What follows belongs to an exercise in optimizing a design on an open flow for small area; a production flow would make more cautious choices.
Where RTL was checked, it was by simulation tests only, not by an equivalence proof against the original.
Not every run is shown, and edits may drop behaviour that the tests do not exercise.
For runs 5 and 6, only the layout was checked, not whether the RTL still works.
Power and IR drop assume default switching activity.

==> design/flow/run.sh <==
#!/bin/bash
# synth_recipe.tcl (not shown) runs the flow's synth.tcl, then flattens the netlist and writes it again
# the make line also repeats each setting of config.mk as NAME=value (left out here)
make -C /OpenROAD-flow-scripts/flow DESIGN_CONFIG=/design/flow/config.mk WORK_HOME=/design/flow/orfs CLKGATE_MAP_FILE= SYNTH_SCRIPT=/design/flow/synth_recipe.tcl finish
==> design/flow/config.mk <==
export PLATFORM = sky130hd
export DESIGN_NAME = Toplevelmodule
export DESIGN_NICKNAME = Toplevelmodule
export VERILOG_FILES = /design/flow/design.v
export SDC_FILE = /design/flow/constraint.sdc
export NUM_CORES = 4
export LEC_CHECK = 0
export ABC_AREA = 1
export CAP_MARGIN = 20
export CORE_MARGIN = 2
export CORE_UTILIZATION = 40
export SLEW_MARGIN = 20
==> design/flow/constraint.sdc <==
create_clock -name core_clock -period 20.0 [get_ports {clk}]
set_input_delay 4.0000 -clock core_clock [delete_from_list [all_inputs] [get_ports {clk}]]
set_output_delay 4.0000 -clock core_clock [all_outputs]
set_load 0.01 [all_outputs]
==> design/flow/design.v <==
module hCounter(clk, rst, h_count, trig_v);
    input clk;
    input rst;
    output reg [9:0] h_count;
    output reg trig_v;
    wire last = h_count[9] & h_count[8] & (&h_count[4:0]);
    always @(posedge clk) begin
        if (rst) begin
            h_count <= 10'd0;
            trig_v <= 1'b0;
        end else begin
            h_count <= last ? 10'd0 : h_count + 10'd1;
            trig_v <= last;
        end
    end
endmodule
module vCounter(clk, rst, enable_v, v_count);
    input clk;
    input rst;
    input enable_v;
    output reg [9:0] v_count;
    wire last = v_count[9] & v_count[3] & v_count[2];
    always @(posedge clk) begin
        if (rst)
            v_count <= 10'd0;
        else if (enable_v)
            v_count <= last ? 10'd0 : v_count + 10'd1;
    end
endmodule
module vga_sync(
    input [9:0] h_count,
    input [9:0] v_count,
    output h_sync, v_sync, animate, last_row, sync_row
    );
    assign h_sync = ~((h_count >= 10'd656) & (h_count <= 10'd751));
    assign sync_row = (v_count >= 10'd490) & (v_count <= 10'd491);
    assign v_sync = ~sync_row;
    assign last_row = (v_count == 10'd479);
    assign animate = last_row & (h_count == 10'd640);
endmodule
module pixel_gen(
    input clk_d,
    input rst,
    input btn,
    input [9:0] pixel_x,
    input [9:0] pixel_y,
    input box, win,
    output wall, wall_mr,
    output [3:0] red,
    output [3:0] green,
    output [3:0] blue
    );
    wire r_n, gb_n;
    picture pic(pixel_x, pixel_y, btn, win, box, wall, wall_mr, r_n, gb_n);
    reg r, gb;
    always @(posedge clk_d) begin
        if (rst) begin
            r <= 1'b0; gb <= 1'b0;
        end else begin
            r <= r_n; gb <= gb_n;
        end
    end
    assign red = {4{r}};
    assign green = {4{gb}};
    assign blue = {4{gb}};
endmodule
module picture(
    input [9:0] pixel_x,
    input [9:0] pixel_y,
    input btn,
    input win,
    input box,
    output wall,
    output wall_mr,
    output r_n,
    output gb_n
    );
  wire new_n28, new_n29, new_n30, new_n31, new_n32, new_n33, new_n34, new_n35, new_n36, new_n37;
  wire new_n38, new_n39, new_n40, new_n41, new_n42, new_n43, new_n44, new_n45, new_n46, new_n47;
  wire new_n48, new_n49, new_n50, new_n51, new_n52, new_n53, new_n54, new_n55, new_n56, new_n57;
  wire new_n58, new_n59, new_n60, new_n61, new_n62, new_n63, new_n64, new_n65, new_n66, new_n67;
  wire new_n68, new_n69, new_n70, new_n71, new_n72, new_n73, new_n74, new_n75, new_n76, new_n77;
  wire new_n78, new_n79, new_n80, new_n81, new_n82, new_n83, new_n84, new_n85, new_n86, new_n87;
  wire new_n88, new_n89, new_n90, new_n91, new_n92, new_n93, new_n94, new_n95, new_n96, new_n97;
  wire new_n98, new_n99, new_n100, new_n101, new_n102, new_n103, new_n104, new_n105, new_n106, new_n107;
  wire new_n108, new_n109, new_n110, new_n111, new_n112, new_n113, new_n114, new_n115, new_n116, new_n117;
  wire new_n118, new_n119, new_n120, new_n121, new_n122, new_n123, new_n124, new_n125, new_n126, new_n127;
  wire new_n128, new_n129, new_n130, new_n131, new_n132, new_n133, new_n134, new_n135, new_n136, new_n137;
  wire new_n138, new_n139, new_n140, new_n141, new_n142, new_n143, new_n144, new_n145, new_n146, new_n147;
  wire new_n148, new_n149, new_n150, new_n151, new_n152, new_n153, new_n154, new_n155, new_n156, new_n157;
  wire new_n158, new_n159, new_n160, new_n161, new_n162, new_n163, new_n164, new_n165, new_n166, new_n167;
  wire new_n168, new_n169, new_n170, new_n171, new_n172, new_n173, new_n174, new_n175, new_n176, new_n177;
  wire new_n178, new_n179, new_n180, new_n181, new_n182, new_n183, new_n184, new_n185, new_n186, new_n187;
  wire new_n188, new_n189, new_n190, new_n191, new_n192, new_n193, new_n194, new_n195, new_n196, new_n197;
  wire new_n198, new_n199, new_n200, new_n201, new_n202, new_n203, new_n204, new_n205, new_n206, new_n207;
  wire new_n209, new_n210, new_n211, new_n212, new_n213, new_n214, new_n215, new_n216, new_n217, new_n218;
  wire new_n219, new_n220, new_n221, new_n222, new_n223, new_n224, new_n225, new_n226, new_n227, new_n228;
  wire new_n229, new_n230, new_n231, new_n232, new_n233, new_n234, new_n235, new_n236, new_n237, new_n238;
  wire new_n239, new_n240, new_n241, new_n242, new_n243, new_n245, new_n246, new_n247, new_n248, new_n249;
  wire new_n250, new_n251, new_n252, new_n253, new_n254, new_n255, new_n256, new_n257, new_n258, new_n259;
  wire new_n260, new_n261, new_n262, new_n263, new_n264, new_n265, new_n266, new_n267, new_n268, new_n269;
  wire new_n270, new_n271, new_n272, new_n273, new_n274, new_n275, new_n276, new_n277, new_n278, new_n279;
  wire new_n280, new_n281, new_n282, new_n283, new_n284, new_n285, new_n286, new_n287, new_n288, new_n289;
  wire new_n290, new_n291, new_n292, new_n293, new_n294, new_n295, new_n296, new_n297, new_n298, new_n299;
  wire new_n300, new_n301, new_n302, new_n303, new_n304, new_n305, new_n306, new_n307, new_n308, new_n309;
  wire new_n310, new_n311, new_n312, new_n313, new_n314, new_n315, new_n316, new_n317, new_n318, new_n319;
  wire new_n320, new_n321, new_n322, new_n323, new_n324, new_n325, new_n326, new_n327, new_n328, new_n329;
  wire new_n330, new_n331, new_n332, new_n333, new_n334, new_n335, new_n336, new_n337, new_n338, new_n339;
  wire new_n340, new_n341, new_n342, new_n343, new_n344, new_n345, new_n346, new_n347, new_n348, new_n349;
  wire new_n350, new_n351, new_n352, new_n353, new_n354, new_n355, new_n356, new_n357, new_n358, new_n359;
  wire new_n360, new_n361, new_n362, new_n363, new_n364, new_n365, new_n366, new_n367, new_n368, new_n369;
  wire new_n370, new_n371, new_n372, new_n373, new_n374, new_n375, new_n376, new_n377, new_n378, new_n379;
  wire new_n380, new_n381, new_n382, new_n383, new_n384, new_n385, new_n386, new_n387, new_n388, new_n389;
  wire new_n390, new_n391, new_n392, new_n393, new_n394, new_n395, new_n396, new_n397, new_n398, new_n399;
  wire new_n400, new_n401, new_n402, new_n403, new_n404, new_n405, new_n406, new_n407, new_n408, new_n409;
  wire new_n410, new_n411, new_n412, new_n413, new_n414, new_n415, new_n416, new_n417, new_n418, new_n419;
  wire new_n420, new_n421, new_n422, new_n423, new_n424, new_n425, new_n426, new_n427, new_n428, new_n429;
  wire new_n430, new_n431, new_n432, new_n433, new_n434, new_n435, new_n436, new_n437, new_n438, new_n439;
  wire new_n440, new_n441, new_n442, new_n443, new_n444, new_n445, new_n446, new_n447, new_n448, new_n449;
  wire new_n450, new_n451, new_n452, new_n453, new_n454, new_n455, new_n456, new_n457, new_n458, new_n459;
  wire new_n460, new_n461, new_n462, new_n463, new_n464, new_n465, new_n466, new_n467, new_n468, new_n469;
  wire new_n470, new_n471, new_n472, new_n473, new_n474, new_n475, new_n476, new_n477, new_n478, new_n479;
  wire new_n480, new_n481, new_n482, new_n483, new_n484, new_n485, new_n486, new_n487, new_n488, new_n489;
  wire new_n490, new_n491, new_n492, new_n493, new_n494, new_n495, new_n496, new_n497, new_n498, new_n499;
  wire new_n500, new_n501, new_n502, new_n503, new_n504, new_n505, new_n506, new_n507, new_n508, new_n509;
  wire new_n510, new_n511, new_n512, new_n513, new_n514, new_n515, new_n516, new_n517, new_n518, new_n519;
  wire new_n520, new_n521, new_n522, new_n523, new_n524, new_n525, new_n526, new_n527, new_n528, new_n529;
  wire new_n530, new_n531, new_n532, new_n533, new_n534, new_n535, new_n536, new_n537, new_n538, new_n539;
  wire new_n540, new_n541, new_n542, new_n543, new_n544, new_n545, new_n546, new_n547, new_n548, new_n549;
  wire new_n550, new_n551, new_n552, new_n553, new_n554, new_n555, new_n556, new_n557, new_n558, new_n559;
  wire new_n560, new_n561, new_n562, new_n563, new_n564, new_n565, new_n566, new_n567, new_n568, new_n569;
  wire new_n570, new_n571, new_n572, new_n573, new_n574, new_n575, new_n576, new_n577, new_n578, new_n579;
  wire new_n580, new_n581, new_n582, new_n583, new_n584, new_n585, new_n586, new_n587, new_n588, new_n589;
  wire new_n590, new_n591, new_n592, new_n593, new_n594, new_n595, new_n596, new_n597, new_n598, new_n599;
  wire new_n600, new_n601, new_n602, new_n603, new_n604, new_n605, new_n606, new_n607, new_n608, new_n609;
  wire new_n610, new_n611, new_n612, new_n613, new_n614, new_n615, new_n616, new_n617, new_n618, new_n619;
  wire new_n620, new_n621, new_n622, new_n623, new_n624, new_n625, new_n626, new_n627, new_n628, new_n629;
  wire new_n630, new_n631, new_n632, new_n633, new_n634, new_n635, new_n636, new_n637, new_n638, new_n639;
  wire new_n640, new_n641, new_n642, new_n643, new_n644, new_n645, new_n646, new_n647, new_n648, new_n649;
  wire new_n650, new_n651, new_n652, new_n653, new_n654, new_n655, new_n656, new_n657, new_n658, new_n659;
  wire new_n660, new_n661, new_n662, new_n663, new_n664, new_n665, new_n666, new_n667, new_n668, new_n669;
  wire new_n670, new_n671, new_n672, new_n673, new_n674, new_n675, new_n676, new_n677, new_n678, new_n679;
  wire new_n680, new_n681, new_n682, new_n683, new_n684, new_n685, new_n686, new_n687, new_n688, new_n689;
  wire new_n690, new_n691, new_n692, new_n693, new_n694, new_n695, new_n696, new_n697, new_n698, new_n699;
  wire new_n700, new_n701, new_n702, new_n703, new_n705, new_n706;
  assign new_n28 = ~pixel_y[4] & pixel_y[6];
  assign new_n29 = ~pixel_y[5] & ~new_n28;
  assign new_n30 = pixel_y[7] & pixel_y[8];
  assign new_n31 = new_n29 & new_n30;
  assign new_n32 = ~pixel_y[4] & ~pixel_y[5];
  assign new_n33 = ~pixel_y[6] & new_n32;
  assign new_n34 = ~pixel_y[7] & ~pixel_y[8];
  assign new_n35 = new_n33 & new_n34;
  assign new_n36 = ~new_n31 & ~new_n35;
  assign new_n37 = ~pixel_y[9] & new_n36;
  assign new_n38 = ~pixel_y[3] & ~pixel_y[4];
  assign new_n39 = pixel_y[8] & ~new_n38;
  assign new_n40 = pixel_y[3] & pixel_y[4];
  assign new_n41 = ~pixel_y[6] & new_n40;
  assign new_n42 = ~new_n39 & ~new_n41;
  assign new_n43 = pixel_y[5] & ~new_n42;
  assign new_n44 = pixel_y[5] & ~pixel_y[8];
  assign new_n45 = pixel_y[6] & ~new_n44;
  assign new_n46 = ~new_n43 & ~new_n45;
  assign new_n47 = pixel_y[5] & pixel_y[6];
  assign new_n48 = pixel_y[8] & ~new_n47;
  assign new_n49 = ~new_n46 & ~new_n48;
  assign new_n50 = new_n37 & ~new_n49;
  assign new_n51 = ~pixel_y[3] & ~new_n34;
  assign new_n52 = pixel_y[3] & ~new_n30;
  assign new_n53 = ~new_n51 & ~new_n52;
  assign new_n54 = new_n50 & new_n53;
  assign new_n55 = ~pixel_y[5] & new_n54;
  assign new_n56 = ~pixel_y[6] & pixel_y[7];
  assign new_n57 = pixel_y[4] & pixel_y[5];
  assign new_n58 = new_n56 & ~new_n57;
  assign new_n59 = pixel_y[6] & new_n34;
  assign new_n60 = ~new_n58 & ~new_n59;
  assign new_n61 = pixel_x[4] & pixel_x[5];
  assign new_n62 = pixel_x[3] & new_n61;
  assign new_n63 = ~pixel_x[4] & ~pixel_x[5];
  assign new_n64 = ~pixel_x[3] & ~pixel_x[5];
  assign new_n65 = ~new_n63 & ~new_n64;
  assign new_n66 = ~new_n62 & new_n65;
  assign new_n67 = pixel_x[6] & new_n66;
  assign new_n68 = new_n60 & new_n67;
  assign new_n69 = pixel_y[6] & new_n40;
  assign new_n70 = ~new_n50 & new_n69;
  assign new_n71 = ~pixel_y[4] & ~pixel_y[6];
  assign new_n72 = ~new_n47 & ~new_n71;
  assign new_n73 = ~new_n29 & new_n72;
  assign new_n74 = ~pixel_y[6] & ~pixel_y[8];
  assign new_n75 = pixel_y[6] & new_n30;
  assign new_n76 = ~new_n74 & ~new_n75;
  assign new_n77 = ~new_n73 & ~new_n76;
  assign new_n78 = ~pixel_y[9] & ~new_n34;
  assign new_n79 = ~new_n77 & new_n78;
  assign new_n80 = new_n70 & new_n79;
  assign new_n81 = pixel_y[6] & ~new_n32;
  assign new_n82 = ~new_n32 & new_n58;
  assign new_n83 = ~pixel_y[8] & ~new_n82;
  assign new_n84 = ~new_n30 & ~new_n83;
  assign new_n85 = ~new_n46 & ~new_n70;
  assign new_n86 = new_n79 & ~new_n85;
  assign new_n87 = ~new_n84 & ~new_n86;
  assign new_n88 = new_n37 & ~new_n87;
  assign new_n89 = ~new_n47 & ~new_n69;
  assign new_n90 = new_n88 & new_n89;
  assign new_n91 = new_n81 & new_n90;
  assign new_n92 = ~new_n80 & ~new_n91;
  assign new_n93 = ~pixel_x[3] & ~pixel_x[4];
  assign new_n94 = pixel_x[5] & ~new_n93;
  assign new_n95 = pixel_x[6] & new_n94;
  assign new_n96 = new_n92 & new_n95;
  assign new_n97 = ~pixel_y[7] & new_n46;
  assign new_n98 = ~pixel_x[6] & new_n66;
  assign new_n99 = ~new_n97 & new_n98;
  assign new_n100 = ~new_n96 & ~new_n99;
  assign new_n101 = ~new_n68 & new_n100;
  assign new_n102 = new_n32 & new_n74;
  assign new_n103 = ~pixel_y[9] & ~new_n102;
  assign new_n104 = pixel_y[7] & new_n47;
  assign new_n105 = ~pixel_y[5] & ~pixel_y[6];
  assign new_n106 = new_n30 & ~new_n105;
  assign new_n107 = ~new_n104 & ~new_n106;
  assign new_n108 = new_n103 & new_n107;
  assign new_n109 = ~new_n101 & new_n108;
  assign new_n110 = ~pixel_x[5] & ~pixel_x[6];
  assign new_n111 = new_n28 & new_n54;
  assign new_n112 = ~new_n110 & ~new_n111;
  assign new_n113 = ~new_n109 & new_n112;
  assign new_n114 = new_n43 & new_n71;
  assign new_n115 = new_n88 & new_n114;
  assign new_n116 = ~new_n80 & ~new_n115;
  assign new_n117 = ~pixel_x[6] & ~new_n61;
  assign new_n118 = ~new_n63 & new_n117;
  assign new_n119 = new_n116 & new_n118;
  assign new_n120 = new_n56 & new_n57;
  assign new_n121 = new_n88 & new_n120;
  assign new_n122 = ~new_n111 & ~new_n121;
  assign new_n123 = pixel_x[5] & pixel_x[6];
  assign new_n124 = ~new_n115 & new_n123;
  assign new_n125 = new_n122 & new_n124;
  assign new_n126 = ~new_n119 & ~new_n125;
  assign new_n127 = ~new_n113 & new_n126;
  assign new_n128 = pixel_x[7] & ~pixel_x[8];
  assign new_n129 = ~new_n86 & ~new_n90;
  assign new_n130 = new_n123 & ~new_n129;
  assign new_n131 = pixel_y[3] & ~pixel_y[6];
  assign new_n132 = ~pixel_y[9] & ~new_n60;
  assign new_n133 = new_n83 & new_n132;
  assign new_n134 = new_n131 & new_n133;
  assign new_n135 = ~pixel_y[3] & new_n33;
  assign new_n136 = new_n88 & new_n135;
  assign new_n137 = ~new_n134 & ~new_n136;
  assign new_n138 = new_n30 & new_n88;
  assign new_n139 = new_n137 & ~new_n138;
  assign new_n140 = ~new_n130 & ~new_n139;
  assign new_n141 = new_n128 & ~new_n140;
  assign new_n142 = ~new_n127 & new_n141;
  assign new_n143 = ~pixel_x[6] & ~new_n94;
  assign new_n144 = ~new_n91 & new_n137;
  assign new_n145 = new_n143 & ~new_n144;
  assign new_n146 = pixel_x[6] & ~new_n63;
  assign new_n147 = ~new_n110 & ~new_n146;
  assign new_n148 = new_n121 & new_n147;
  assign new_n149 = ~new_n145 & ~new_n148;
  assign new_n150 = ~new_n137 & new_n149;
  assign new_n151 = new_n117 & ~new_n122;
  assign new_n152 = ~new_n91 & ~new_n151;
  assign new_n153 = ~new_n150 & new_n152;
  assign new_n154 = ~new_n67 & ~new_n153;
  assign new_n155 = ~new_n111 & new_n116;
  assign new_n156 = new_n146 & ~new_n155;
  assign new_n157 = ~new_n115 & ~new_n133;
  assign new_n158 = new_n93 & new_n110;
  assign new_n159 = ~new_n157 & new_n158;
  assign new_n160 = ~pixel_x[7] & pixel_x[8];
  assign new_n161 = pixel_x[3] & pixel_x[6];
  assign new_n162 = new_n61 & new_n161;
  assign new_n163 = ~new_n117 & ~new_n162;
  assign new_n164 = new_n138 & ~new_n163;
  assign new_n165 = new_n160 & ~new_n164;
  assign new_n166 = ~new_n159 & new_n165;
  assign new_n167 = ~new_n156 & new_n166;
  assign new_n168 = ~new_n154 & new_n167;
  assign new_n169 = ~pixel_x[7] & ~pixel_x[8];
  assign new_n170 = new_n97 & ~new_n135;
  assign new_n171 = new_n79 & ~new_n170;
  assign new_n172 = new_n50 & new_n64;
  assign new_n173 = ~new_n171 & ~new_n172;
  assign new_n174 = ~pixel_x[6] & ~new_n173;
  assign new_n175 = ~new_n134 & ~new_n174;
  assign new_n176 = new_n122 & new_n175;
  assign new_n177 = ~new_n130 & new_n176;
  assign new_n178 = new_n100 & ~new_n177;
  assign new_n179 = new_n169 & ~new_n178;
  assign new_n180 = ~pixel_x[6] & ~pixel_x[8];
  assign new_n181 = new_n63 & new_n180;
  assign new_n182 = pixel_y[8] & ~new_n81;
  assign new_n183 = ~new_n73 & new_n182;
  assign new_n184 = ~new_n30 & ~new_n56;
  assign new_n185 = ~new_n59 & new_n184;
  assign new_n186 = ~new_n183 & new_n185;
  assign new_n187 = pixel_x[3] & ~new_n186;
  assign new_n188 = new_n50 & new_n187;
  assign new_n189 = new_n181 & ~new_n188;
  assign new_n190 = new_n92 & new_n189;
  assign new_n191 = ~new_n179 & ~new_n190;
  assign new_n192 = ~new_n168 & new_n191;
  assign new_n193 = ~pixel_y[9] & new_n34;
  assign new_n194 = new_n43 & new_n193;
  assign new_n195 = ~new_n192 & ~new_n194;
  assign new_n196 = ~new_n142 & ~new_n195;
  assign new_n197 = ~new_n55 & ~new_n196;
  assign new_n198 = pixel_y[8] & ~new_n116;
  assign new_n199 = ~new_n55 & ~new_n138;
  assign new_n200 = ~new_n198 & new_n199;
  assign new_n201 = ~new_n146 & ~new_n200;
  assign new_n202 = pixel_x[7] & pixel_x[8];
  assign new_n203 = new_n149 & new_n202;
  assign new_n204 = ~new_n201 & new_n203;
  assign new_n205 = ~pixel_x[7] & new_n181;
  assign new_n206 = ~pixel_x[9] & ~new_n205;
  assign new_n207 = ~new_n204 & new_n206;
  assign wall_mr = ~new_n197 & new_n207;
  assign new_n209 = ~new_n73 & new_n88;
  assign new_n210 = ~pixel_x[5] & ~new_n79;
  assign new_n211 = new_n50 & ~new_n210;
  assign new_n212 = ~new_n110 & ~new_n211;
  assign new_n213 = ~pixel_x[6] & new_n50;
  assign new_n214 = ~new_n212 & ~new_n213;
  assign new_n215 = ~new_n209 & ~new_n214;
  assign new_n216 = new_n161 & ~new_n182;
  assign new_n217 = ~pixel_x[5] & pixel_x[6];
  assign new_n218 = ~new_n81 & new_n217;
  assign new_n219 = ~new_n216 & ~new_n218;
  assign new_n220 = pixel_x[4] & ~new_n219;
  assign new_n221 = pixel_x[3] & ~pixel_x[4];
  assign new_n222 = ~new_n63 & ~new_n221;
  assign new_n223 = ~pixel_x[6] & ~new_n222;
  assign new_n224 = ~new_n210 & new_n223;
  assign new_n225 = ~new_n220 & ~new_n224;
  assign new_n226 = pixel_x[3] & ~pixel_x[5];
  assign new_n227 = ~pixel_x[9] & ~new_n226;
  assign new_n228 = new_n160 & new_n227;
  assign new_n229 = ~new_n225 & new_n228;
  assign new_n230 = ~new_n215 & new_n229;
  assign new_n231 = ~pixel_x[3] & ~pixel_x[6];
  assign new_n232 = new_n83 & new_n231;
  assign new_n233 = ~new_n226 & ~new_n232;
  assign new_n234 = pixel_x[9] & ~new_n169;
  assign new_n235 = new_n30 & new_n47;
  assign new_n236 = ~pixel_y[9] & ~new_n235;
  assign new_n237 = ~new_n234 & new_n236;
  assign new_n238 = ~pixel_x[4] & ~new_n110;
  assign new_n239 = new_n202 & new_n238;
  assign new_n240 = new_n36 & new_n239;
  assign new_n241 = new_n237 & new_n240;
  assign new_n242 = ~new_n233 & new_n241;
  assign new_n243 = ~new_n230 & ~new_n242;
  assign wall = wall_mr | ~new_n243;
  assign new_n245 = pixel_y[4] & new_n104;
  assign new_n246 = pixel_y[1] & pixel_y[2];
  assign new_n247 = pixel_y[0] & new_n246;
  assign new_n248 = pixel_y[3] & new_n247;
  assign new_n249 = new_n33 & ~new_n248;
  assign new_n250 = new_n84 & new_n249;
  assign new_n251 = ~new_n245 & ~new_n250;
  assign new_n252 = new_n166 & ~new_n251;
  assign new_n253 = ~pixel_y[1] & ~pixel_y[2];
  assign new_n254 = ~pixel_y[0] & new_n253;
  assign new_n255 = pixel_y[3] & new_n57;
  assign new_n256 = ~new_n254 & new_n255;
  assign new_n257 = new_n40 & ~new_n253;
  assign new_n258 = ~pixel_y[5] & ~new_n257;
  assign new_n259 = new_n59 & ~new_n258;
  assign new_n260 = ~new_n256 & new_n259;
  assign new_n261 = ~new_n252 & ~new_n260;
  assign new_n262 = pixel_x[1] & pixel_x[2];
  assign new_n263 = pixel_x[3] & new_n262;
  assign new_n264 = new_n63 & ~new_n263;
  assign new_n265 = new_n160 & ~new_n264;
  assign new_n266 = ~pixel_x[9] & ~new_n265;
  assign new_n267 = ~pixel_x[2] & ~pixel_x[5];
  assign new_n268 = ~pixel_x[0] & ~pixel_x[1];
  assign new_n269 = new_n267 & new_n268;
  assign new_n270 = new_n146 & ~new_n269;
  assign new_n271 = ~new_n64 & new_n270;
  assign new_n272 = ~new_n266 & ~new_n271;
  assign new_n273 = ~pixel_x[9] & ~new_n143;
  assign new_n274 = pixel_x[2] & pixel_x[3];
  assign new_n275 = ~new_n268 & new_n274;
  assign new_n276 = ~pixel_x[4] & ~new_n275;
  assign new_n277 = pixel_x[3] & pixel_x[4];
  assign new_n278 = pixel_x[0] & pixel_x[1];
  assign new_n279 = ~pixel_x[2] & ~new_n278;
  assign new_n280 = new_n277 & ~new_n279;
  assign new_n281 = ~new_n276 & ~new_n280;
  assign new_n282 = pixel_x[7] & ~new_n281;
  assign new_n283 = ~new_n273 & ~new_n282;
  assign new_n284 = ~pixel_x[2] & ~pixel_x[3];
  assign new_n285 = new_n61 & ~new_n284;
  assign new_n286 = new_n202 & ~new_n285;
  assign new_n287 = ~pixel_x[3] & new_n279;
  assign new_n288 = new_n61 & ~new_n287;
  assign new_n289 = new_n160 & new_n288;
  assign new_n290 = ~new_n286 & ~new_n289;
  assign new_n291 = ~new_n283 & new_n290;
  assign new_n292 = ~new_n272 & ~new_n291;
  assign new_n293 = ~new_n261 & ~new_n292;
  assign new_n294 = new_n135 & ~new_n247;
  assign new_n295 = new_n30 & ~new_n294;
  assign new_n296 = new_n34 & ~new_n47;
  assign new_n297 = ~new_n295 & ~new_n296;
  assign new_n298 = ~pixel_y[8] & ~new_n104;
  assign new_n299 = pixel_y[2] & pixel_y[3];
  assign new_n300 = pixel_y[7] & new_n299;
  assign new_n301 = new_n81 & new_n300;
  assign new_n302 = ~new_n270 & ~new_n301;
  assign new_n303 = ~new_n67 & new_n302;
  assign new_n304 = new_n298 & ~new_n303;
  assign new_n305 = new_n63 & ~new_n161;
  assign new_n306 = ~new_n288 & ~new_n305;
  assign new_n307 = ~new_n110 & new_n298;
  assign new_n308 = ~new_n306 & ~new_n307;
  assign new_n309 = ~pixel_x[3] & new_n110;
  assign new_n310 = ~new_n262 & new_n309;
  assign new_n311 = ~new_n308 & ~new_n310;
  assign new_n312 = ~new_n304 & new_n311;
  assign new_n313 = new_n297 & ~new_n312;
  assign new_n314 = ~pixel_y[0] & ~pixel_y[2];
  assign new_n315 = new_n257 & ~new_n314;
  assign new_n316 = new_n104 & ~new_n315;
  assign new_n317 = ~new_n260 & ~new_n316;
  assign new_n318 = ~new_n313 & new_n317;
  assign new_n319 = new_n93 & ~new_n262;
  assign new_n320 = new_n123 & ~new_n319;
  assign new_n321 = new_n158 & new_n269;
  assign new_n322 = new_n202 & ~new_n321;
  assign new_n323 = ~new_n320 & new_n322;
  assign new_n324 = ~new_n318 & new_n323;
  assign new_n325 = ~new_n38 & new_n47;
  assign new_n326 = pixel_x[6] & ~new_n288;
  assign new_n327 = pixel_x[5] & ~pixel_x[6];
  assign new_n328 = ~new_n326 & ~new_n327;
  assign new_n329 = ~pixel_y[7] & ~new_n328;
  assign new_n330 = ~new_n295 & ~new_n329;
  assign new_n331 = ~new_n325 & ~new_n330;
  assign new_n332 = pixel_x[2] & ~pixel_x[4];
  assign new_n333 = ~pixel_x[2] & pixel_x[4];
  assign new_n334 = ~new_n332 & ~new_n333;
  assign new_n335 = ~pixel_x[1] & ~new_n221;
  assign new_n336 = new_n334 & new_n335;
  assign new_n337 = ~new_n231 & new_n267;
  assign new_n338 = new_n336 & new_n337;
  assign new_n339 = new_n38 & new_n254;
  assign new_n340 = new_n104 & ~new_n339;
  assign new_n341 = ~pixel_y[8] & ~new_n327;
  assign new_n342 = ~new_n340 & new_n341;
  assign new_n343 = ~new_n338 & new_n342;
  assign new_n344 = pixel_x[7] & ~new_n63;
  assign new_n345 = ~pixel_x[8] & ~new_n344;
  assign new_n346 = ~new_n283 & new_n345;
  assign new_n347 = ~new_n343 & new_n346;
  assign new_n348 = ~new_n331 & new_n347;
  assign new_n349 = ~pixel_x[6] & pixel_x[9];
  assign new_n350 = pixel_x[1] & ~new_n93;
  assign new_n351 = ~new_n65 & new_n350;
  assign new_n352 = ~new_n336 & ~new_n351;
  assign new_n353 = new_n160 & new_n352;
  assign new_n354 = new_n326 & new_n353;
  assign new_n355 = ~new_n349 & ~new_n354;
  assign new_n356 = ~new_n66 & ~new_n279;
  assign new_n357 = ~new_n267 & ~new_n356;
  assign new_n358 = ~new_n355 & new_n357;
  assign new_n359 = pixel_x[4] & new_n275;
  assign new_n360 = new_n217 & ~new_n359;
  assign new_n361 = new_n61 & new_n263;
  assign new_n362 = ~pixel_x[6] & new_n361;
  assign new_n363 = ~new_n360 & ~new_n362;
  assign new_n364 = new_n128 & ~new_n363;
  assign new_n365 = new_n93 & new_n279;
  assign new_n366 = ~new_n110 & ~new_n365;
  assign new_n367 = new_n265 & ~new_n366;
  assign new_n368 = ~new_n364 & ~new_n367;
  assign new_n369 = ~new_n358 & new_n368;
  assign new_n370 = new_n297 & ~new_n369;
  assign new_n371 = ~btn & ~new_n370;
  assign new_n372 = ~new_n348 & new_n371;
  assign new_n373 = ~new_n324 & new_n372;
  assign new_n374 = ~new_n293 & new_n373;
  assign new_n375 = new_n221 & ~new_n262;
  assign new_n376 = pixel_y[1] & pixel_y[4];
  assign new_n377 = ~pixel_y[1] & ~pixel_y[4];
  assign new_n378 = ~new_n376 & ~new_n377;
  assign new_n379 = new_n299 & new_n378;
  assign new_n380 = pixel_y[4] & ~new_n299;
  assign new_n381 = ~pixel_x[1] & pixel_x[6];
  assign new_n382 = new_n380 & new_n381;
  assign new_n383 = ~new_n379 & ~new_n382;
  assign new_n384 = ~pixel_x[1] & ~pixel_x[3];
  assign new_n385 = new_n299 & ~new_n384;
  assign new_n386 = new_n334 & ~new_n385;
  assign new_n387 = ~new_n383 & ~new_n386;
  assign new_n388 = ~pixel_y[2] & ~pixel_y[3];
  assign new_n389 = new_n332 & new_n376;
  assign new_n390 = new_n388 & new_n389;
  assign new_n391 = ~new_n387 & ~new_n390;
  assign new_n392 = ~new_n375 & ~new_n391;
  assign new_n393 = ~pixel_y[1] & pixel_y[2];
  assign new_n394 = ~new_n274 & ~new_n284;
  assign new_n395 = ~pixel_x[4] & new_n394;
  assign new_n396 = ~pixel_x[1] & ~pixel_x[2];
  assign new_n397 = ~new_n262 & ~new_n396;
  assign new_n398 = ~new_n395 & new_n397;
  assign new_n399 = ~new_n393 & ~new_n398;
  assign new_n400 = ~pixel_x[2] & ~new_n399;
  assign new_n401 = ~pixel_x[1] & pixel_x[3];
  assign new_n402 = pixel_y[1] & pixel_y[3];
  assign new_n403 = ~new_n274 & ~new_n402;
  assign new_n404 = ~new_n401 & new_n403;
  assign new_n405 = ~new_n400 & new_n404;
  assign new_n406 = pixel_x[3] & pixel_y[4];
  assign new_n407 = ~new_n388 & new_n406;
  assign new_n408 = new_n405 & new_n407;
  assign new_n409 = ~new_n392 & ~new_n408;
  assign new_n410 = new_n217 & ~new_n409;
  assign new_n411 = ~new_n246 & ~new_n253;
  assign new_n412 = ~pixel_x[1] & ~pixel_x[4];
  assign new_n413 = ~pixel_y[3] & new_n412;
  assign new_n414 = new_n411 & new_n413;
  assign new_n415 = ~new_n299 & ~new_n388;
  assign new_n416 = pixel_x[4] & ~pixel_y[1];
  assign new_n417 = ~new_n415 & new_n416;
  assign new_n418 = ~new_n414 & ~new_n417;
  assign new_n419 = pixel_x[1] & pixel_x[3];
  assign new_n420 = ~new_n384 & ~new_n419;
  assign new_n421 = pixel_x[4] & ~new_n420;
  assign new_n422 = ~new_n380 & ~new_n394;
  assign new_n423 = ~new_n421 & ~new_n422;
  assign new_n424 = pixel_y[4] & ~new_n423;
  assign new_n425 = ~new_n418 & ~new_n424;
  assign new_n426 = ~new_n387 & ~new_n398;
  assign new_n427 = new_n418 & ~new_n423;
  assign new_n428 = new_n327 & ~new_n427;
  assign new_n429 = ~new_n426 & new_n428;
  assign new_n430 = ~new_n425 & new_n429;
  assign new_n431 = ~pixel_x[4] & new_n123;
  assign new_n432 = ~pixel_y[1] & ~pixel_y[3];
  assign new_n433 = ~new_n402 & ~new_n432;
  assign new_n434 = ~pixel_y[2] & pixel_y[4];
  assign new_n435 = ~new_n433 & new_n434;
  assign new_n436 = ~new_n379 & ~new_n435;
  assign new_n437 = new_n431 & ~new_n436;
  assign new_n438 = ~pixel_x[6] & ~pixel_y[4];
  assign new_n439 = new_n388 & new_n438;
  assign new_n440 = ~new_n437 & ~new_n439;
  assign new_n441 = ~new_n352 & ~new_n440;
  assign new_n442 = pixel_y[5] & ~new_n441;
  assign new_n443 = ~new_n430 & new_n442;
  assign new_n444 = ~new_n410 & new_n443;
  assign new_n445 = ~pixel_x[2] & ~new_n420;
  assign new_n446 = ~new_n274 & ~new_n445;
  assign new_n447 = ~pixel_y[2] & new_n378;
  assign new_n448 = pixel_y[3] & new_n447;
  assign new_n449 = new_n446 & new_n448;
  assign new_n450 = ~pixel_y[2] & ~pixel_y[4];
  assign new_n451 = ~new_n40 & ~new_n450;
  assign new_n452 = ~new_n380 & ~new_n451;
  assign new_n453 = pixel_x[4] & ~new_n450;
  assign new_n454 = new_n420 & ~new_n453;
  assign new_n455 = ~new_n420 & new_n453;
  assign new_n456 = ~new_n454 & ~new_n455;
  assign new_n457 = ~new_n452 & new_n456;
  assign new_n458 = ~pixel_x[2] & pixel_y[2];
  assign new_n459 = ~pixel_x[3] & ~pixel_y[3];
  assign new_n460 = ~new_n458 & ~new_n459;
  assign new_n461 = ~new_n387 & ~new_n460;
  assign new_n462 = new_n457 & new_n461;
  assign new_n463 = ~new_n449 & ~new_n462;
  assign new_n464 = new_n431 & ~new_n463;
  assign new_n465 = ~pixel_x[5] & pixel_y[2];
  assign new_n466 = ~pixel_x[4] & pixel_y[3];
  assign new_n467 = pixel_x[2] & ~new_n466;
  assign new_n468 = ~new_n457 & ~new_n467;
  assign new_n469 = ~new_n465 & ~new_n468;
  assign new_n470 = ~new_n263 & ~new_n380;
  assign new_n471 = pixel_x[3] & pixel_y[2];
  assign new_n472 = ~new_n262 & ~new_n471;
  assign new_n473 = new_n118 & ~new_n472;
  assign new_n474 = ~new_n470 & new_n473;
  assign new_n475 = ~new_n469 & new_n474;
  assign new_n476 = ~new_n93 & new_n394;
  assign new_n477 = ~new_n63 & ~new_n476;
  assign new_n478 = new_n388 & ~new_n477;
  assign new_n479 = ~pixel_x[2] & ~pixel_x[4];
  assign new_n480 = new_n64 & new_n479;
  assign new_n481 = ~new_n478 & ~new_n480;
  assign new_n482 = pixel_x[1] & pixel_x[4];
  assign new_n483 = new_n217 & new_n482;
  assign new_n484 = ~new_n431 & ~new_n483;
  assign new_n485 = pixel_y[1] & ~new_n484;
  assign new_n486 = new_n327 & ~new_n412;
  assign new_n487 = new_n110 & new_n412;
  assign new_n488 = ~new_n486 & ~new_n487;
  assign new_n489 = ~new_n485 & new_n488;
  assign new_n490 = ~new_n481 & ~new_n489;
  assign new_n491 = pixel_x[6] & new_n451;
  assign new_n492 = ~pixel_x[2] & ~new_n491;
  assign new_n493 = pixel_x[2] & pixel_x[6];
  assign new_n494 = pixel_x[1] & ~pixel_x[4];
  assign new_n495 = ~pixel_x[5] & ~new_n494;
  assign new_n496 = ~new_n493 & new_n495;
  assign new_n497 = ~new_n456 & new_n496;
  assign new_n498 = ~new_n492 & new_n497;
  assign new_n499 = ~new_n490 & ~new_n498;
  assign new_n500 = ~new_n475 & new_n499;
  assign new_n501 = ~new_n464 & new_n500;
  assign new_n502 = ~new_n38 & ~new_n501;
  assign new_n503 = ~pixel_x[2] & ~new_n93;
  assign new_n504 = ~new_n332 & ~new_n401;
  assign new_n505 = ~new_n412 & ~new_n504;
  assign new_n506 = ~new_n503 & ~new_n505;
  assign new_n507 = new_n448 & ~new_n506;
  assign new_n508 = ~pixel_x[3] & ~pixel_y[2];
  assign new_n509 = new_n401 & new_n458;
  assign new_n510 = ~new_n508 & ~new_n509;
  assign new_n511 = pixel_y[4] & ~new_n332;
  assign new_n512 = new_n432 & ~new_n482;
  assign new_n513 = new_n511 & new_n512;
  assign new_n514 = ~new_n510 & new_n513;
  assign new_n515 = ~new_n507 & ~new_n514;
  assign new_n516 = new_n217 & ~new_n515;
  assign new_n517 = ~pixel_y[5] & ~new_n516;
  assign new_n518 = ~new_n502 & new_n517;
  assign new_n519 = pixel_x[9] & ~new_n518;
  assign new_n520 = ~pixel_x[2] & pixel_x[5];
  assign new_n521 = ~new_n446 & ~new_n520;
  assign new_n522 = ~pixel_x[4] & ~new_n521;
  assign new_n523 = new_n226 & new_n522;
  assign new_n524 = pixel_x[5] & new_n57;
  assign new_n525 = new_n246 & ~new_n332;
  assign new_n526 = ~new_n412 & new_n525;
  assign new_n527 = new_n524 & new_n526;
  assign new_n528 = pixel_y[5] & new_n450;
  assign new_n529 = pixel_y[2] & new_n32;
  assign new_n530 = ~new_n528 & ~new_n529;
  assign new_n531 = ~new_n527 & new_n530;
  assign new_n532 = ~new_n523 & ~new_n531;
  assign new_n533 = new_n349 & ~new_n520;
  assign new_n534 = pixel_x[1] & pixel_x[7];
  assign new_n535 = pixel_x[3] & ~new_n534;
  assign new_n536 = pixel_x[6] & ~new_n93;
  assign new_n537 = pixel_y[1] & new_n536;
  assign new_n538 = ~new_n535 & new_n537;
  assign new_n539 = ~new_n533 & ~new_n538;
  assign new_n540 = ~pixel_x[1] & pixel_x[7];
  assign new_n541 = new_n123 & new_n540;
  assign new_n542 = ~pixel_x[7] & new_n217;
  assign new_n543 = pixel_x[4] & ~new_n542;
  assign new_n544 = ~new_n541 & new_n543;
  assign new_n545 = pixel_x[2] & ~new_n401;
  assign new_n546 = pixel_y[3] & ~new_n545;
  assign new_n547 = ~new_n544 & new_n546;
  assign new_n548 = ~new_n539 & new_n547;
  assign new_n549 = new_n532 & new_n548;
  assign new_n550 = new_n202 & new_n380;
  assign new_n551 = new_n320 & new_n550;
  assign new_n552 = pixel_x[2] & ~new_n393;
  assign new_n553 = ~pixel_x[3] & ~new_n482;
  assign new_n554 = new_n552 & ~new_n553;
  assign new_n555 = pixel_y[1] & new_n388;
  assign new_n556 = new_n277 & ~new_n555;
  assign new_n557 = ~new_n554 & ~new_n556;
  assign new_n558 = new_n551 & new_n557;
  assign new_n559 = ~new_n405 & new_n558;
  assign new_n560 = ~new_n549 & ~new_n559;
  assign new_n561 = ~new_n519 & new_n560;
  assign new_n562 = ~new_n444 & ~new_n561;
  assign new_n563 = ~pixel_x[3] & ~new_n479;
  assign new_n564 = pixel_x[2] & ~pixel_y[2];
  assign new_n565 = pixel_x[4] & ~new_n458;
  assign new_n566 = ~new_n564 & new_n565;
  assign new_n567 = ~new_n563 & ~new_n566;
  assign new_n568 = ~pixel_x[5] & ~new_n567;
  assign new_n569 = ~new_n361 & ~new_n568;
  assign new_n570 = pixel_x[9] & new_n569;
  assign new_n571 = pixel_x[8] & ~pixel_y[4];
  assign new_n572 = ~new_n569 & new_n571;
  assign new_n573 = ~new_n570 & ~new_n572;
  assign new_n574 = pixel_x[8] & new_n123;
  assign new_n575 = ~new_n180 & ~new_n574;
  assign new_n576 = new_n520 & new_n553;
  assign new_n577 = ~pixel_y[3] & ~new_n576;
  assign new_n578 = ~new_n575 & new_n577;
  assign new_n579 = new_n532 & new_n578;
  assign new_n580 = ~new_n573 & new_n579;
  assign new_n581 = ~pixel_x[1] & pixel_x[5];
  assign new_n582 = ~pixel_x[5] & new_n380;
  assign new_n583 = ~new_n581 & ~new_n582;
  assign new_n584 = ~pixel_y[5] & ~new_n388;
  assign new_n585 = pixel_x[2] & ~new_n221;
  assign new_n586 = new_n349 & new_n585;
  assign new_n587 = new_n584 & new_n586;
  assign new_n588 = ~new_n583 & new_n587;
  assign new_n589 = ~new_n457 & new_n588;
  assign new_n590 = ~new_n580 & ~new_n589;
  assign new_n591 = ~new_n562 & new_n590;
  assign new_n592 = pixel_y[7] & new_n74;
  assign new_n593 = ~new_n591 & new_n592;
  assign new_n594 = pixel_x[9] & new_n495;
  assign new_n595 = new_n121 & new_n594;
  assign new_n596 = pixel_x[7] & new_n332;
  assign new_n597 = new_n134 & new_n596;
  assign new_n598 = ~new_n595 & ~new_n597;
  assign new_n599 = new_n161 & new_n393;
  assign new_n600 = ~new_n598 & new_n599;
  assign new_n601 = pixel_x[3] & ~new_n376;
  assign new_n602 = new_n394 & new_n584;
  assign new_n603 = ~new_n601 & new_n602;
  assign new_n604 = ~new_n161 & ~new_n231;
  assign new_n605 = ~pixel_x[2] & ~new_n584;
  assign new_n606 = ~new_n604 & new_n605;
  assign new_n607 = ~new_n603 & ~new_n606;
  assign new_n608 = pixel_y[4] & ~pixel_y[6];
  assign new_n609 = ~new_n299 & ~new_n552;
  assign new_n610 = new_n608 & ~new_n609;
  assign new_n611 = new_n28 & ~new_n299;
  assign new_n612 = ~pixel_y[5] & ~new_n611;
  assign new_n613 = ~new_n610 & new_n612;
  assign new_n614 = new_n63 & ~new_n613;
  assign new_n615 = ~new_n607 & new_n614;
  assign new_n616 = ~pixel_y[4] & new_n337;
  assign new_n617 = pixel_y[2] & pixel_y[6];
  assign new_n618 = ~new_n616 & new_n617;
  assign new_n619 = new_n71 & new_n411;
  assign new_n620 = ~new_n618 & ~new_n619;
  assign new_n621 = ~pixel_y[3] & pixel_y[6];
  assign new_n622 = ~new_n131 & ~new_n253;
  assign new_n623 = ~new_n621 & new_n622;
  assign new_n624 = ~pixel_x[2] & ~new_n623;
  assign new_n625 = ~new_n620 & new_n624;
  assign new_n626 = new_n620 & ~new_n624;
  assign new_n627 = ~new_n66 & ~new_n626;
  assign new_n628 = ~new_n625 & new_n627;
  assign new_n629 = new_n63 & new_n274;
  assign new_n630 = ~new_n62 & ~new_n629;
  assign new_n631 = ~new_n38 & ~new_n630;
  assign new_n632 = pixel_x[4] & ~new_n274;
  assign new_n633 = new_n623 & ~new_n632;
  assign new_n634 = ~new_n66 & new_n333;
  assign new_n635 = ~new_n633 & ~new_n634;
  assign new_n636 = ~new_n631 & new_n635;
  assign new_n637 = ~new_n253 & new_n608;
  assign new_n638 = ~new_n337 & new_n637;
  assign new_n639 = new_n131 & ~new_n253;
  assign new_n640 = ~pixel_y[3] & ~new_n246;
  assign new_n641 = ~new_n617 & ~new_n640;
  assign new_n642 = ~new_n639 & new_n641;
  assign new_n643 = ~new_n638 & ~new_n642;
  assign new_n644 = ~new_n636 & new_n643;
  assign new_n645 = ~new_n628 & new_n644;
  assign new_n646 = ~new_n467 & ~new_n545;
  assign new_n647 = ~new_n466 & new_n508;
  assign new_n648 = ~new_n555 & new_n647;
  assign new_n649 = ~new_n646 & ~new_n648;
  assign new_n650 = ~new_n299 & ~new_n649;
  assign new_n651 = new_n522 & ~new_n650;
  assign new_n652 = pixel_y[5] & ~new_n651;
  assign new_n653 = new_n41 & new_n246;
  assign new_n654 = ~new_n608 & new_n632;
  assign new_n655 = new_n642 & new_n654;
  assign new_n656 = ~new_n634 & new_n655;
  assign new_n657 = ~new_n653 & ~new_n656;
  assign new_n658 = ~new_n652 & new_n657;
  assign new_n659 = ~new_n645 & new_n658;
  assign new_n660 = new_n63 & new_n263;
  assign new_n661 = pixel_x[4] & new_n581;
  assign new_n662 = ~new_n632 & ~new_n661;
  assign new_n663 = ~new_n660 & new_n662;
  assign new_n664 = new_n640 & ~new_n663;
  assign new_n665 = ~pixel_y[3] & new_n253;
  assign new_n666 = new_n521 & new_n665;
  assign new_n667 = ~new_n664 & ~new_n666;
  assign new_n668 = ~new_n57 & ~new_n123;
  assign new_n669 = new_n667 & ~new_n668;
  assign new_n670 = ~new_n536 & ~new_n669;
  assign new_n671 = ~new_n659 & new_n670;
  assign new_n672 = ~new_n615 & ~new_n671;
  assign new_n673 = pixel_x[9] & ~pixel_y[7];
  assign new_n674 = win & new_n673;
  assign new_n675 = new_n48 & new_n674;
  assign new_n676 = ~new_n672 & new_n675;
  assign new_n677 = ~new_n401 & ~new_n667;
  assign new_n678 = new_n447 & ~new_n677;
  assign new_n679 = ~new_n378 & new_n419;
  assign new_n680 = new_n569 & new_n679;
  assign new_n681 = new_n352 & ~new_n680;
  assign new_n682 = new_n451 & ~new_n681;
  assign new_n683 = ~new_n678 & ~new_n682;
  assign new_n684 = pixel_x[9] & new_n110;
  assign new_n685 = ~new_n649 & new_n684;
  assign new_n686 = pixel_x[2] & ~new_n419;
  assign new_n687 = ~pixel_y[4] & ~new_n686;
  assign new_n688 = pixel_x[4] & ~new_n401;
  assign new_n689 = ~new_n445 & new_n688;
  assign new_n690 = ~new_n687 & ~new_n689;
  assign new_n691 = pixel_x[7] & ~new_n479;
  assign new_n692 = new_n574 & new_n691;
  assign new_n693 = ~new_n690 & new_n692;
  assign new_n694 = ~new_n685 & ~new_n693;
  assign new_n695 = new_n34 & new_n325;
  assign new_n696 = ~new_n694 & new_n695;
  assign new_n697 = ~new_n683 & new_n696;
  assign new_n698 = btn & ~new_n697;
  assign new_n699 = ~new_n676 & new_n698;
  assign new_n700 = ~new_n600 & new_n699;
  assign new_n701 = ~new_n593 & new_n700;
  assign new_n702 = ~wall & new_n701;
  assign new_n703 = ~new_n374 & ~new_n702;
  assign gb_n = new_n237 & ~new_n703;
  assign new_n705 = btn & ~win;
  assign new_n706 = box & new_n705;
  assign r_n = gb_n & ~new_n706;
endmodule
module movement(
    input clk,
    input rst,
    input animate,
    input last_row,
    input sync_row,
    input left, right, up, down,
    input [9:0] h_count, v_count,
    input wall, wall_mr,
    output box, win
    );
    reg [9:1] xp, yp;
    reg bl, br, bu, bd;
    reg c;
    wire [10:0] dx = {1'b0, h_count} - {1'b0, xp, 1'b0};
    wire [10:0] dy = {1'b0, v_count} - {1'b0, yp, 1'b0};
    wire [9:0] dxm = dx[9:0];
    wire [9:0] dym = dy[9:0];
    assign box = (dx[10:4] == 7'd0) & (dy[10:4] == 7'd0);
    assign win = (xp >= 9'd225) & (xp <= 9'd504);
    wire row0 = (dym == 10'd0);
    wire col0 = (dxm == 10'd0);
    wire hit_l = row0 & wall & ((dxm == 10'd1014) | (dxm == 10'd5) | (dxm == 10'd1021));
    wire hit_r = row0 & ((wall & ((dxm == 10'd10) | (dxm == 10'd25))) | (wall_mr & (dxm == 10'd17)));
    wire hit_u = col0 & wall & (dym == 10'd25);
    wire hit_d = col0 & wall & (dym == 10'd1014);
    always @(posedge clk) begin
        if (rst | sync_row) begin
            bl <= 1'b0; br <= 1'b0; bu <= 1'b0; bd <= 1'b0;
        end else if (animate) begin
            bl <= left & ~bl;
            br <= ~left & right & ~br;
            bu <= ~left & ~right & up & ~bu;
            bd <= ~left & ~right & ~up & down & ~bd;
        end else begin
            bl <= bl | hit_l; br <= br | hit_r; bu <= bu | hit_u; bd <= bd | hit_d;
        end
    end
    wire [3:0] i = h_count[3:0];
    wire step = last_row & (h_count[9:4] == 6'b101001) & (i <= 4'd8);
    wire mx = bl | br;
    wire neg = bl | bd;
    wire k = (i == 4'd0) | (neg ? ((i == 4'd1) | (i >= 4'd3)) : (i == 4'd2));
    wire a = mx ? xp[1] : yp[1];
    wire s = a ^ k ^ c;
    always @(posedge clk) begin
        c <= step & ((a & k) | (a & c) | (k & c));
        if (rst) begin
            xp <= 9'd8;
            yp <= 9'd36;
        end else if (step) begin
            if (mx) xp <= {s, xp[9:2]};
            if (bu | bd) yp <= {s, yp[9:2]};
        end
    end
endmodule
module inputs(
    input clk_d,
    input rst,
    input btn1, btn2, btn3, btn4,
    output reg left, right, up, down
    );
    always @(posedge clk_d) begin
        if (rst | ~(btn1 | btn2 | btn3 | btn4)) begin
            left <= 1'b0; right <= 1'b0; up <= 1'b0; down <= 1'b0;
        end else if (btn1 | btn2) begin
            left <= btn1; right <= ~btn1;
        end else begin
            up <= btn3; down <= ~btn3;
        end
    end
endmodule
module Toplevelmodule(
    input clk,
    input rst,
    input count_x, count_y, btn1, btn2, btn3, btn4, btn5,
    output h_sync, v_sync,
    output [3:0] red, green, blue
    );
    wire v_trig, animate, last_row, sync_row;
    wire [9:0] h_count, v_count;
    wire left, right, up, down;
    wire wall, wall_mr, box, win;
    hCounter hc(clk, rst, h_count, v_trig);
    vCounter vc(clk, rst, v_trig, v_count);
    vga_sync vgas(h_count, v_count, h_sync, v_sync, animate, last_row, sync_row);
    inputs i(clk, rst, btn1, btn2, btn3, btn4, left, right, up, down);
    movement m1(clk, rst, animate, last_row, sync_row, left, right, up, down, h_count, v_count,
                wall, wall_mr, box, win);
    pixel_gen pg(clk, rst, btn5, h_count, v_count, box, win,
                 wall, wall_mr, red, green, blue);
endmodule
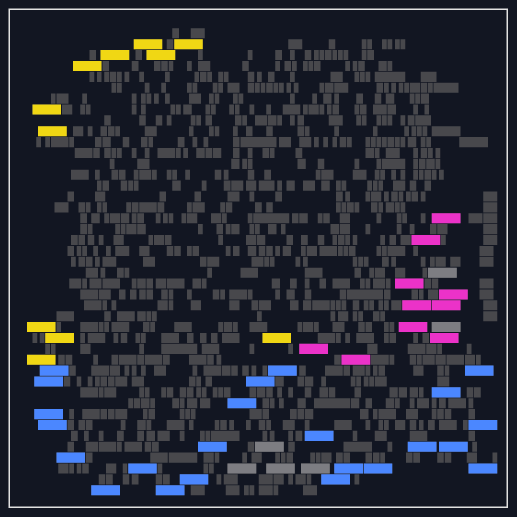
**Above:** run 1 (hierarchy map of the flops).
Drawn at 4 px/um.
legend:
  vc:
    color: magenta
    placed_flops: 10
    where: east
  m1:
    color: blue
    placed_flops: 23
  hc:
    color: yellow
    placed_flops: 11

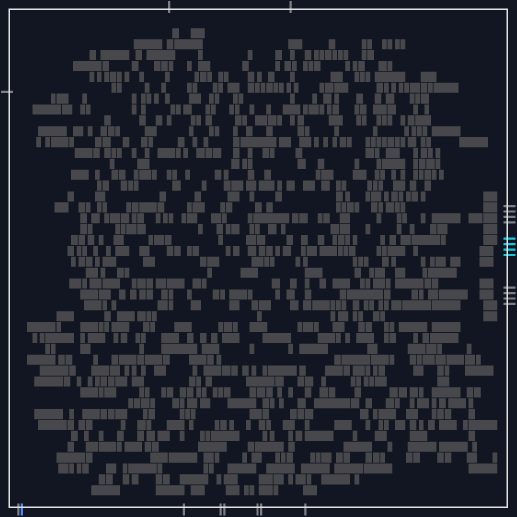
**Above:** run 1 (I/O pins on the die edge).
Drawn at 4 px/um. Pins as bars across the die edge, other pins in gray.
legend:
  count_y:
    color: blue
    pins: 1
    direction: input
    edge: south
  blue:
    color: cyan
    pins: 4
    direction: output
    edge: east

==> impl_metrics.yaml, run 1 <==
clock_tree:
  clock-root-buffer: "clkbuf_16"
  hold_buffers: 0
  path_clk_slew_ns: 0.07
  clockBufferDepth: 2
  clock-sinks: 50
  cts_made_buffers: 5
  cts_tree: "yes"
job:
  maxCapViolCount: 0
power_and_ir_drop:
  seq_cell_power_w: 0.000103
  combPwrFrac_pct: 12.8
  internal_power_w: 0.000158
  p_clk_w: 0.0000905
  worst_ir_drop_vdd_mv: 0.0297
  maxPowerGroup: "registers"
  switching_share_pct: 28.9
  p_leak_nw: 2.78
  comb_power_w: 0.0000283
  p_sw_w: 0.0000642
  pwr-share-clk_pct: 40.8
sta:
  hold_viol: 0
  worst_slack_ns: 12.79
  fin_skew_ns: 0.00749
  slew_headroom_pct: 34.8
  tightestPinTransition_ns: 0.976
  fmax_mhz: 139
  fin_crit_sh_pct: 36.0
  setup_viol_count_final: 0
  min_period_ns: 7.21
global_route:
  grt_use_total_pct: 29.5
  use_met3_pct: 5.08
  grt_start_max_net_pins: 22
  antenna_found_initial: 0
floorplanning:
  die_area_sq_um: 15400
  die_y_um: 124
outcome:
  status: "finished clean"
critical_path:
  timing.critical_path.buf_inv: 2
  reg2regPathDepth: 16
  cp_data_arrival_time_ns: 3.21
  worstSetupEndpointType: "primary output"
  worstPathCellList: "ha_1 > clkinv_1 > a21oi_1 > nor2_1 > o211ai_1 > clkdlybuf4s50_1"
  critical_path.top_delay_family: "flip-flops"
  startpoint_type: "register"
  crit_path_start: "vc.v_count[3]"
  slowest_delay_ns: 0.96
synthesis:
  yosys.area.top_type: "dfxtp_1"
  synth_edf_count: 0
  async_flop_share_pct: 0
  ys.flop_type: "dfxtp_1"
  syn_area_per_cell_sq_um: 6.20
  syn-num-nets: 992
  synthTopCellsByCount: "nand2_1 (165), inv_1 (134), nor2_1 (104)"
  synth_top_area_share_pct: 17.3
  synth_area_leaders: "dfxtp_1 (17%), nand2_1 (11%), ha_1 (11%), inv_1 (8.7%), nor2_1 (6.8%)"
  yosysUniqueCellTypes: 57
  synth_area_sq_um: 5770
layout:
  num_antenna_cells: 0
  nets: 988
  layout_common_cells: "nand2_1 (165), inv_1 (134), nor2_1 (104), o21ai_0 (76), a21oi_1 (63)"
  final_cells: 1107
  fin_util_pct: 44.3
route:
  drt_iter0_drc: 873
  highest_layer: "met4"
  wl_per_cell_um: 19.9
  final_antenna_net_count: 0
  dr_wl_met3_um: 2020
  dr_wl_met2_um: 9250
  wl_met1_um: 9820
  vias: 6605
  routed_wl_um: 22000
hold_path:
  hold_start: "m1.yp[5]"
place:
  io_buffer_count: 20
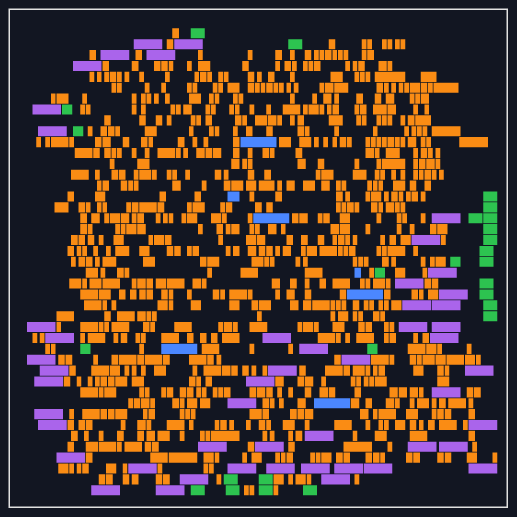
**Above:** run 1 (placement by cell class).
Drawn at 4 px/um.
legend:
  clock drivers and dummy loads:
    color: blue
    cells: 7
    share_of_their_area: 2.3%
  other buffers and delay cells:
    color: green
    cells: 26
    share_of_their_area: 4.1%
  all other logic:
    color: orange
    cells: 844
    share_of_their_area: 77%
  flops:
    color: purple
    cells: 50
    share_of_their_area: 17%

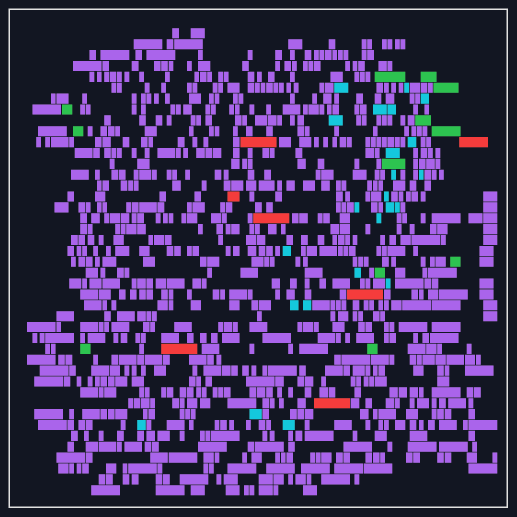
**Above:** run 1 (cells by drive strength).
Drawn at 4 px/um.
legend:
  drive 3 to 4:
    color: green
    cells: 12
    share: 1.3%
    most_used: buf_4
  drive 6 and up:
    color: red
    cells: 7
    share: 0.76%
    most_used: clkbuf_16
  drive 1 or less:
    color: purple
    cells: 885
    share: 95%
    most_used: nand2_1
  drive 2:
    color: cyan
    cells: 23
    share: 2.5%
    most_used: inv_2

==> run 1: sequential cells by signal, indices dropped and copies added, names as in the netlist <==
signal / count
hc.h_count: 10
vc.v_count: 10
m1.xp: 9
m1.yp: 9
hc.trig_v: 1
i.down: 1
i.left: 1
i.right: 1
i.up: 1
m1.bd: 1
m1.bl: 1
m1.br: 1
m1.bu: 1
m1.c: 1
pg.gb: 1
pg.r: 1
==> run 1: area by class of cell <==
type / instances / area (sq um)
clock buffers: 5 / 125
multi-input cells: 697 / 4030
fillers: 1550 / 7800
clock inverters: 2 / 13.8
inverters: 147 / 552
well taps: 180 / 225
flip-flops and latches: 50 / 1000
repair buffers: 26 / 245
==> run 1: tightest hold or removal path, stage by stage (launching register included) <==
cell and delay (ns):
dfxtp_1 0.31, inv_1 0.06, a21oi_1 0.06
==> run 1: kinds of logic after synthesis <==
logic type	count (synthesis)	synth area share (%)
fa+ha+maj	52	11.7
buf+inv	184	13.0
flops	50	17.3
xor+xnor	16	2.43
compound gates	233	24.6
simple gates	396	31.1
==> run 2: changes to the inputs <==
==> design/flow/flow/run.sh (new file) <==
#!/bin/bash
# The standard layout, with the synthesis of flow/my_synth.tcl (the standard flow's
# synthesis with an area-oriented ABC mapping script, flow/abc_map.script).
set -euo pipefail
HERE=$(pwd)
export FLOW_ABC_SCRIPT=$HERE/flow/abc_map.script
sed -e "s#SYNTH_SCRIPT=[^ ]*synth_recipe.tcl#SYNTH_SCRIPT=$HERE/flow/my_synth.tcl#" standard.sh > my_standard.sh
grep -q "SYNTH_SCRIPT=$HERE/flow/my_synth.tcl" my_standard.sh
bash my_standard.sh > flow.log 2>&1
==> design/flow/flow/abc_map.script (new file) <==
strash
dch -f
amap
topo
==> design/flow/flow/my_synth.tcl (new file) <==
# The standard flow's synthesis (synth_recipe.tcl) with one change: ORFS's synth.tcl is run
# with the ABC script flow/abc_map.script for the mapping of the
# combinational logic. Everything else, including the flip-flop mapping,
# flattening and renaming, is as in synth_recipe.tcl.
proc synth {args} { yosys synth -nofsm -noshare {*}$args }
set fh [open $::env(SCRIPTS_DIR)/synth.tcl]
set script [read $fh]
close $fh
set old {log_cmd abc {*}$abc_args}
set new {log_cmd abc -script $::env(FLOW_ABC_SCRIPT) {*}$lib_args {*}$lib_dont_use_args}
if { [string first $old $script] < 0 } { error "abc call not found in synth.tcl" }
set script [string map [list $old $new] $script]
uplevel #0 $script
# left out here: clear keep_hierarchy, flatten, clean up, hide names made inside functions, write 1_2_yosys.v
==> design/flow/standard.sh (new file) <==
#!/bin/bash
# synth_recipe.tcl (not shown) runs the flow's synth.tcl, then flattens the netlist and writes it again
# the make line also repeats each setting of config.mk as NAME=value (left out here)
make -C /OpenROAD-flow-scripts/flow DESIGN_CONFIG=/design/flow/config.mk WORK_HOME=/design/flow/orfs CLKGATE_MAP_FILE= SYNTH_SCRIPT=/design/flow/synth_recipe.tcl "${@:-finish}"
removed: design/flow/run.sh
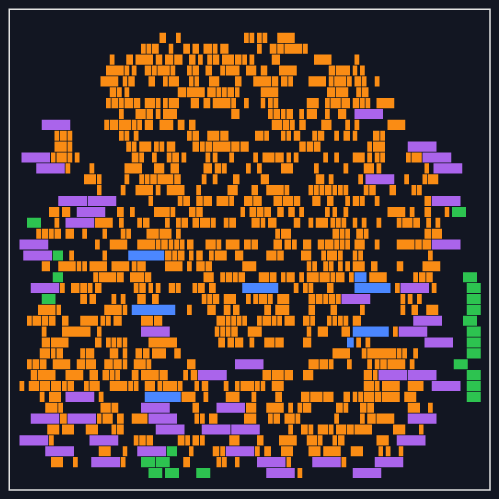
**Above:** run 2 (placement by cell class).
Drawn at 4 px/um.
legend:
  other buffers and delay cells:
    color: green
    cells: 23
    share_of_their_area: 3.9%
  clock drivers and dummy loads:
    color: blue
    cells: 8
    share_of_their_area: 3.0%
  flops:
    color: purple
    cells: 50
    share_of_their_area: 18%
  all other logic:
    color: orange
    cells: 763
    share_of_their_area: 75%

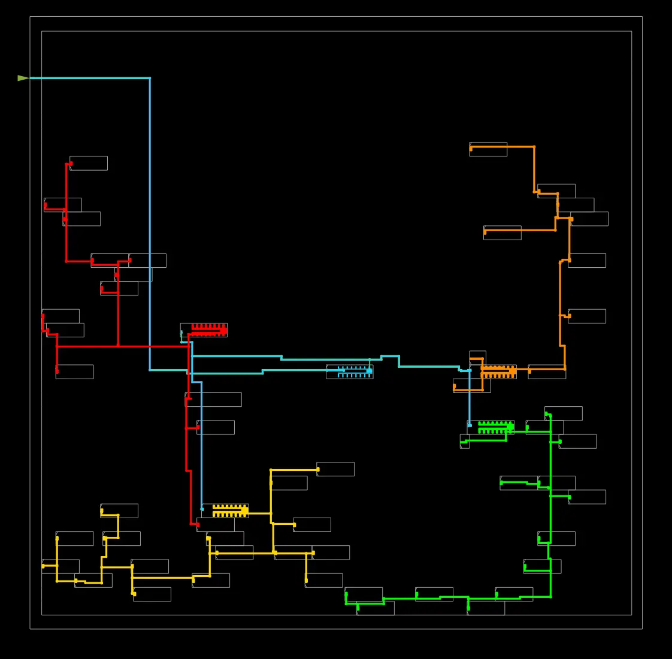
**Above:** run 2 (clock tree after CTS).
Num CTS Buffers: 5
TritonCTS Sinks: 50
seq_cells: 50

==> impl_metrics.yaml, run 2 <==
sta:
  fin_crit_sh_pct: 38.4
  fmax_mhz: 130
  setup_viol_count_final: 0
  slew_headroom_pct: 34.3
  hold_viol: 0
  tightestPinTransition_ns: 0.961
  min_period_ns: 7.69
  fin_skew_ns: 0.00318
route:
  dr_wl_met3_um: 2100
  final_antenna_net_count: 0
  wl_met1_um: 9020
  dr_wl_met2_um: 8520
  vias: 6332
  highest_layer: "met4"
  drt_iter0_drc: 890
  routed_wl_um: 20400
layout:
  final_common_cell: "nor2_1"
  multi_input_area_sq_um: 3840
  nClkBuffers: 5
  inverters: 116
  fin_util_pct: 44.7
  num_antenna_cells: 0
  clock_area_share_pct: 2.87
  n_all_buffers: 23
  multi_input_area_share_pct: 65.2
  largest_class: "multi-input combinational cells"
  multi_input_cells: 647
  reg_top3: "hc.h_count x10, vc.v_count x10"
  fill_cells: 1415
  regArea_sq_um: 1000
  seq_share_pct: 17.0
  layout_common_cells: "nor2_1 (178), clkinv_1 (116), a21oi_1 (62), nand2_1 (59), o21ai_0 (52)"
  nets: 904
  buf_share_pct: 3.78
clock_tree:
  clock-root-buffer: "clkbuf_16"
  cts_tree: "yes"
  path_clk_slew_ns: 0.07
  clockBufferDepth: 2
  hold_buffers: 0
synthesis:
  syn_area_per_cell_sq_um: 6.51
  yosysUniqueCellTypes: 50
  async_flop_share_pct: 0
  ys.flop_type: "dfxtp_1"
  synthTopCellsByCount: "nor2_1 (178), clkinv_1 (116), a21oi_1 (62)"
  syn_inst: 825
  yosys.area.top_type: "dfxtp_1"
  synth_top_area_share_pct: 18.6
  yosysMostFrequentCell: "nor2_1"
  synth_edf_count: 0
  synth_area_sq_um: 5370
  synth_area_leaders: "dfxtp_1 (19%), nor2_1 (12%), ha_1 (11%), clkinv_1 (8.1%), a21oi_1 (5.8%)"
power_and_ir_drop:
  worst_ir_drop_vdd_mv: 0.0317
  p_leak_nw: 2.06
floorplanning:
  start_util_pct: 40.7
  die_y_um: 120
  tapCellCount: 176
  die_area_sq_um: 14400
  row_count: 42
global_route:
  antenna_found_initial: 0
  use_met3_pct: 6.37
  grt_use_total_pct: 28.5
  grt_start_max_net_pins: 20
critical_path:
  slowest_delay_ns: 0.77
  reg2regPathDepth: 24
  worstPathCellList: "clkinv_1 > nor2_1 > clkinv_1 > a211oi_1 > nor2_1 > a31oi_1 > clkinv_1 > clkdlybuf4s50_1"
  critPathMaxFanout: 16
  cp_data_arrival_time_ns: 3.69
  critical_path.top_delay_family: "buffers and inverters"
  timing.critical_path.buf_inv: 4
  startpoint_type: "register"
  worstSetupEndpointType: "primary output"
hold_path:
  hold_start: "m1.yp[9]"
outcome:
  status: "finished clean"
job:
  maxCapViolCount: 0
place:
  io_buffer_count: 20
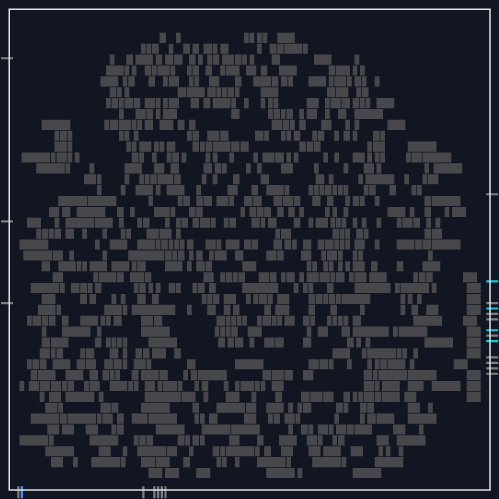
**Above:** run 2 (I/O pins on the die edge).
Drawn at 4 px/um. Pins as bars across the die edge, other pins in gray.
legend:
  count_y:
    color: blue
    pins: 1
    direction: input
    edge: south
  blue:
    color: cyan
    pins: 4
    direction: output
    edge: east

run 2: worst max-delay path by stage:
stage	slack, ns	startpoint	endpoint
floorplan	14.07	vc.v_count[4]	v_sync
global placement	12.64	vc.v_count[4]	v_sync
detailed placement	12.74	vc.v_count[4]	v_sync
CTS	12.39	vc.v_count[4]	v_sync
global route	12.12	vc.v_count[4]	v_sync
finish	12.31	vc.v_count[4]	v_sync
run 2: cells by family (layout without fill, tap and decap cells):
logic type / Yosys count / count (layout) / share of synthesized area [%]
DFF: 50 / 50 / 18.6
AOI/OAI and AO/OA: 245 / 245 / 30.0
buffers and inverters: 128 / 147 / 9.79
adders and majority gates: 52 / 52 / 12.5
and+or+nand+nor: 350 / 350 / 29.0
run 2: through the flow:
step / instances / setup WS, ns / power [W]
3_5_place_dp: 1012 / 12.74 / 0.000133
4_1_cts: 1020 / 12.39 / 0.000233
3_3_place_gp: 1012 / 12.64 / 0.000133
5_1_grt: 1020 / 12.12 / 0.000240
6_report: 1020 / 12.31 / 0.000232
2_1_floorplan: 825 / 14.07 / 0.000123
run 2: report_power, final:
group	internal [W]	switching (W)
combinational	0.0000111	0.0000169
sequential	0.000101	0.00000286
clock	0.0000593	0.0000406
==> run 3: changes to the inputs <==
==> design/flow/flow/run.sh (replaced) <==
#!/bin/bash
# The standard layout (standard.sh) with two changes:
#  - synthesis by flow/my_synth.tcl: the standard flow's synthesis, but the combinational
#    logic is mapped by ABC with the area-oriented script flow/abc_map.script,
#    and adders are not extracted into half/full adder cells first;
#  - clock tree synthesis with clkbuf_8 buffers and no dummy loads.
# Each tool's output goes to flow.log (make) and the ORFS logs under orfs/logs.
set -euo pipefail
HERE=$(pwd)
export FLOW_ABC_SCRIPT=$HERE/flow/abc_map.script
export FLOW_NO_FA=1
export CTS_ARGS="-sink_clustering_enable -repair_clock_nets -buf_list sky130_fd_sc_hd__clkbuf_8 -dont_use_dummy_load"
sed -e "s#SYNTH_SCRIPT=[^ ]*synth_recipe.tcl#SYNTH_SCRIPT=$HERE/flow/my_synth.tcl#" standard.sh > my_standard.sh
grep -q "SYNTH_SCRIPT=$HERE/flow/my_synth.tcl" my_standard.sh
bash my_standard.sh > flow.log 2>&1
==> design/flow/flow/abc_map.script (replaced) <==
strash
dc2
resub -K 8
dc2
dch -f
amap
topo
--- a/design/flow/flow/my_synth.tcl
+++ b/design/flow/flow/my_synth.tcl
@@ -2,6 +2,10 @@
 # with the ABC script flow/abc_map.script for the mapping of the
 # combinational logic. Everything else, including the flip-flop mapping,
 # flattening and renaming, is as in synth_recipe.tcl.
+if { [info exists ::env(FLOW_NO_FA)] && $::env(FLOW_NO_FA) } {
+  # no extraction of adders: ABC maps the arithmetic with the rest
+  set ::env(ADDER_MAP_FILE) ""
+}
 proc synth {args} { yosys synth -nofsm -noshare {*}$args }
 set fh [open $::env(SCRIPTS_DIR)/synth.tcl]
 set script [read $fh]
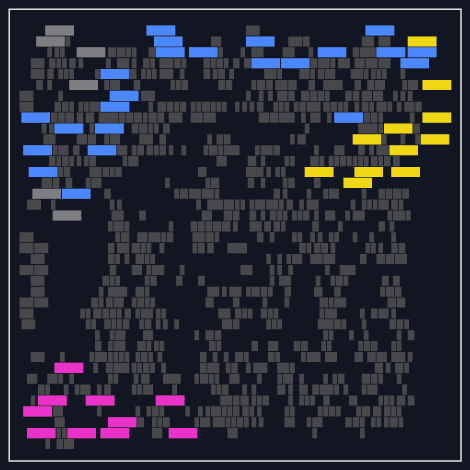
**Above:** run 3 (hierarchy map of the flops).
Drawn at 4 px/um.
legend:
  hc:
    color: yellow
    placed_flops: 11
  m1:
    color: blue
    placed_flops: 23
  vc:
    color: magenta
    placed_flops: 10
    where: south-west

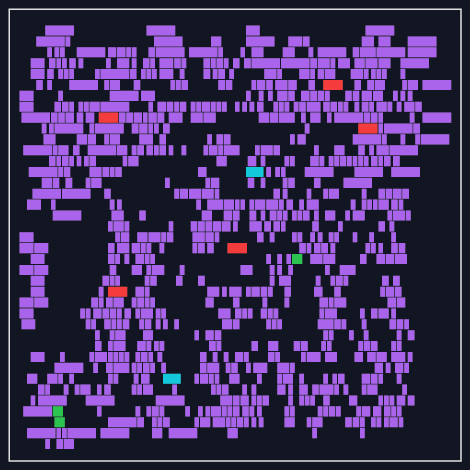
**Above:** run 3 (cells by drive strength).
Drawn at 4 px/um.
legend:
  drive 3 to 4:
    color: green
    cells: 3
    share: 0.38%
    most_used: buf_4
  drive 6 and up:
    color: red
    cells: 5
    share: 0.63%
    most_used: clkbuf_8
  drive 1 or less:
    color: purple
    cells: 787
    share: 99%
    most_used: nor2_1
  drive 2:
    color: cyan
    cells: 2
    share: 0.25%

==> impl_metrics.yaml, run 3 <==
critical_path:
  crit_type: "reg -> out"
  critical_path.top_delay_family: "simple AND/OR/NAND/NOR gates"
  worstSetupEndpointType: "primary output"
  startpoint_type: "register"
  critPathMaxFanout: 9
  timing.critical_path.buf_inv: 4
  slowest_delay_ns: 0.81
  worstPathCellList: "clkinv_1 > nor2_1 > clkinv_1 > nor2_1 > nand2_1 > nor4_1 > clkinv_1 > clkdlybuf4s50_1"
  cp_data_arrival_time_ns: 3.87
layout:
  clock_area_share_pct: 1.35
  n_all_buffers: 23
  multi_input_area_sq_um: 3300
  nClkBuffers: 5
  multi_input_cells: 630
  regArea_sq_um: 1000
  final_common_cell: "nor2_1"
  inverters: 89
  reg_top3: "hc.h_count x10, vc.v_count x10"
  nFlopsAndLatches: 50
  final_cells: 940
  fill_cells: 1198
  seq_share_pct: 19.6
  layout_common_cells: "nor2_1 (210), clkinv_1 (89), o21ai_0 (75), nand2_1 (68), dfxtp_1 (50)"
  buf_share_pct: 4.36
  multi_input_area_share_pct: 64.6
  num_antenna_cells: 0
  nets: 808
  largest_class: "multi-input combinational cells"
  fin_util_pct: 44.5
floorplanning:
  start_util_pct: 41.1
  die_area_sq_um: 12700
  row_count: 39
  die_y_um: 113
job:
  maxCapViolCount: 0
power_and_ir_drop:
  worst_ir_drop_vdd_mv: 0.0379
  p_leak_nw: 1.59
  pwr-share-clk_pct: 31.3
  seq_cell_power_w: 0.000103
  p_clk_w: 0.0000576
  combPwrFrac_pct: 12.9
  p_sw_w: 0.0000525
  switching_share_pct: 28.5
  seqPwrFrac_pct: 55.8
  power_w: 0.000184
  internal_power_w: 0.000132
global_route:
  antenna_found_initial: 0
  grt_pass1_vias: 5906
  grt_use_total_pct: 33.8
synthesis:
  syn_inst: 781
  async_flop_share_pct: 0
  yosys.area.top_type: "dfxtp_1"
  yosysMostFrequentCell: "nor2_1"
  synth_area_leaders: "dfxtp_1 (21%), nor2_1 (17%), o21ai_0 (8.1%), clkinv_1 (7.1%), nand2_1 (5.4%)"
  synthTopCellsByCount: "nor2_1 (210), clkinv_1 (89), o21ai_0 (76)"
  synth_area_sq_um: 4720
  syn_area_per_cell_sq_um: 6.04
  synth_top_area_share_pct: 21.2
  synth_edf_count: 0
clock_tree:
  hold_buffers: 0
  cts_made_buffers: 5
  path_clk_slew_ns: 0.09
  clock-sinks: 50
  clockBufferDepth: 2
  cts_tree: "yes"
sta:
  tightestPinTransition_ns: 1.06
  setup_viol_count_final: 0
  min_period_ns: 7.87
  slew_headroom_pct: 28.7
  fmax_mhz: 127
  worst_slack_ns: 12.13
  fin_crit_sh_pct: 39.4
  fin_skew_ns: 0.0268
route:
  wl_per_cell_um: 23.1
  highest_layer: "met4"
  wl_met1_um: 8870
  vias: 6340
  final_antenna_net_count: 0
  dr_wl_met2_um: 9100
  routed_wl_um: 21700
place:
  io_buffer_count: 20
  dpl_worst_slack_ns: 12.54
  dp_cells: 935
outcome:
  status: "finished clean"
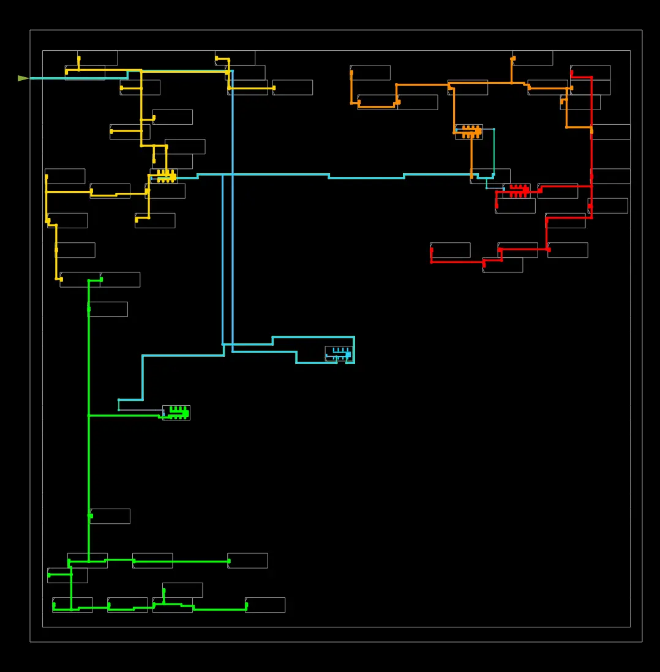
**Above:** run 3 (clock tree after CTS).
htree depth: 2
Root Buffer: clkbuf_8

[run 3: cell count changes after synthesis, moves of 6 or more]
cell / change
or2_0: -7
or3_1: -6
a21oi_1: -20
a22oi_1: +11
nand2_1: +9
o21ai_0: +23
clkinv_1: -27
ha_1: -49
o21a_1: -7
nor2_1: +32
[run 3: final timing paths]
path | slack, ns | startpoint | depth (start not counted) | end
worst min-delay path | 0.50 | m1.yp[4] | 2 | m1.yp[4]
worst min register to register | 0.50 | m1.yp[4] | 2 | m1.yp[4]
worst max register to register | 12.26 | vc.v_count[6] | 23 | m1.bu
worst max-delay path | 12.13 | vc.v_count[7] | 8 | v_sync
[run 3: routing by layer]
layer / vias up / track usage (%)
li1: 2888 / -
met1: 2857 / 44.4
met2: 485 / 51.1
met3: 110 / 7.45
met4: 0 / 19.2
met5: - / 0
[run 3: cell families after synthesis]
| kind of cell | count (synthesis) | synth area share, % |
|---|---|---|
| AND/OR/NAND/NOR | 373 | 33.7 |
| buffers and inverters | 101 | 8.99 |
| AO/OA/AOI/OAI | 256 | 35.9 |
| flip-flops | 50 | 21.2 |
| XOR/XNOR | 1 | 0.186 |
==> run 4: changes to the inputs <==
--- a/design/flow/flow/my_synth.tcl
+++ b/design/flow/flow/my_synth.tcl
@@ -1,4 +1,4 @@
-# The standard flow's synthesis (synth_recipe.tcl) with one change: ORFS's synth.tcl is run
+# The standard flow's synthesis (synth_recipe.tcl), except that ORFS's synth.tcl is run
 # with the ABC script flow/abc_map.script for the mapping of the
 # combinational logic. Everything else, including the flip-flop mapping,
 # flattening and renaming, is as in synth_recipe.tcl.
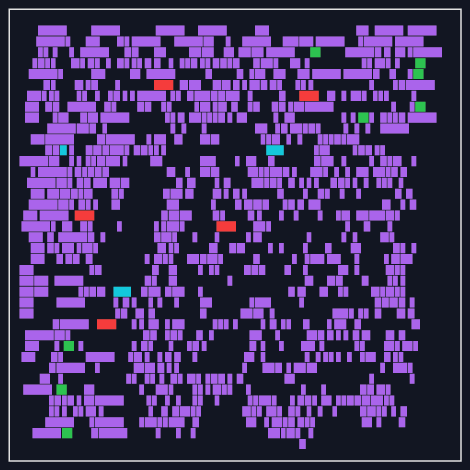
**Above:** run 4 (cells by drive strength).
Drawn at 4 px/um.
legend:
  drive 1 or less:
    color: purple
    cells: 787
    share: 98%
    most_used: nor2_1
  drive 3 to 4:
    color: green
    cells: 8
    share: 1.0%
    most_used: buf_4
  drive 6 and up:
    color: red
    cells: 5
    share: 0.62%
    most_used: clkbuf_8
  drive 2:
    color: cyan
    cells: 3
    share: 0.37%

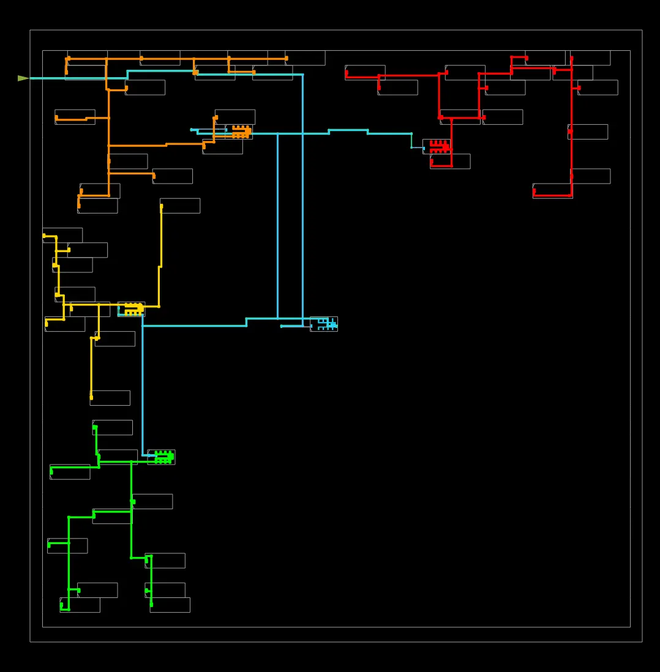
**Above:** run 4 (clock tree after CTS).

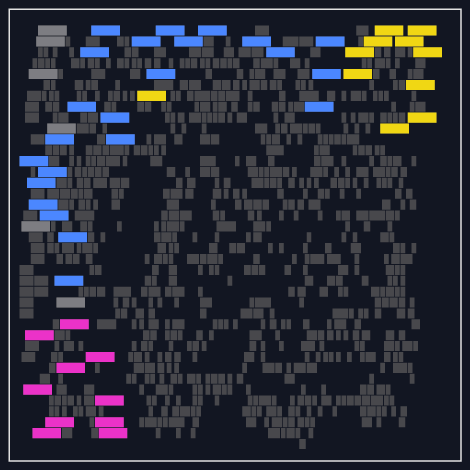
**Above:** run 4 (hierarchy map of the flops).
Drawn at 4 px/um.
legend:
  hc:
    color: yellow
    placed_flops: 11
    where: north-east
  vc:
    color: magenta
    placed_flops: 10
    where: south-west
  m1:
    color: blue
    placed_flops: 23
not colored: 6

==> impl_metrics.yaml, run 4 <==
layout:
  multi_input_area_sq_um: 3300
  fin_util_pct: 44.9
  final_common_cell: "nor2_1"
  regArea_sq_um: 1000
  final_cells: 946
  nets: 814
  reg_top3: "hc.h_count x10, vc.v_count x10"
  fill_cells: 1267
critical_path:
  startpoint_type: "register"
  crit_type: "reg -> out"
  worstSetupEndpointType: "primary output"
  crit_slowest_cell: "nor4_1"
  worstPathCellList: "clkinv_1 > nor2_1 > clkinv_1 > nor2_1 > nand2_1 > nor4_1 > clkinv_1 > clkdlybuf4s50_1"
  cp_data_arrival_time_ns: 3.91
  timing.critical_path.buf_inv: 4
  slowest_delay_ns: 0.73
  reg2reg_slack_ns: 12.49
  critPathMaxFanout: 11
sta:
  fin_skew_ns: 0.0232
  fin_crit_sh_pct: 39.5
  fmax_mhz: 126
  tightestPinTransition_ns: 0.962
  slew_headroom_pct: 34.2
  setup_viol_count_final: 0
  min_period_ns: 7.91
global_route:
  grt_use_total_pct: 34.5
  grt_pass1_vias: 6022
  use_met3_pct: 5.18
  antenna_found_initial: 0
  grt_use_met2_pct: 54.3
  grt_busiest_layer: "met2"
  met1_usage_pct: 44.5
clock_tree:
  insertion_delay_ns: 0.33
  clock-root-buffer: "clkbuf_8"
  cts_htree_levels: 2
  path_clk_slew_ns: 0.08
  cts_tree: "yes"
  clock-sinks: 50
  cts_made_buffers: 5
route:
  vias: 6368
  dr_wl_met2_um: 9630
  wl_per_cell_um: 23.5
  wl_met1_um: 8860
  routed_wl_um: 22200
  final_antenna_net_count: 0
synthesis:
  yosys.area.top_type: "dfxtp_1"
  synth-simple-area-share_pct: 33.7
  synth_area_sq_um: 4720
  synth_area_leaders: "dfxtp_1 (21%), nor2_1 (17%), o21ai_0 (8.1%), clkinv_1 (7.1%), nand2_1 (5.4%)"
  yosys-mux-area-fraction_pct: 0
  synth_edf_count: 0
  synthAdderAreaFrac_pct: 0
  syn_inst: 781
  synth_compound_area_share_pct: 35.9
  synth_top_area_share_pct: 21.2
  async_flop_share_pct: 0
  yosysMostFrequentCell: "nor2_1"
  synthTopCellsByCount: "nor2_1 (210), clkinv_1 (89), o21ai_0 (76)"
  syn_area_per_cell_sq_um: 6.04
place:
  dpl_worst_slack_ns: 12.61
  io_buffer_count: 20
  dp_cells: 941
power_and_ir_drop:
  power_w: 0.000183
  worst_ir_drop_vdd_mv: 0.0466
floorplanning:
  start_util_pct: 41.1
  die_y_um: 113
  row_count: 39
  die_area_sq_um: 12700
outcome:
  status: "finished clean"
## run 4: cell counts after synthesis
No cell type changed its count.
## run 4: area by class of cell
class	count	share of cell area, %
clock buffer	5	1.34
inverter	89	6.49
tap	143	3.47
multi-input combinational	630	64.1
sequential	50	19.4
timing repair buffer	29	5.15
## run 4: cells by family (layout without fill, tap and decap cells)
| group | count (synthesis) | in the layout |
|---|---|---|
| buffers and inverters | 101 | 123 |
| AOI/OAI and AO/OA | 256 | 256 |
| xor gates and xnor gates | 1 | 1 |
| DFF | 50 | 50 |
| and+or+nand+nor | 373 | 373 |
## run 4: report_power, final
group          internal [W]  leakage (nW)  switching [W]  total (W)
logic            0.00000875          1.18      0.0000156  0.0000244
clock network     0.0000226        0.0359      0.0000333  0.0000559
registers          0.000101         0.405     0.00000226   0.000103
total              0.000132          1.62      0.0000512   0.000183
## run 4: worst paths after layout
kind / cells past startpoint / startpoint / endpoint
worst max register to register: 25 / vc.v_count[8] / m1.bu
worst min register to register: 2 / m1.yp[7] / m1.yp[7]
worst min-delay path: 2 / m1.yp[7] / m1.yp[7]
worst max-delay path: 8 / vc.v_count[8] / v_sync
**Run 4: placement by cell class**

Drawn at 4 px/um.
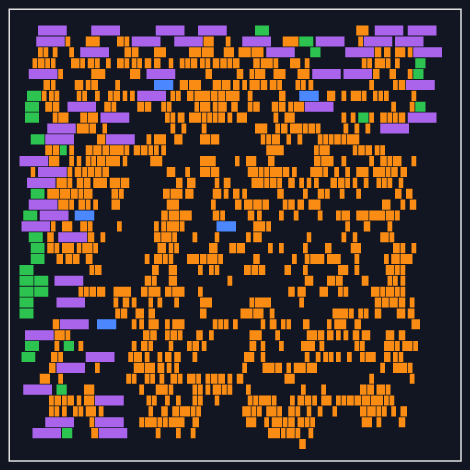

==> run 5: changes to the inputs <==
--- a/design/flow/design.v
+++ b/design/flow/design.v
@@ -30,13 +30,11 @@
 module vga_sync(
     input [9:0] h_count,
     input [9:0] v_count,
-    output h_sync, v_sync, animate, last_row, sync_row
+    output h_sync, v_sync, animate
     );
     assign h_sync = ~((h_count >= 10'd656) & (h_count <= 10'd751));
-    assign sync_row = (v_count >= 10'd490) & (v_count <= 10'd491);
-    assign v_sync = ~sync_row;
-    assign last_row = (v_count == 10'd479);
-    assign animate = last_row & (h_count == 10'd640);
+    assign v_sync = ~((v_count >= 10'd490) & (v_count <= 10'd491));
+    assign animate = (v_count == 10'd479) & (h_count == 10'd640);
 endmodule
 module pixel_gen(
     input clk_d,
@@ -828,8 +826,6 @@
     input clk,
     input rst,
     input animate,
-    input last_row,
-    input sync_row,
     input left, right, up, down,
     input [9:0] h_count, v_count,
     input wall, wall_mr,
@@ -837,7 +833,6 @@
     );
     reg [9:1] xp, yp;
     reg bl, br, bu, bd;
-    reg c;
     wire [10:0] dx = {1'b0, h_count} - {1'b0, xp, 1'b0};
     wire [10:0] dy = {1'b0, v_count} - {1'b0, yp, 1'b0};
     wire [9:0] dxm = dx[9:0];
@@ -851,32 +846,26 @@
     wire hit_u = col0 & wall & (dym == 10'd25);
     wire hit_d = col0 & wall & (dym == 10'd1014);
     always @(posedge clk) begin
-        if (rst | sync_row) begin
+        if (rst | animate) begin
             bl <= 1'b0; br <= 1'b0; bu <= 1'b0; bd <= 1'b0;
-        end else if (animate) begin
-            bl <= left & ~bl;
-            br <= ~left & right & ~br;
-            bu <= ~left & ~right & up & ~bu;
-            bd <= ~left & ~right & ~up & down & ~bd;
         end else begin
             bl <= bl | hit_l; br <= br | hit_r; bu <= bu | hit_u; bd <= bd | hit_d;
         end
     end
-    wire [3:0] i = h_count[3:0];
-    wire step = last_row & (h_count[9:4] == 6'b101001) & (i <= 4'd8);
-    wire mx = bl | br;
-    wire neg = bl | bd;
-    wire k = (i == 4'd0) | (neg ? ((i == 4'd1) | (i >= 4'd3)) : (i == 4'd2));
-    wire a = mx ? xp[1] : yp[1];
-    wire s = a ^ k ^ c;
     always @(posedge clk) begin
-        c <= step & ((a & k) | (a & c) | (k & c));
         if (rst) begin
             xp <= 9'd8;
             yp <= 9'd36;
-        end else if (step) begin
-            if (mx) xp <= {s, xp[9:2]};
-            if (bu | bd) yp <= {s, yp[9:2]};
+        end else if (animate) begin
+            if (left) begin
+                if (~bl) xp <= xp - 9'd5;
+            end else if (right) begin
+                if (~br) xp <= xp + 9'd5;
+            end else if (up) begin
+                if (~bu) yp <= yp + 9'd5;
+            end else if (down) begin
+                if (~bd) yp <= yp - 9'd5;
+            end
         end
     end
 endmodule
@@ -903,15 +892,15 @@
     output h_sync, v_sync,
     output [3:0] red, green, blue
     );
-    wire v_trig, animate, last_row, sync_row;
+    wire v_trig, animate;
     wire [9:0] h_count, v_count;
     wire left, right, up, down;
     wire wall, wall_mr, box, win;
     hCounter hc(clk, rst, h_count, v_trig);
     vCounter vc(clk, rst, v_trig, v_count);
-    vga_sync vgas(h_count, v_count, h_sync, v_sync, animate, last_row, sync_row);
+    vga_sync vgas(h_count, v_count, h_sync, v_sync, animate);
     inputs i(clk, rst, btn1, btn2, btn3, btn4, left, right, up, down);
-    movement m1(clk, rst, animate, last_row, sync_row, left, right, up, down, h_count, v_count,
+    movement m1(clk, rst, animate, left, right, up, down, h_count, v_count,
                 wall, wall_mr, box, win);
     pixel_gen pg(clk, rst, btn5, h_count, v_count, box, win,
                  wall, wall_mr, red, green, blue);
==> design/flow/run.sh (new file) <==
#!/bin/bash
# synth_recipe.tcl (not shown) runs the flow's synth.tcl, then flattens the netlist and writes it again
# the make line also repeats each setting of config.mk as NAME=value (left out here)
make -C /OpenROAD-flow-scripts/flow DESIGN_CONFIG=/design/flow/config.mk WORK_HOME=/design/flow/orfs CLKGATE_MAP_FILE= SYNTH_SCRIPT=/design/flow/synth_recipe.tcl finish
removed: design/flow/flow/run.sh
removed: design/flow/flow/abc_map.script
removed: design/flow/flow/my_synth.tcl
removed: design/flow/standard.sh
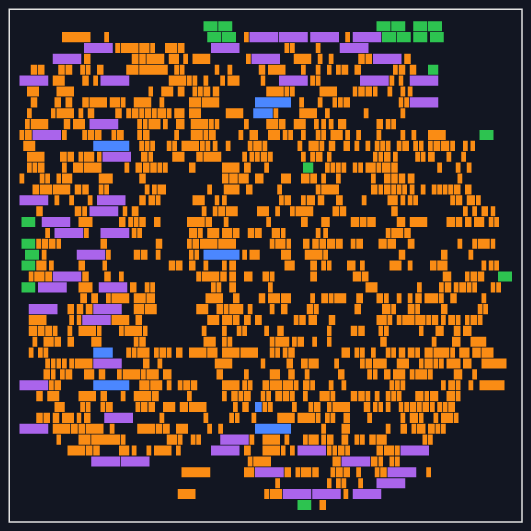
**Above:** run 5 (placement by cell class).
Drawn at 4 px/um.
legend:
  flops:
    color: purple
    cells: 49
    share_of_their_area: 16%
  all other logic:
    color: orange
    cells: 918
    share_of_their_area: 79%
  clock drivers and dummy loads:
    color: blue
    cells: 8
    share_of_their_area: 2.5%
  other buffers and delay cells:
    color: green
    cells: 22
    share_of_their_area: 3.4%

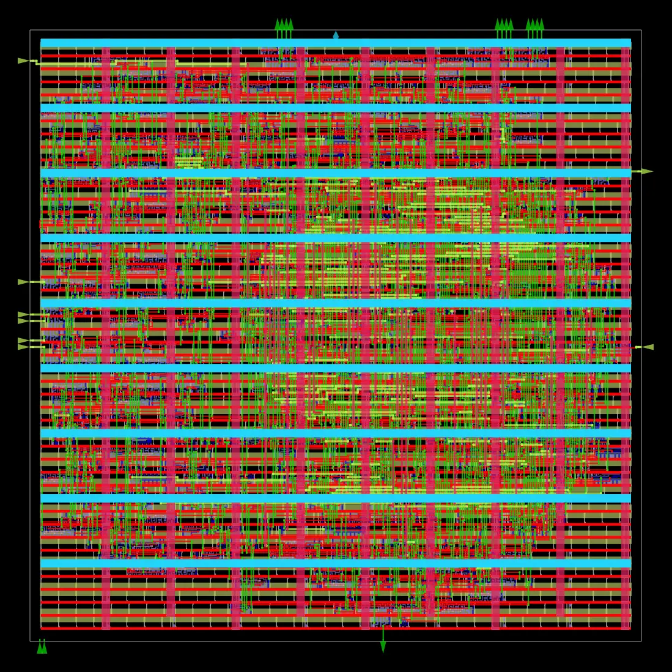
**Above:** run 5 (finished layout with every layer on).
Finished Cell Area: 6560 sq um
die area: 16300 sq um
FP Rows: 45
Die W: 128 um
drt total wl: 22400 um

==> impl_metrics.yaml, run 5 <==
outcome:
  status: "finished clean"
clock_tree:
  hold_buffers: 0
  path_clk_slew_ns: 0.07
  cts_made_buffers: 5
  clock-sinks: 49
  post-cts-setup-buffers: 0
  clock-root-buffer: "clkbuf_16"
  insertion_delay_ns: 0.30
  clockBufferDepth: 2
  cts_htree_levels: 2
  cts_tree: "yes"
  ctsResizeCount: 0
synthesis:
  synth_top_family_by_area: "simple AND/OR/NAND/NOR gates"
  synth_area_sq_um: 6130
  yosysUniqueCellTypes: 54
  synth_top_area_share_pct: 16.0
  syn_area_per_cell_sq_um: 6.13
  synth_area_leaders: "dfxtp_1 (16%), ha_1 (12%), nand2_1 (9.9%), inv_1 (9.5%), nor2_1 (7.8%)"
  synth-seq-cells: 49
  ys.flop_type: "dfxtp_1"
  syn_inst: 1000
  synthXorXnorAreaFrac_pct: 3.57
  yosysMostFrequentCell: "nand2_1"
  synthTopCellsByCount: "nand2_1 (161), inv_1 (156), nor2_1 (127)"
  yosys.area.top_type: "dfxtp_1"
  synthAdderAreaFrac_pct: 13.3
  synth_compound_area_share_pct: 23.7
  syn-num-nets: 1072
  synth_edf_count: 0
  yosys-mux-area-fraction_pct: 0
  ys_seq_area_share_pct: 16.0
  yosysWarnings: 5
  synth-simple-area-share_pct: 30.0
  async_flop_share_pct: 0
critical_path:
  crit_top_cell: "inv_1"
  worstSetupEndpointType: "primary output"
  cp_data_arrival_time_ns: 2.89
  critPathMaxFanout: 15
  reg2reg_from: "hc.h_count[6]"
  slowest_delay_ns: 0.75
  cp.required_ns: 16.00
  crit_slowest_cell: "dfxtp_1"
  crit_path_start: "hc.h_count[5]"
  startpoint_type: "register"
  critical_path.top_delay_family: "buffers and inverters"
  timing.critical_path.buf_inv: 4
  worstPathCellList: "clkinv_1 > nand2_1 > inv_1 > o22ai_1 > inv_1 > clkdlybuf4s50_1"
  crit_type: "reg -> out"
sta:
  slew_headroom_pct: 30.2
  tightestPinTransition_ns: 1.03
  hold_viol: 0
  fmax_mhz: 145
  fin_skew_ns: 0.00561
  setup-tns-final_ns: 0
  fin_crit_sh_pct: 34.5
  min_period_ns: 6.89
  whs_ns: 0.457
  worst_slack_ns: 13.11
  setup_viol_count_final: 0
place:
  placed_cell_area_sq_um: 6400
  dp_cells: 1177
  gp_congestion: 1.02
  dpl.hpwl_um: 17500
  io_buffer_count: 20
  dpl_worst_slack_ns: 13.49
power_and_ir_drop:
  power_w: 0.000226
  p_leak_nw: 3.03
  powerDensity_nw_per_um2: 34.4
  worst_ir_drop_vdd_mv: 0.0347
route:
  drt_pass1_iterations: 5
  final_antenna_net_count: 0
  vias: 6829
  wl_per_cell_um: 18.9
  drc: 0
  drt_iter0_drc: 766
global_route:
  antenna_found_initial: 0
  grt_pass1_wl_um: 35400
  grt_use_total_pct: 27.9
  gr-total-overflow: 0
  grt_start_max_net_pins: 20
  grt_pass1_vias: 6582
layout:
  drive_gt1_share_pct: 4.51
  num_antenna_cells: 0
  nets: 1068
  fin_util_pct: 43.5
  final_common_cell: "nand2_1"
  reg_top3: "hc.h_count x10, vc.v_count x10"
  syn_to_final_growth_pct: 6.98
  layout_common_cells: "nand2_1 (161), inv_1 (156), nor2_1 (127), a21oi_1 (86), o21ai_0 (68)"
  final_cells: 1185
floorplanning:
  start_util_pct: 40.6
  core_area_sq_um: 15100
  boundaryPins: 23
hold_path:
  min_path_type: "reg -> reg"
  hold_start: "m1.yp[9]"
job:
  maxCapViolCount: 0
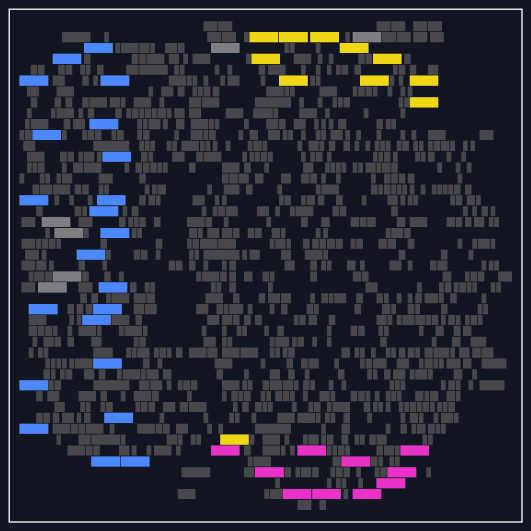
**Above:** run 5 (hierarchy map of the flops).
Drawn at 4 px/um.
legend:
  hc:
    color: yellow
    placed_flops: 11
  vc:
    color: magenta
    placed_flops: 10
  m1:
    color: blue
    placed_flops: 22
not colored: 6

run 5: where the power goes:
part           internal (W)  total [W]  leakage, nW  switching [W]
combinational     0.0000124  0.0000322         2.55      0.0000198
sequential        0.0000988   0.000102        0.397     0.00000319
clock             0.0000531  0.0000917       0.0799      0.0000386
run 5: path summary, 6_finish.rpt:
| check | end | depth (start not counted) | slack, ns |
|---|---|---|---|
| worst max-delay path | h_sync | 6 | 13.11 |
| worst min-delay path | m1.yp[9] | 1 | 0.46 |
| worst max register to register | pg.r | 17 | 16.23 |
| worst min register to register | m1.yp[9] | 1 | 0.46 |
run 5: layer usage:
| layer | vias to the layer above | global-route usage (%) | share of wire, % | routed length (um) |
|---|---|---|---|---|
| met5 | - | 0 | 0 | 0 |
| met3 | 69 | 4.88 | 7.7 | 1730 |
| met1 | 3113 | 36.3 | 43 | 9600 |
| li1 | 3344 | - | - | - |
| met4 | 0 | 14.0 | 4.9 | 1100 |
| met2 | 303 | 44.5 | 44 | 9940 |
run 5: layout make-up:
type | count | area, sq um
fill | 1647 | 8530
multi-input combinational | 748 | 4330
sequential | 49 | 981
inverter | 170 | 638
tap | 188 | 235
timing repair buffer | 22 | 215
clock buffer | 7 | 153
clock inverter | 1 | 5.00
## Run 6: large edit since run 5, in outline
design/flow/design.v: 907 -> 438 lines; modules unchanged: 4
  vga_sync: edited, 9 -> 10 lines
  pixel_gen: edited, 26 -> 316 lines
  Toplevelmodule: edited, 20 -> 20 lines
  removed: picture
==> module Toplevelmodule as of run 6 <==
module Toplevelmodule(
    input clk,
    input rst,
    input count_x, count_y, btn1, btn2, btn3, btn4, btn5,
    output h_sync, v_sync,
    output [3:0] red, green, blue
    );
    wire v_trig, video_on, animate;
    wire [9:0] h_count, v_count;
    wire left, right, up, down;
    wire wall, wall_mr, box, win;
    hCounter hc(clk, rst, h_count, v_trig);
    vCounter vc(clk, rst, v_trig, v_count);
    vga_sync vgas(h_count, v_count, h_sync, v_sync, video_on, animate);
    inputs i(clk, rst, btn1, btn2, btn3, btn4, left, right, up, down);
    movement m1(clk, rst, animate, left, right, up, down, h_count, v_count,
                wall, wall_mr, box, win);
    pixel_gen pg(clk, rst, btn5, h_count, v_count, video_on, box, win,
                 wall, wall_mr, red, green, blue);
endmodule
==> module vga_sync as of run 6 <==
module vga_sync(
    input [9:0] h_count,
    input [9:0] v_count,
    output h_sync, v_sync, video_on, animate
    );
    assign h_sync = ~((h_count >= 10'd656) & (h_count <= 10'd751));
    assign v_sync = ~((v_count >= 10'd490) & (v_count <= 10'd491));
    assign video_on = (h_count < 10'd640) & (v_count < 10'd480);
    assign animate = (v_count == 10'd479) & (h_count == 10'd640);
endmodule
--- a/design/flow/config.mk
+++ b/design/flow/config.mk
@@ -6,5 +6,4 @@
 export NUM_CORES = 4
 export LEC_CHECK = 0
-export ABC_AREA = 1
 export CAP_MARGIN = 20
 export CORE_MARGIN = 2
==> impl_metrics.yaml, run 6 <==
clock_tree:
  insertion_delay_ns: 0.31
  clock-sinks: 49
  clock-root-buffer: "clkbuf_16"
  path_clk_slew_ns: 0.08
  cts_made_buffers: 5
  post-cts-setup-buffers: 0
  clockBufferDepth: 2
  hold_buffers: 0
  ctsResizeCount: 0
power_and_ir_drop:
  powerDensity_nw_per_um2: 25.0
  power_w: 0.000232
  worst_ir_drop_vdd_mv: 0.0306
  p_leak_nw: 3.19
critical_path:
  worstPathCellList: "buf_4 > nand2_1 > nor2_1 > nand4_1 > clkdlybuf4s50_1"
  reg2reg_slack_ns: 15.66
  crit_type: "reg -> out"
  reg2reg_from: "hc.h_count[3]"
  slowest_delay_ns: 0.59
  startpoint_type: "register"
  critPathMaxFanout: 62
  worstReg2RegEnd: "pg.r"
  crit_slowest_cell: "buf_4"
  reg2regPathDepth: 10
  cp_data_arrival_time_ns: 2.81
  cp.required_ns: 16.00
hold_path:
  holdPathStages: 2
  hold_start: "m1.yp[9]"
  hold_path_end: "m1.yp[9]"
  min_path_type: "reg -> reg"
sta:
  min_period_ns: 6.81
  whs_ns: 0.461
  fin_crit_sh_pct: 34.0
  fmax_mhz: 147
  tightestPinTransition_ns: 1.07
  worst_slack_ns: 13.19
  fin_skew_ns: 0.0104
  setup_viol_count_final: 0
  setup-tns-final_ns: 0
synthesis:
  ys.flop_type: "dfxtp_1"
  syn_inst: 1309
  ys_seq_area_share_pct: 11.0
  yosysUniqueCellTypes: 93
  synth-seq-cells: 49
  syn_area_per_cell_sq_um: 6.83
  syn-num-nets: 1365
  yosysWarnings: 5
  yosys.area.top_type: "dfxtp_1"
  yosysMostFrequentCell: "nor2_1"
  synth_edf_count: 0
  synth_top_area_share_pct: 11.0
floorplanning:
  core_area_sq_um: 21900
  tapCellCount: 280
  die_area_sq_um: 23600
  die_w_um: 154
  start_util_pct: 40.8
layout:
  inverters: 43
  nFlopsAndLatches: 49
  layout_common_cells: "nor2_1 (119), nand2_1 (94), a21oi_1 (80), o21ai_0 (71), nand3_1 (57)"
  buf_share_pct: 4.83
  drive_gt1_share_pct: 7.34
  multi_input_area_sq_um: 7170
  fin_util_pct: 42.4
  reg_top3: "hc.h_count x10, vc.v_count x10"
  largest_class: "multi-input combinational cells"
  multi_input_cells: 1087
  final_cells: 1521
  clock_area_share_pct: 1.71
  regArea_sq_um: 987
  nClkBuffers: 5
  final_area_sq_um: 9280
global_route:
  grt_pass1_wl_um: 65100
  grt_use_total_pct: 36.0
  grt_start_max_net_pins: 63
route:
  vias: 11000
  drc: 0
  final_antenna_net_count: 0
  wl_per_cell_um: 29.0
place:
  placed_cell_area_sq_um: 9110
  dp_cells: 1512
job:
  maxCapViolCount: 0
outcome:
  status: "finished clean"
[run 6: critical path: cells and delay by family, from the launching register on]
kind,cells,cell delay (ns)
flops,1,0.32
simple gates,3,1.02
buf+inv,2,1.15
[run 6: worst max path at each step]
stage | from | endpoint
floorplan | btn5 | pg.gb
global placement | btn5 | pg.gb
detailed placement | btn5 | pg.gb
CTS | vc.v_count[5] | v_sync
global route | vc.v_count[5] | v_sync
finish | vc.v_count[5] | v_sync
[run 6: cell families after synthesis]
kind of cell             synth area share [%]
AO/OA/AOI/OAI                            30.9
XOR/XNOR                                 4.41
adder cells (fa/ha/maj)                  6.91
buffers and inverters                    8.93
AND/OR/NAND/NOR                          36.5
flip-flops                               11.0
multiplexers                             1.37
[run 6: metal layers]
layer,track usage [%],vias to the layer above,part of all wire (%)
met4,16.8,0,5.5
met5,0,-,0
met2,51.8,832,41
li1,-,4826,-
met3,9.19,176,13
met1,50.2,5126,40
[run 6: power breakdown]
group          internal (W)  switching [W]
combinational     0.0000135      0.0000232
clock             0.0000481      0.0000465
sequential        0.0000987     0.00000219
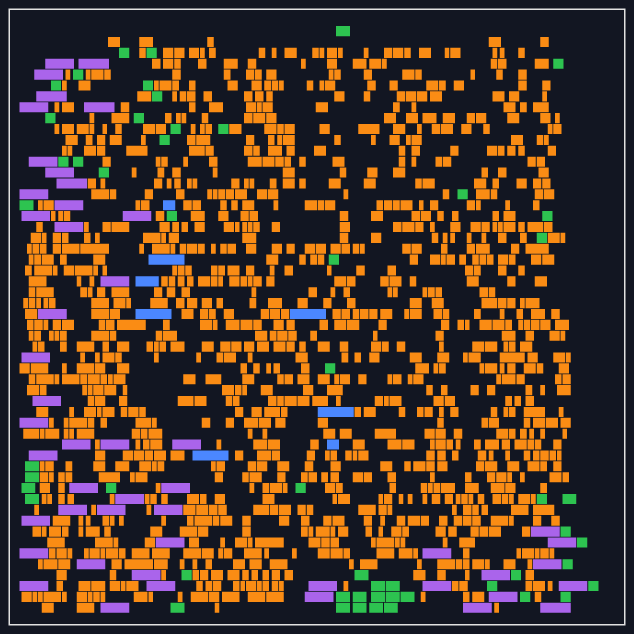
**Above:** run 6 (placement by cell class).
Drawn at 4 px/um.
legend:
  other buffers and delay cells:
    color: green
    cells: 53
    share_of_their_area: 5.0%
  flops:
    color: purple
    cells: 49
    share_of_their_area: 11%
  all other logic:
    color: orange
    cells: 1130
    share_of_their_area: 82%
  clock drivers and dummy loads:
    color: blue
    cells: 8
    share_of_their_area: 1.8%

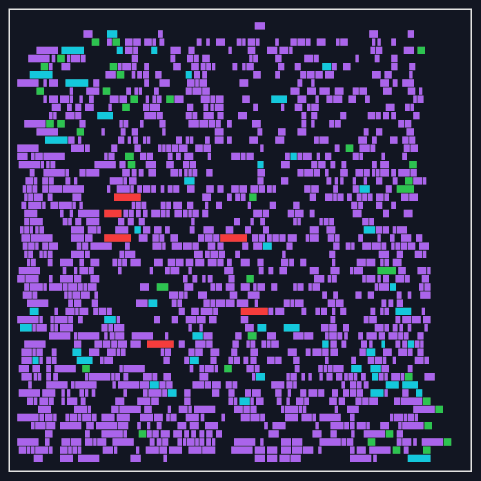
**Above:** run 6 (cells by drive strength).
Drawn at 3 px/um.
legend:
  drive 3 to 4:
    color: green
    cells: 38
    share: 3.1%
    most_used: buf_4
  drive 2:
    color: cyan
    cells: 47
    share: 3.8%
    most_used: or2_2
  drive 6 and up:
    color: red
    cells: 6
    share: 0.48%
    most_used: clkbuf_16
  drive 1 or less:
    color: purple
    cells: 1149
    share: 93%
    most_used: nor2_1

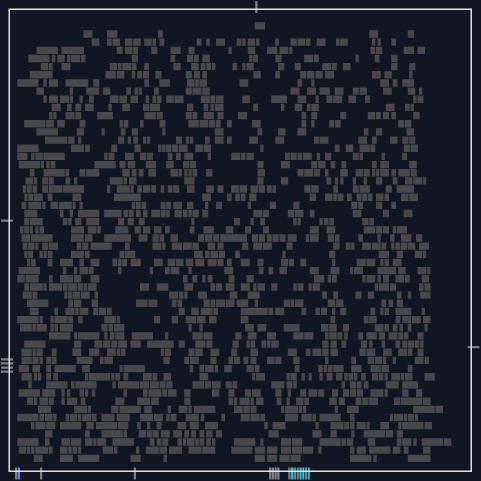
**Above:** run 6 (I/O pins on the die edge).
Drawn at 3 px/um. Pins as bars across the die edge, other pins in gray.
legend:
  blue:
    color: cyan
    pins: 4
    direction: output
    edge: south
  count_y:
    color: blue
    pins: 1
    direction: input
    edge: south

**Run 6: clock tree after CTS**

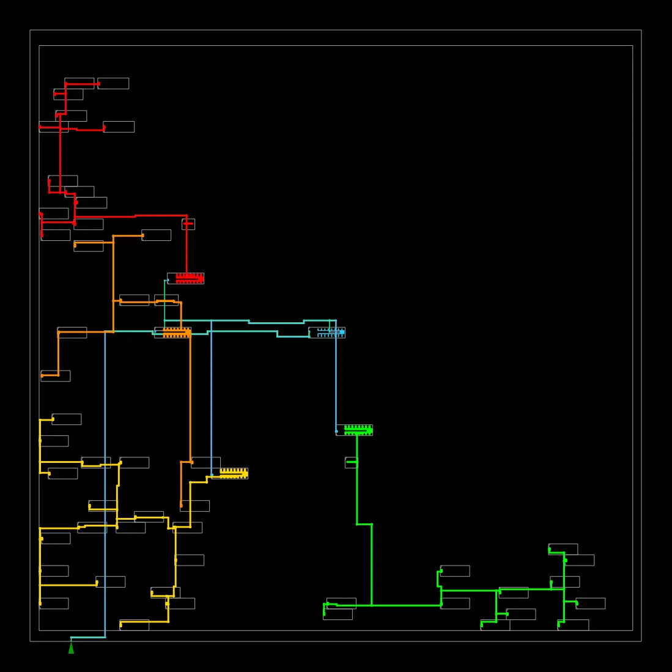

--- run 7: outline of the changes from run 6 ---
design/flow/design.v: 438 -> 911 lines; modules unchanged: 3
  vga_sync: edited, 10 -> 11 lines
  pixel_gen: edited, 316 -> 26 lines
  picture: new, 753 lines
  movement: edited, 47 -> 56 lines
  Toplevelmodule: edited, 20 -> 20 lines
==> module Toplevelmodule as of run 7 <==
module Toplevelmodule(
    input clk,
    input rst,
    input count_x, count_y, btn1, btn2, btn3, btn4, btn5,
    output h_sync, v_sync,
    output [3:0] red, green, blue
    );
    wire v_trig, animate, last_row, sync_row;
    wire [9:0] h_count, v_count;
    wire left, right, up, down;
    wire wall, wall_mr, box, win;
    hCounter hc(clk, rst, h_count, v_trig);
    vCounter vc(clk, rst, v_trig, v_count);
    vga_sync vgas(h_count, v_count, h_sync, v_sync, animate, last_row, sync_row);
    inputs i(clk, rst, btn1, btn2, btn3, btn4, left, right, up, down);
    movement m1(clk, rst, animate, last_row, sync_row, left, right, up, down, h_count, v_count,
                wall, wall_mr, box, win);
    pixel_gen pg(clk, rst, btn5, h_count, v_count, box, win,
                 wall, wall_mr, red, green, blue);
endmodule
==> module movement as of run 7 <==
module movement(
    input clk,
    input rst,
    input animate,
    input last_row,
    input sync_row,
    input left, right, up, down,
    input [9:0] h_count, v_count,
    input wall, wall_mr,
    output box, win
    );
    reg [9:1] xp, yp;
    reg bl, br, bu, bd;
    reg c;
    wire [10:0] dx = {1'b0, h_count} - {1'b0, xp, 1'b0};
    wire [10:0] dy = {1'b0, v_count} - {1'b0, yp, 1'b0};
    wire [9:0] dxm = dx[9:0];
    wire [9:0] dym = dy[9:0];
    assign box = (dx[10:4] == 7'd0) & (dy[10:4] == 7'd0);
    assign win = (xp >= 9'd225) & (xp <= 9'd504);
    wire row0 = (dym == 10'd0);
    wire col0 = (dxm == 10'd0);
    wire hit_l = row0 & wall & ((dxm == 10'd1014) | (dxm == 10'd5) | (dxm == 10'd1021));
    wire hit_r = row0 & ((wall & ((dxm == 10'd10) | (dxm == 10'd25))) | (wall_mr & (dxm == 10'd17)));
    wire hit_u = col0 & wall & (dym == 10'd25);
    wire hit_d = col0 & wall & (dym == 10'd1014);
    always @(posedge clk) begin
        if (rst | sync_row) begin
            bl <= 1'b0; br <= 1'b0; bu <= 1'b0; bd <= 1'b0;
        end else if (animate) begin
            bl <= left & ~bl;
            br <= ~left & right & ~br;
            bu <= ~left & ~right & up & ~bu;
            bd <= ~left & ~right & ~up & down & ~bd;
        end else begin
            bl <= bl | hit_l; br <= br | hit_r; bu <= bu | hit_u; bd <= bd | hit_d;
        end
    end
    wire [3:0] i = h_count[3:0];
    wire step = last_row & (h_count[9:4] == 6'b101001) & (i <= 4'd8);
    wire mx = bl | br;
    wire neg = bl | bd;
    wire k = (i == 4'd0) | (neg ? ((i == 4'd1) | (i >= 4'd3)) : (i == 4'd2));
    wire a = mx ? xp[1] : yp[1];
    wire s = a ^ k ^ c;
    always @(posedge clk) begin
        c <= step & ((a & k) | (a & c) | (k & c));
        if (rst) begin
            xp <= 9'd8;
            yp <= 9'd36;
        end else if (step) begin
            if (mx) xp <= {s, xp[9:2]};
            if (bu | bd) yp <= {s, yp[9:2]};
        end
    end
endmodule
==> module vga_sync as of run 7 <==
module vga_sync(
    input [9:0] h_count,
    input [9:0] v_count,
    output h_sync, v_sync, animate, last_row, sync_row
    );
    assign h_sync = ~((h_count >= 10'd656) & (h_count <= 10'd751));
    assign sync_row = (v_count >= 10'd490) & (v_count <= 10'd491);
    assign v_sync = ~sync_row;
    assign last_row = (v_count == 10'd479);
    assign animate = last_row & (h_count == 10'd640);
endmodule
==> module pixel_gen as of run 7 <==
module pixel_gen(
    input clk_d,
    input rst,
    input btn,
    input [9:0] pixel_x,
    input [9:0] pixel_y,
    input box, win,
    output wall, wall_mr,
    output [3:0] red,
    output [3:0] green,
    output [3:0] blue
    );
    wire r_n, gb_n;
    picture pic(pixel_x, pixel_y, btn, win, box, wall, wall_mr, r_n, gb_n);
    reg r, gb;
    always @(posedge clk_d) begin
        if (rst) begin
            r <= 1'b0; gb <= 1'b0;
        end else begin
            r <= r_n; gb <= gb_n;
        end
    end
    assign red = {4{r}};
    assign green = {4{gb}};
    assign blue = {4{gb}};
endmodule
==> design/flow/flow/run.sh (new file) <==
#!/bin/bash
# The standard layout (standard.sh) with these changes:
#  - synthesis by flow/my_synth.tcl: the standard flow's synthesis, but the combinational
#    logic is mapped by ABC (deepsyn, then area-oriented mapping) with the script flow/abc_map.script,
#    and adders are not extracted into half/full adder cells first;
#  - clock tree synthesis with clkbuf_8 buffers and no dummy loads;
#  - port buffers (every input and output still gets one) of cell buf_1.
# Each tool's output goes to flow.log (make) and the ORFS logs under orfs/logs.
set -euo pipefail
HERE=$(pwd)
export FLOW_ABC_SCRIPT=$HERE/flow/abc_map.script
export FLOW_NO_FA=1
export BUFFER_PORTS_ARGS="-buffer_cell sky130_fd_sc_hd__buf_1"
export CTS_ARGS="-sink_clustering_enable -repair_clock_nets -buf_list sky130_fd_sc_hd__clkbuf_8 -dont_use_dummy_load"
sed -e "s#SYNTH_SCRIPT=[^ ]*synth_recipe.tcl#SYNTH_SCRIPT=$HERE/flow/my_synth.tcl#" standard.sh > my_standard.sh
grep -q "SYNTH_SCRIPT=$HERE/flow/my_synth.tcl" my_standard.sh
bash my_standard.sh > flow.log 2>&1
==> design/flow/flow/abc_map.script (new file) <==
strash
&get -n
&deepsyn -T 300 -S 2
&put
dc2
resub -K 8
dc2
dch -f
amap -m
topo
==> design/flow/flow/my_synth.tcl (new file) <==
# The standard flow's synthesis (synth_recipe.tcl), except that ORFS's synth.tcl is run
# with the ABC script flow/abc_map.script for the mapping of the
# combinational logic. Everything else, including the flip-flop mapping,
# flattening and renaming, is as in synth_recipe.tcl.
if { [info exists ::env(FLOW_NO_FA)] && $::env(FLOW_NO_FA) } {
  # no extraction of adders: ABC maps the arithmetic with the rest
  set ::env(ADDER_MAP_FILE) ""
}
proc synth {args} { yosys synth -nofsm -noshare {*}$args }
set fh [open $::env(SCRIPTS_DIR)/synth.tcl]
set script [read $fh]
close $fh
set old {log_cmd abc {*}$abc_args}
set new {log_cmd abc -script $::env(FLOW_ABC_SCRIPT) {*}$lib_args {*}$lib_dont_use_args}
if { [string first $old $script] < 0 } { error "abc call not found in synth.tcl" }
set script [string map [list $old $new] $script]
uplevel #0 $script
# left out here: clear keep_hierarchy, flatten, clean up, hide names made inside functions, write 1_2_yosys.v
==> design/flow/standard.sh (new file) <==
#!/bin/bash
# synth_recipe.tcl (not shown) runs the flow's synth.tcl, then flattens the netlist and writes it again
# the make line also repeats each setting of config.mk as NAME=value (left out here)
make -C /OpenROAD-flow-scripts/flow DESIGN_CONFIG=/design/flow/config.mk WORK_HOME=/design/flow/orfs CLKGATE_MAP_FILE= SYNTH_SCRIPT=/design/flow/synth_recipe.tcl "${@:-finish}"
--- a/design/flow/config.mk
+++ b/design/flow/config.mk
@@ -6,4 +6,5 @@
 export NUM_CORES = 4
 export LEC_CHECK = 0
+export ABC_AREA = 1
 export CAP_MARGIN = 20
 export CORE_MARGIN = 2
removed: design/flow/run.sh
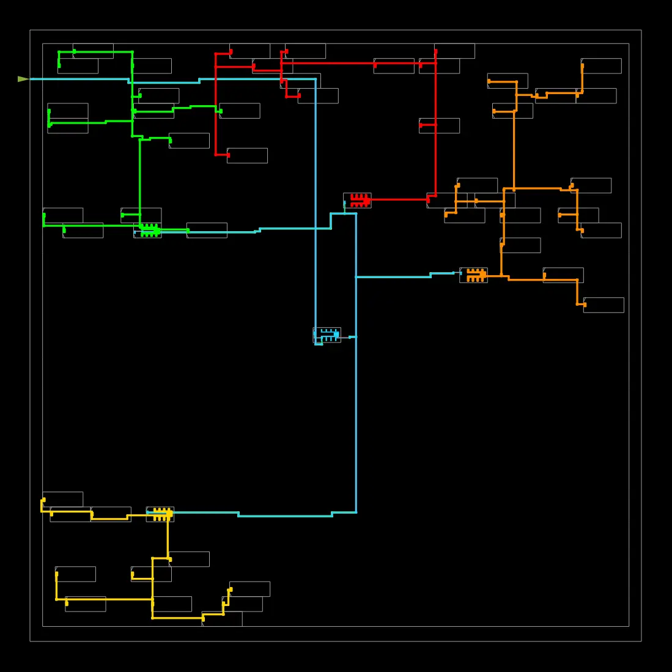
**Above:** run 7 (clock tree after CTS).

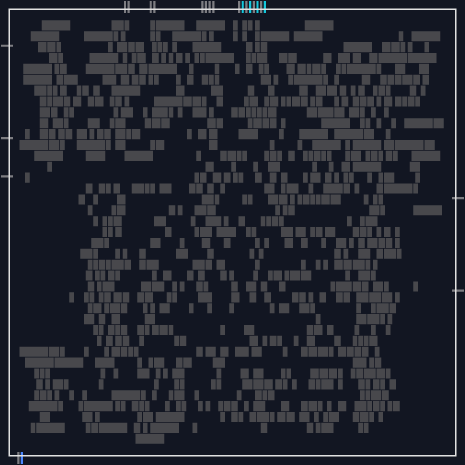
**Above:** run 7 (I/O pins on the die edge).
Drawn at 4 px/um. Pins as bars across the die edge, other pins in gray.
legend:
  blue:
    color: cyan
    pins: 4
    direction: output
    edge: north
  count_y:
    color: blue
    pins: 1
    direction: input
    edge: south

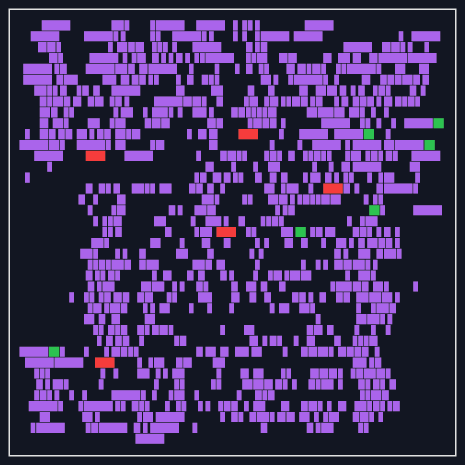
**Above:** run 7 (cells by drive strength).
Drawn at 4 px/um.
legend:
  drive 3 to 4:
    color: green
    cells: 6
    share: 0.78%
    most_used: buf_4
  drive 1 or less:
    color: purple
    cells: 760
    share: 99%
    most_used: nor2_1
  drive 6 and up:
    color: red
    cells: 5
    share: 0.65%
    most_used: clkbuf_8

==> impl_metrics.yaml, run 7 <==
clock_tree:
  path_clk_slew_ns: 0.09
  cts_made_buffers: 5
  hold_buffers: 0
  clock-root-buffer: "clkbuf_8"
  clockBufferDepth: 2
  post-cts-setup-buffers: 0
  ctsResizeCount: 0
  insertion_delay_ns: 0.33
  clock-sinks: 50
critical_path:
  crit_type: "reg -> reg"
  reg2reg_from: "vc.v_count[3]"
  crit_path_start: "vc.v_count[3]"
  startpoint_type: "register"
  worstReg2RegEnd: "m1.br"
  cp_data_arrival_time_ns: 7.72
  cp-endpoint: "m1.br"
  cp.required_ns: 20.22
  timing.critical_path.buf_inv: 3
  crit_slowest_cell: "dfxtp_1"
  crit_cells: 27
  slowest_delay_ns: 0.88
  reg2regPathDepth: 27
  critPathMaxFanout: 19
  reg2reg_slack_ns: 12.51
  critical_path.top_delay_family: "compound AO/OA/AOI/OAI gates"
power_and_ir_drop:
  p_clk_w: 0.0000566
  internal_power_w: 0.000129
  combPwrFrac_pct: 11.2
  powerDensity_nw_per_um2: 36.8
  switching_share_pct: 28.2
  pwr-share-clk_pct: 31.5
  worst_ir_drop_vdd_mv: 0.0480
  seq_cell_power_w: 0.000103
  p_sw_w: 0.0000507
  maxPowerGroup: "registers"
  seqPwrFrac_pct: 57.3
  comb_power_w: 0.0000200
  p_leak_nw: 1.48
route:
  wl_per_cell_um: 22.9
  final_antenna_net_count: 0
  drc: 0
  routed_wl_um: 20900
  vias: 6154
sta:
  fmax_mhz: 133
  rsz0062_at_grt: "no"
  fin_skew_ns: 0.0213
  fin_crit_sh_pct: 37.5
  min_period_ns: 7.49
  tightestPinTransition_ns: 0.922
  setup_viol_count_final: 0
  setup-tns-final_ns: 0
  worst_slack_ns: 12.51
floorplanning:
  core_area_sq_um: 11300
  die_w_um: 111
  die_area_sq_um: 12400
  row_count: 39
  start_util_pct: 40.7
layout:
  reg_top3: "hc.h_count x10, vc.v_count x10"
  drive_gt1_share_pct: 1.43
  fin_util_pct: 43.1
  regArea_sq_um: 1000
  final_area_sq_um: 4880
  multi_input_area_sq_um: 3160
  syn_to_final_growth_pct: 6.03
  layout_common_cells: "nor2_1 (175), clkinv_1 (93), o21ai_0 (76), nand2_1 (60), dfxtp_1 (50)"
hold_path:
  hold_path_end: "i.down"
  holdPathStages: 2
  min_path_type: "reg -> reg"
  hold_start: "i.down"
outcome:
  status: "finished clean"
synthesis:
  syn_inst: 752
  yosys.area.top_type: "dfxtp_1"
  ys_seq_area_share_pct: 21.7
  yosysMostFrequentCell: "nor2_1"
  synth_top_area_share_pct: 21.7
  yosysWarnings: 5
  syn_area_per_cell_sq_um: 6.12
  syn-num-nets: 761
  ys.flop_type: "dfxtp_1"
  yosysUniqueCellTypes: 48
  synth-seq-cells: 50
  synth_edf_count: 0
global_route:
  grt_busiest_layer: "met2"
  met1_usage_pct: 44.1
  grt_use_total_pct: 33.6
  use_met3_pct: 8.86
  grt_use_met2_pct: 50.4
  gr-total-overflow: 0
  grt_pass1_wl_um: 32600
  grt_start_max_net_pins: 23
place:
  placed_cell_area_sq_um: 4810
job:
  maxCapViolCount: 0
## run 7: changes by cell type after synthesis, sizes merged, moves of 43 or more
cell    previous run  this run
clkinv             0        93
ha                43         0
a21oi             82        31
nor2             119       175
inv               43         0
buf               73        12
clkbuf            57         0
## run 7: final cells by class
| class | instances | area share [%] |
|---|---|---|
| multi-input cells | 597 | 64.8 |
| flip-flops and latches | 50 | 20.5 |
| inverters | 93 | 7.15 |
| well taps | 143 | 3.67 |
| repair buffers | 26 | 2.46 |
| clock buffers | 5 | 1.41 |
## run 7: metal layers
metal	share of wire, %	up-vias	wire (um)
met2	42	436	8790
met5	0	-	0
met1	40	2821	8440
li1	-	2804	-
met3	12	93	2540
met4	5.6	0	1170
## run 7: per-stage QoR
step                      power (W)  hold WS (ns)  cells
final                      0.000180         0.475    914
after global routing       0.000187         0.518    914
after CTS                  0.000180         0.482    914
after detailed placement   0.000124         0.470    909
after global placement     0.000124         0.469    909
after floorplan            0.000119         0.442    752
## run 7: cell families after synthesis
family                 after synthesis  synth area share [%]
buffers and inverters              105                  9.54
AND/OR/NAND/NOR                    334                  31.3
flip-flops                          50                  21.7
multiplexers                         1                 0.217
AO/OA/AOI/OAI                      262                  37.2

==> screenshots <==
I/O pins on the die edge.
Drawn at 4 px/um. Pins as bars across the die edge, other pins in gray.
(a)
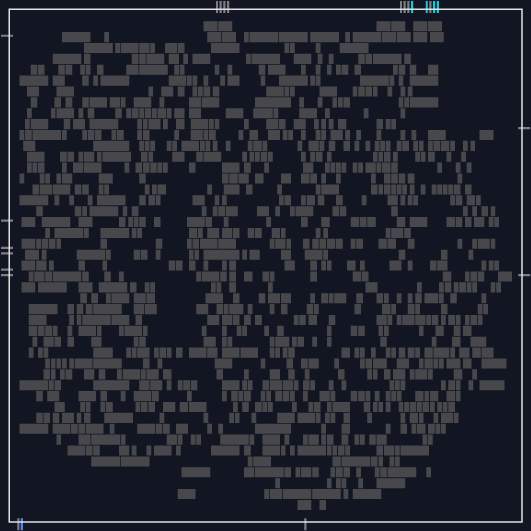
(b)
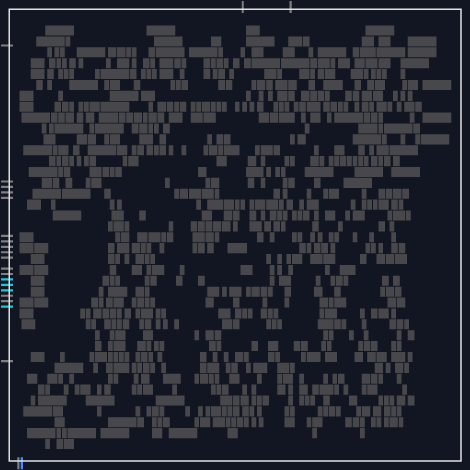
(c)
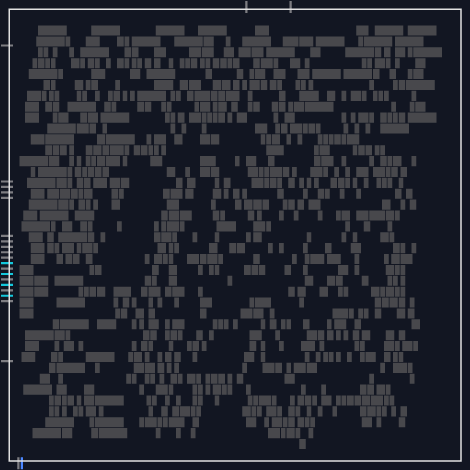
The one with the largest die is (a).
(b) -> run 3
(c) -> run 4
(a) -> run 5

Key to (a):
legend:
  blue:
    color: cyan
    pins: 4
    direction: output
    edge: north
  count_y:
    color: blue
    pins: 1
    direction: input
    edge: south
all pins by edge: 12 north, 6 west, 3 south, 2 east


==> notes/layouts.md <==
Pictures saved along the way, in no particular order.

Finished layout with every layer on.
Plate I
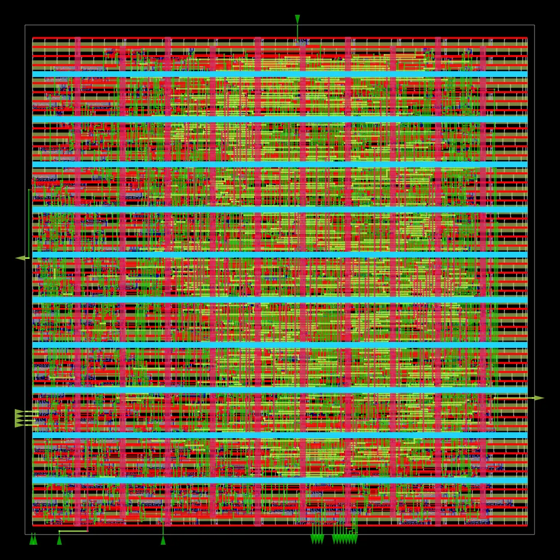
Plate II
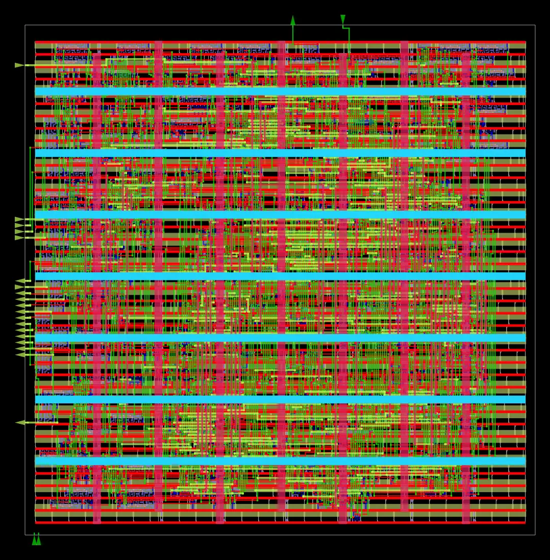
Plate III
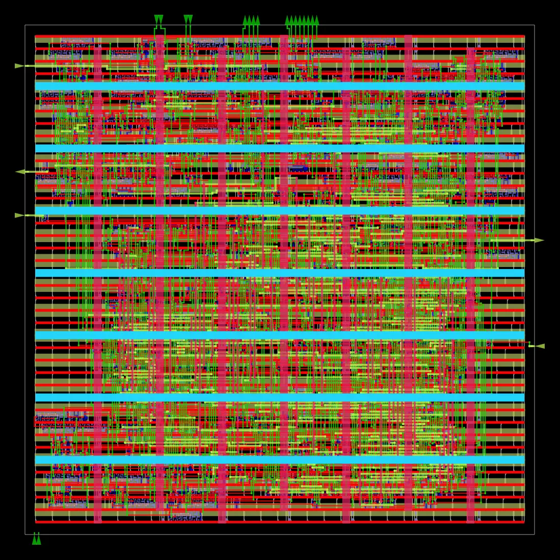
Plate IV
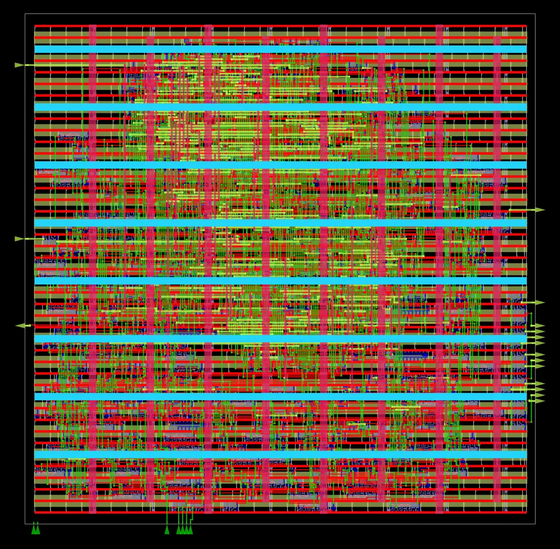
Plate V
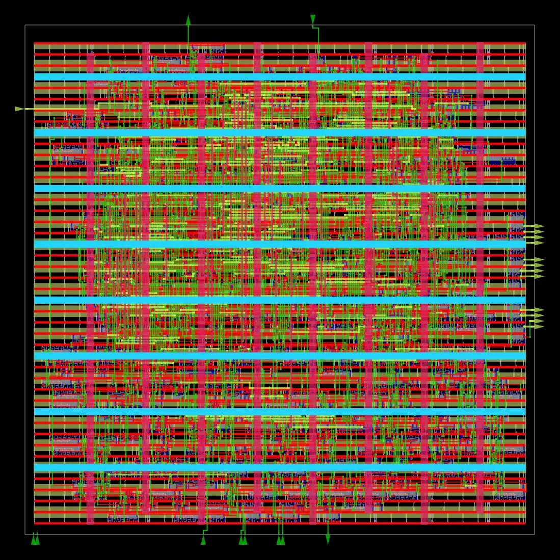
Run 7 is Plate III.
Run 1 is Plate V.
Run 6 is Plate I.
Run 2 is Plate IV.
Run 4 is Plate II.

-- re-timing with driven ports --
How much do the figures lean on ideal ports? The routed layouts below were timed once more, with nothing changed but the port constraints. Step 1 assumes that a clkbuf_16 drives the clock port and a buf_2 every other input. Step 2 moves the port delays by t, midway between the first and last clock arrival at a register: inputs arrive t later, outputs are due t later. That takes back most of the time a late clock gives input paths. a / b / c = ideal ports / drivers / drivers and shift; a / b = the first two.
run | shift t [ns] | slack for setup (ns) | worst setup path after step 2 | clock arrival spread, ns
run 1 | 0.347 | 12.795 / 12.755 / 13.102 | register to output | 0.008 / 0.008
run 2 | 0.341 | 12.310 / 12.266 / 12.606 | register to output | 0.003 / 0.003
run 3 | 0.376 | 12.126 / 12.087 / 12.264 | register to register | 0.027 / 0.026
run 4 | 0.356 | 12.090 / 12.054 / 12.410 | register to output | 0.024 / 0.023
run 5 | 0.339 | 13.108 / 13.068 / 13.406 | register to output | 0.005 / 0.005
run 6 | 0.355 | 13.190 / 13.142 / 13.255 | input to register | 0.010 / 0.011
run 7 | 0.359 | 12.505 / 12.505 / 12.505 | register to register | 0.022 / 0.022
After both steps setup and hold are still met in every run listed.
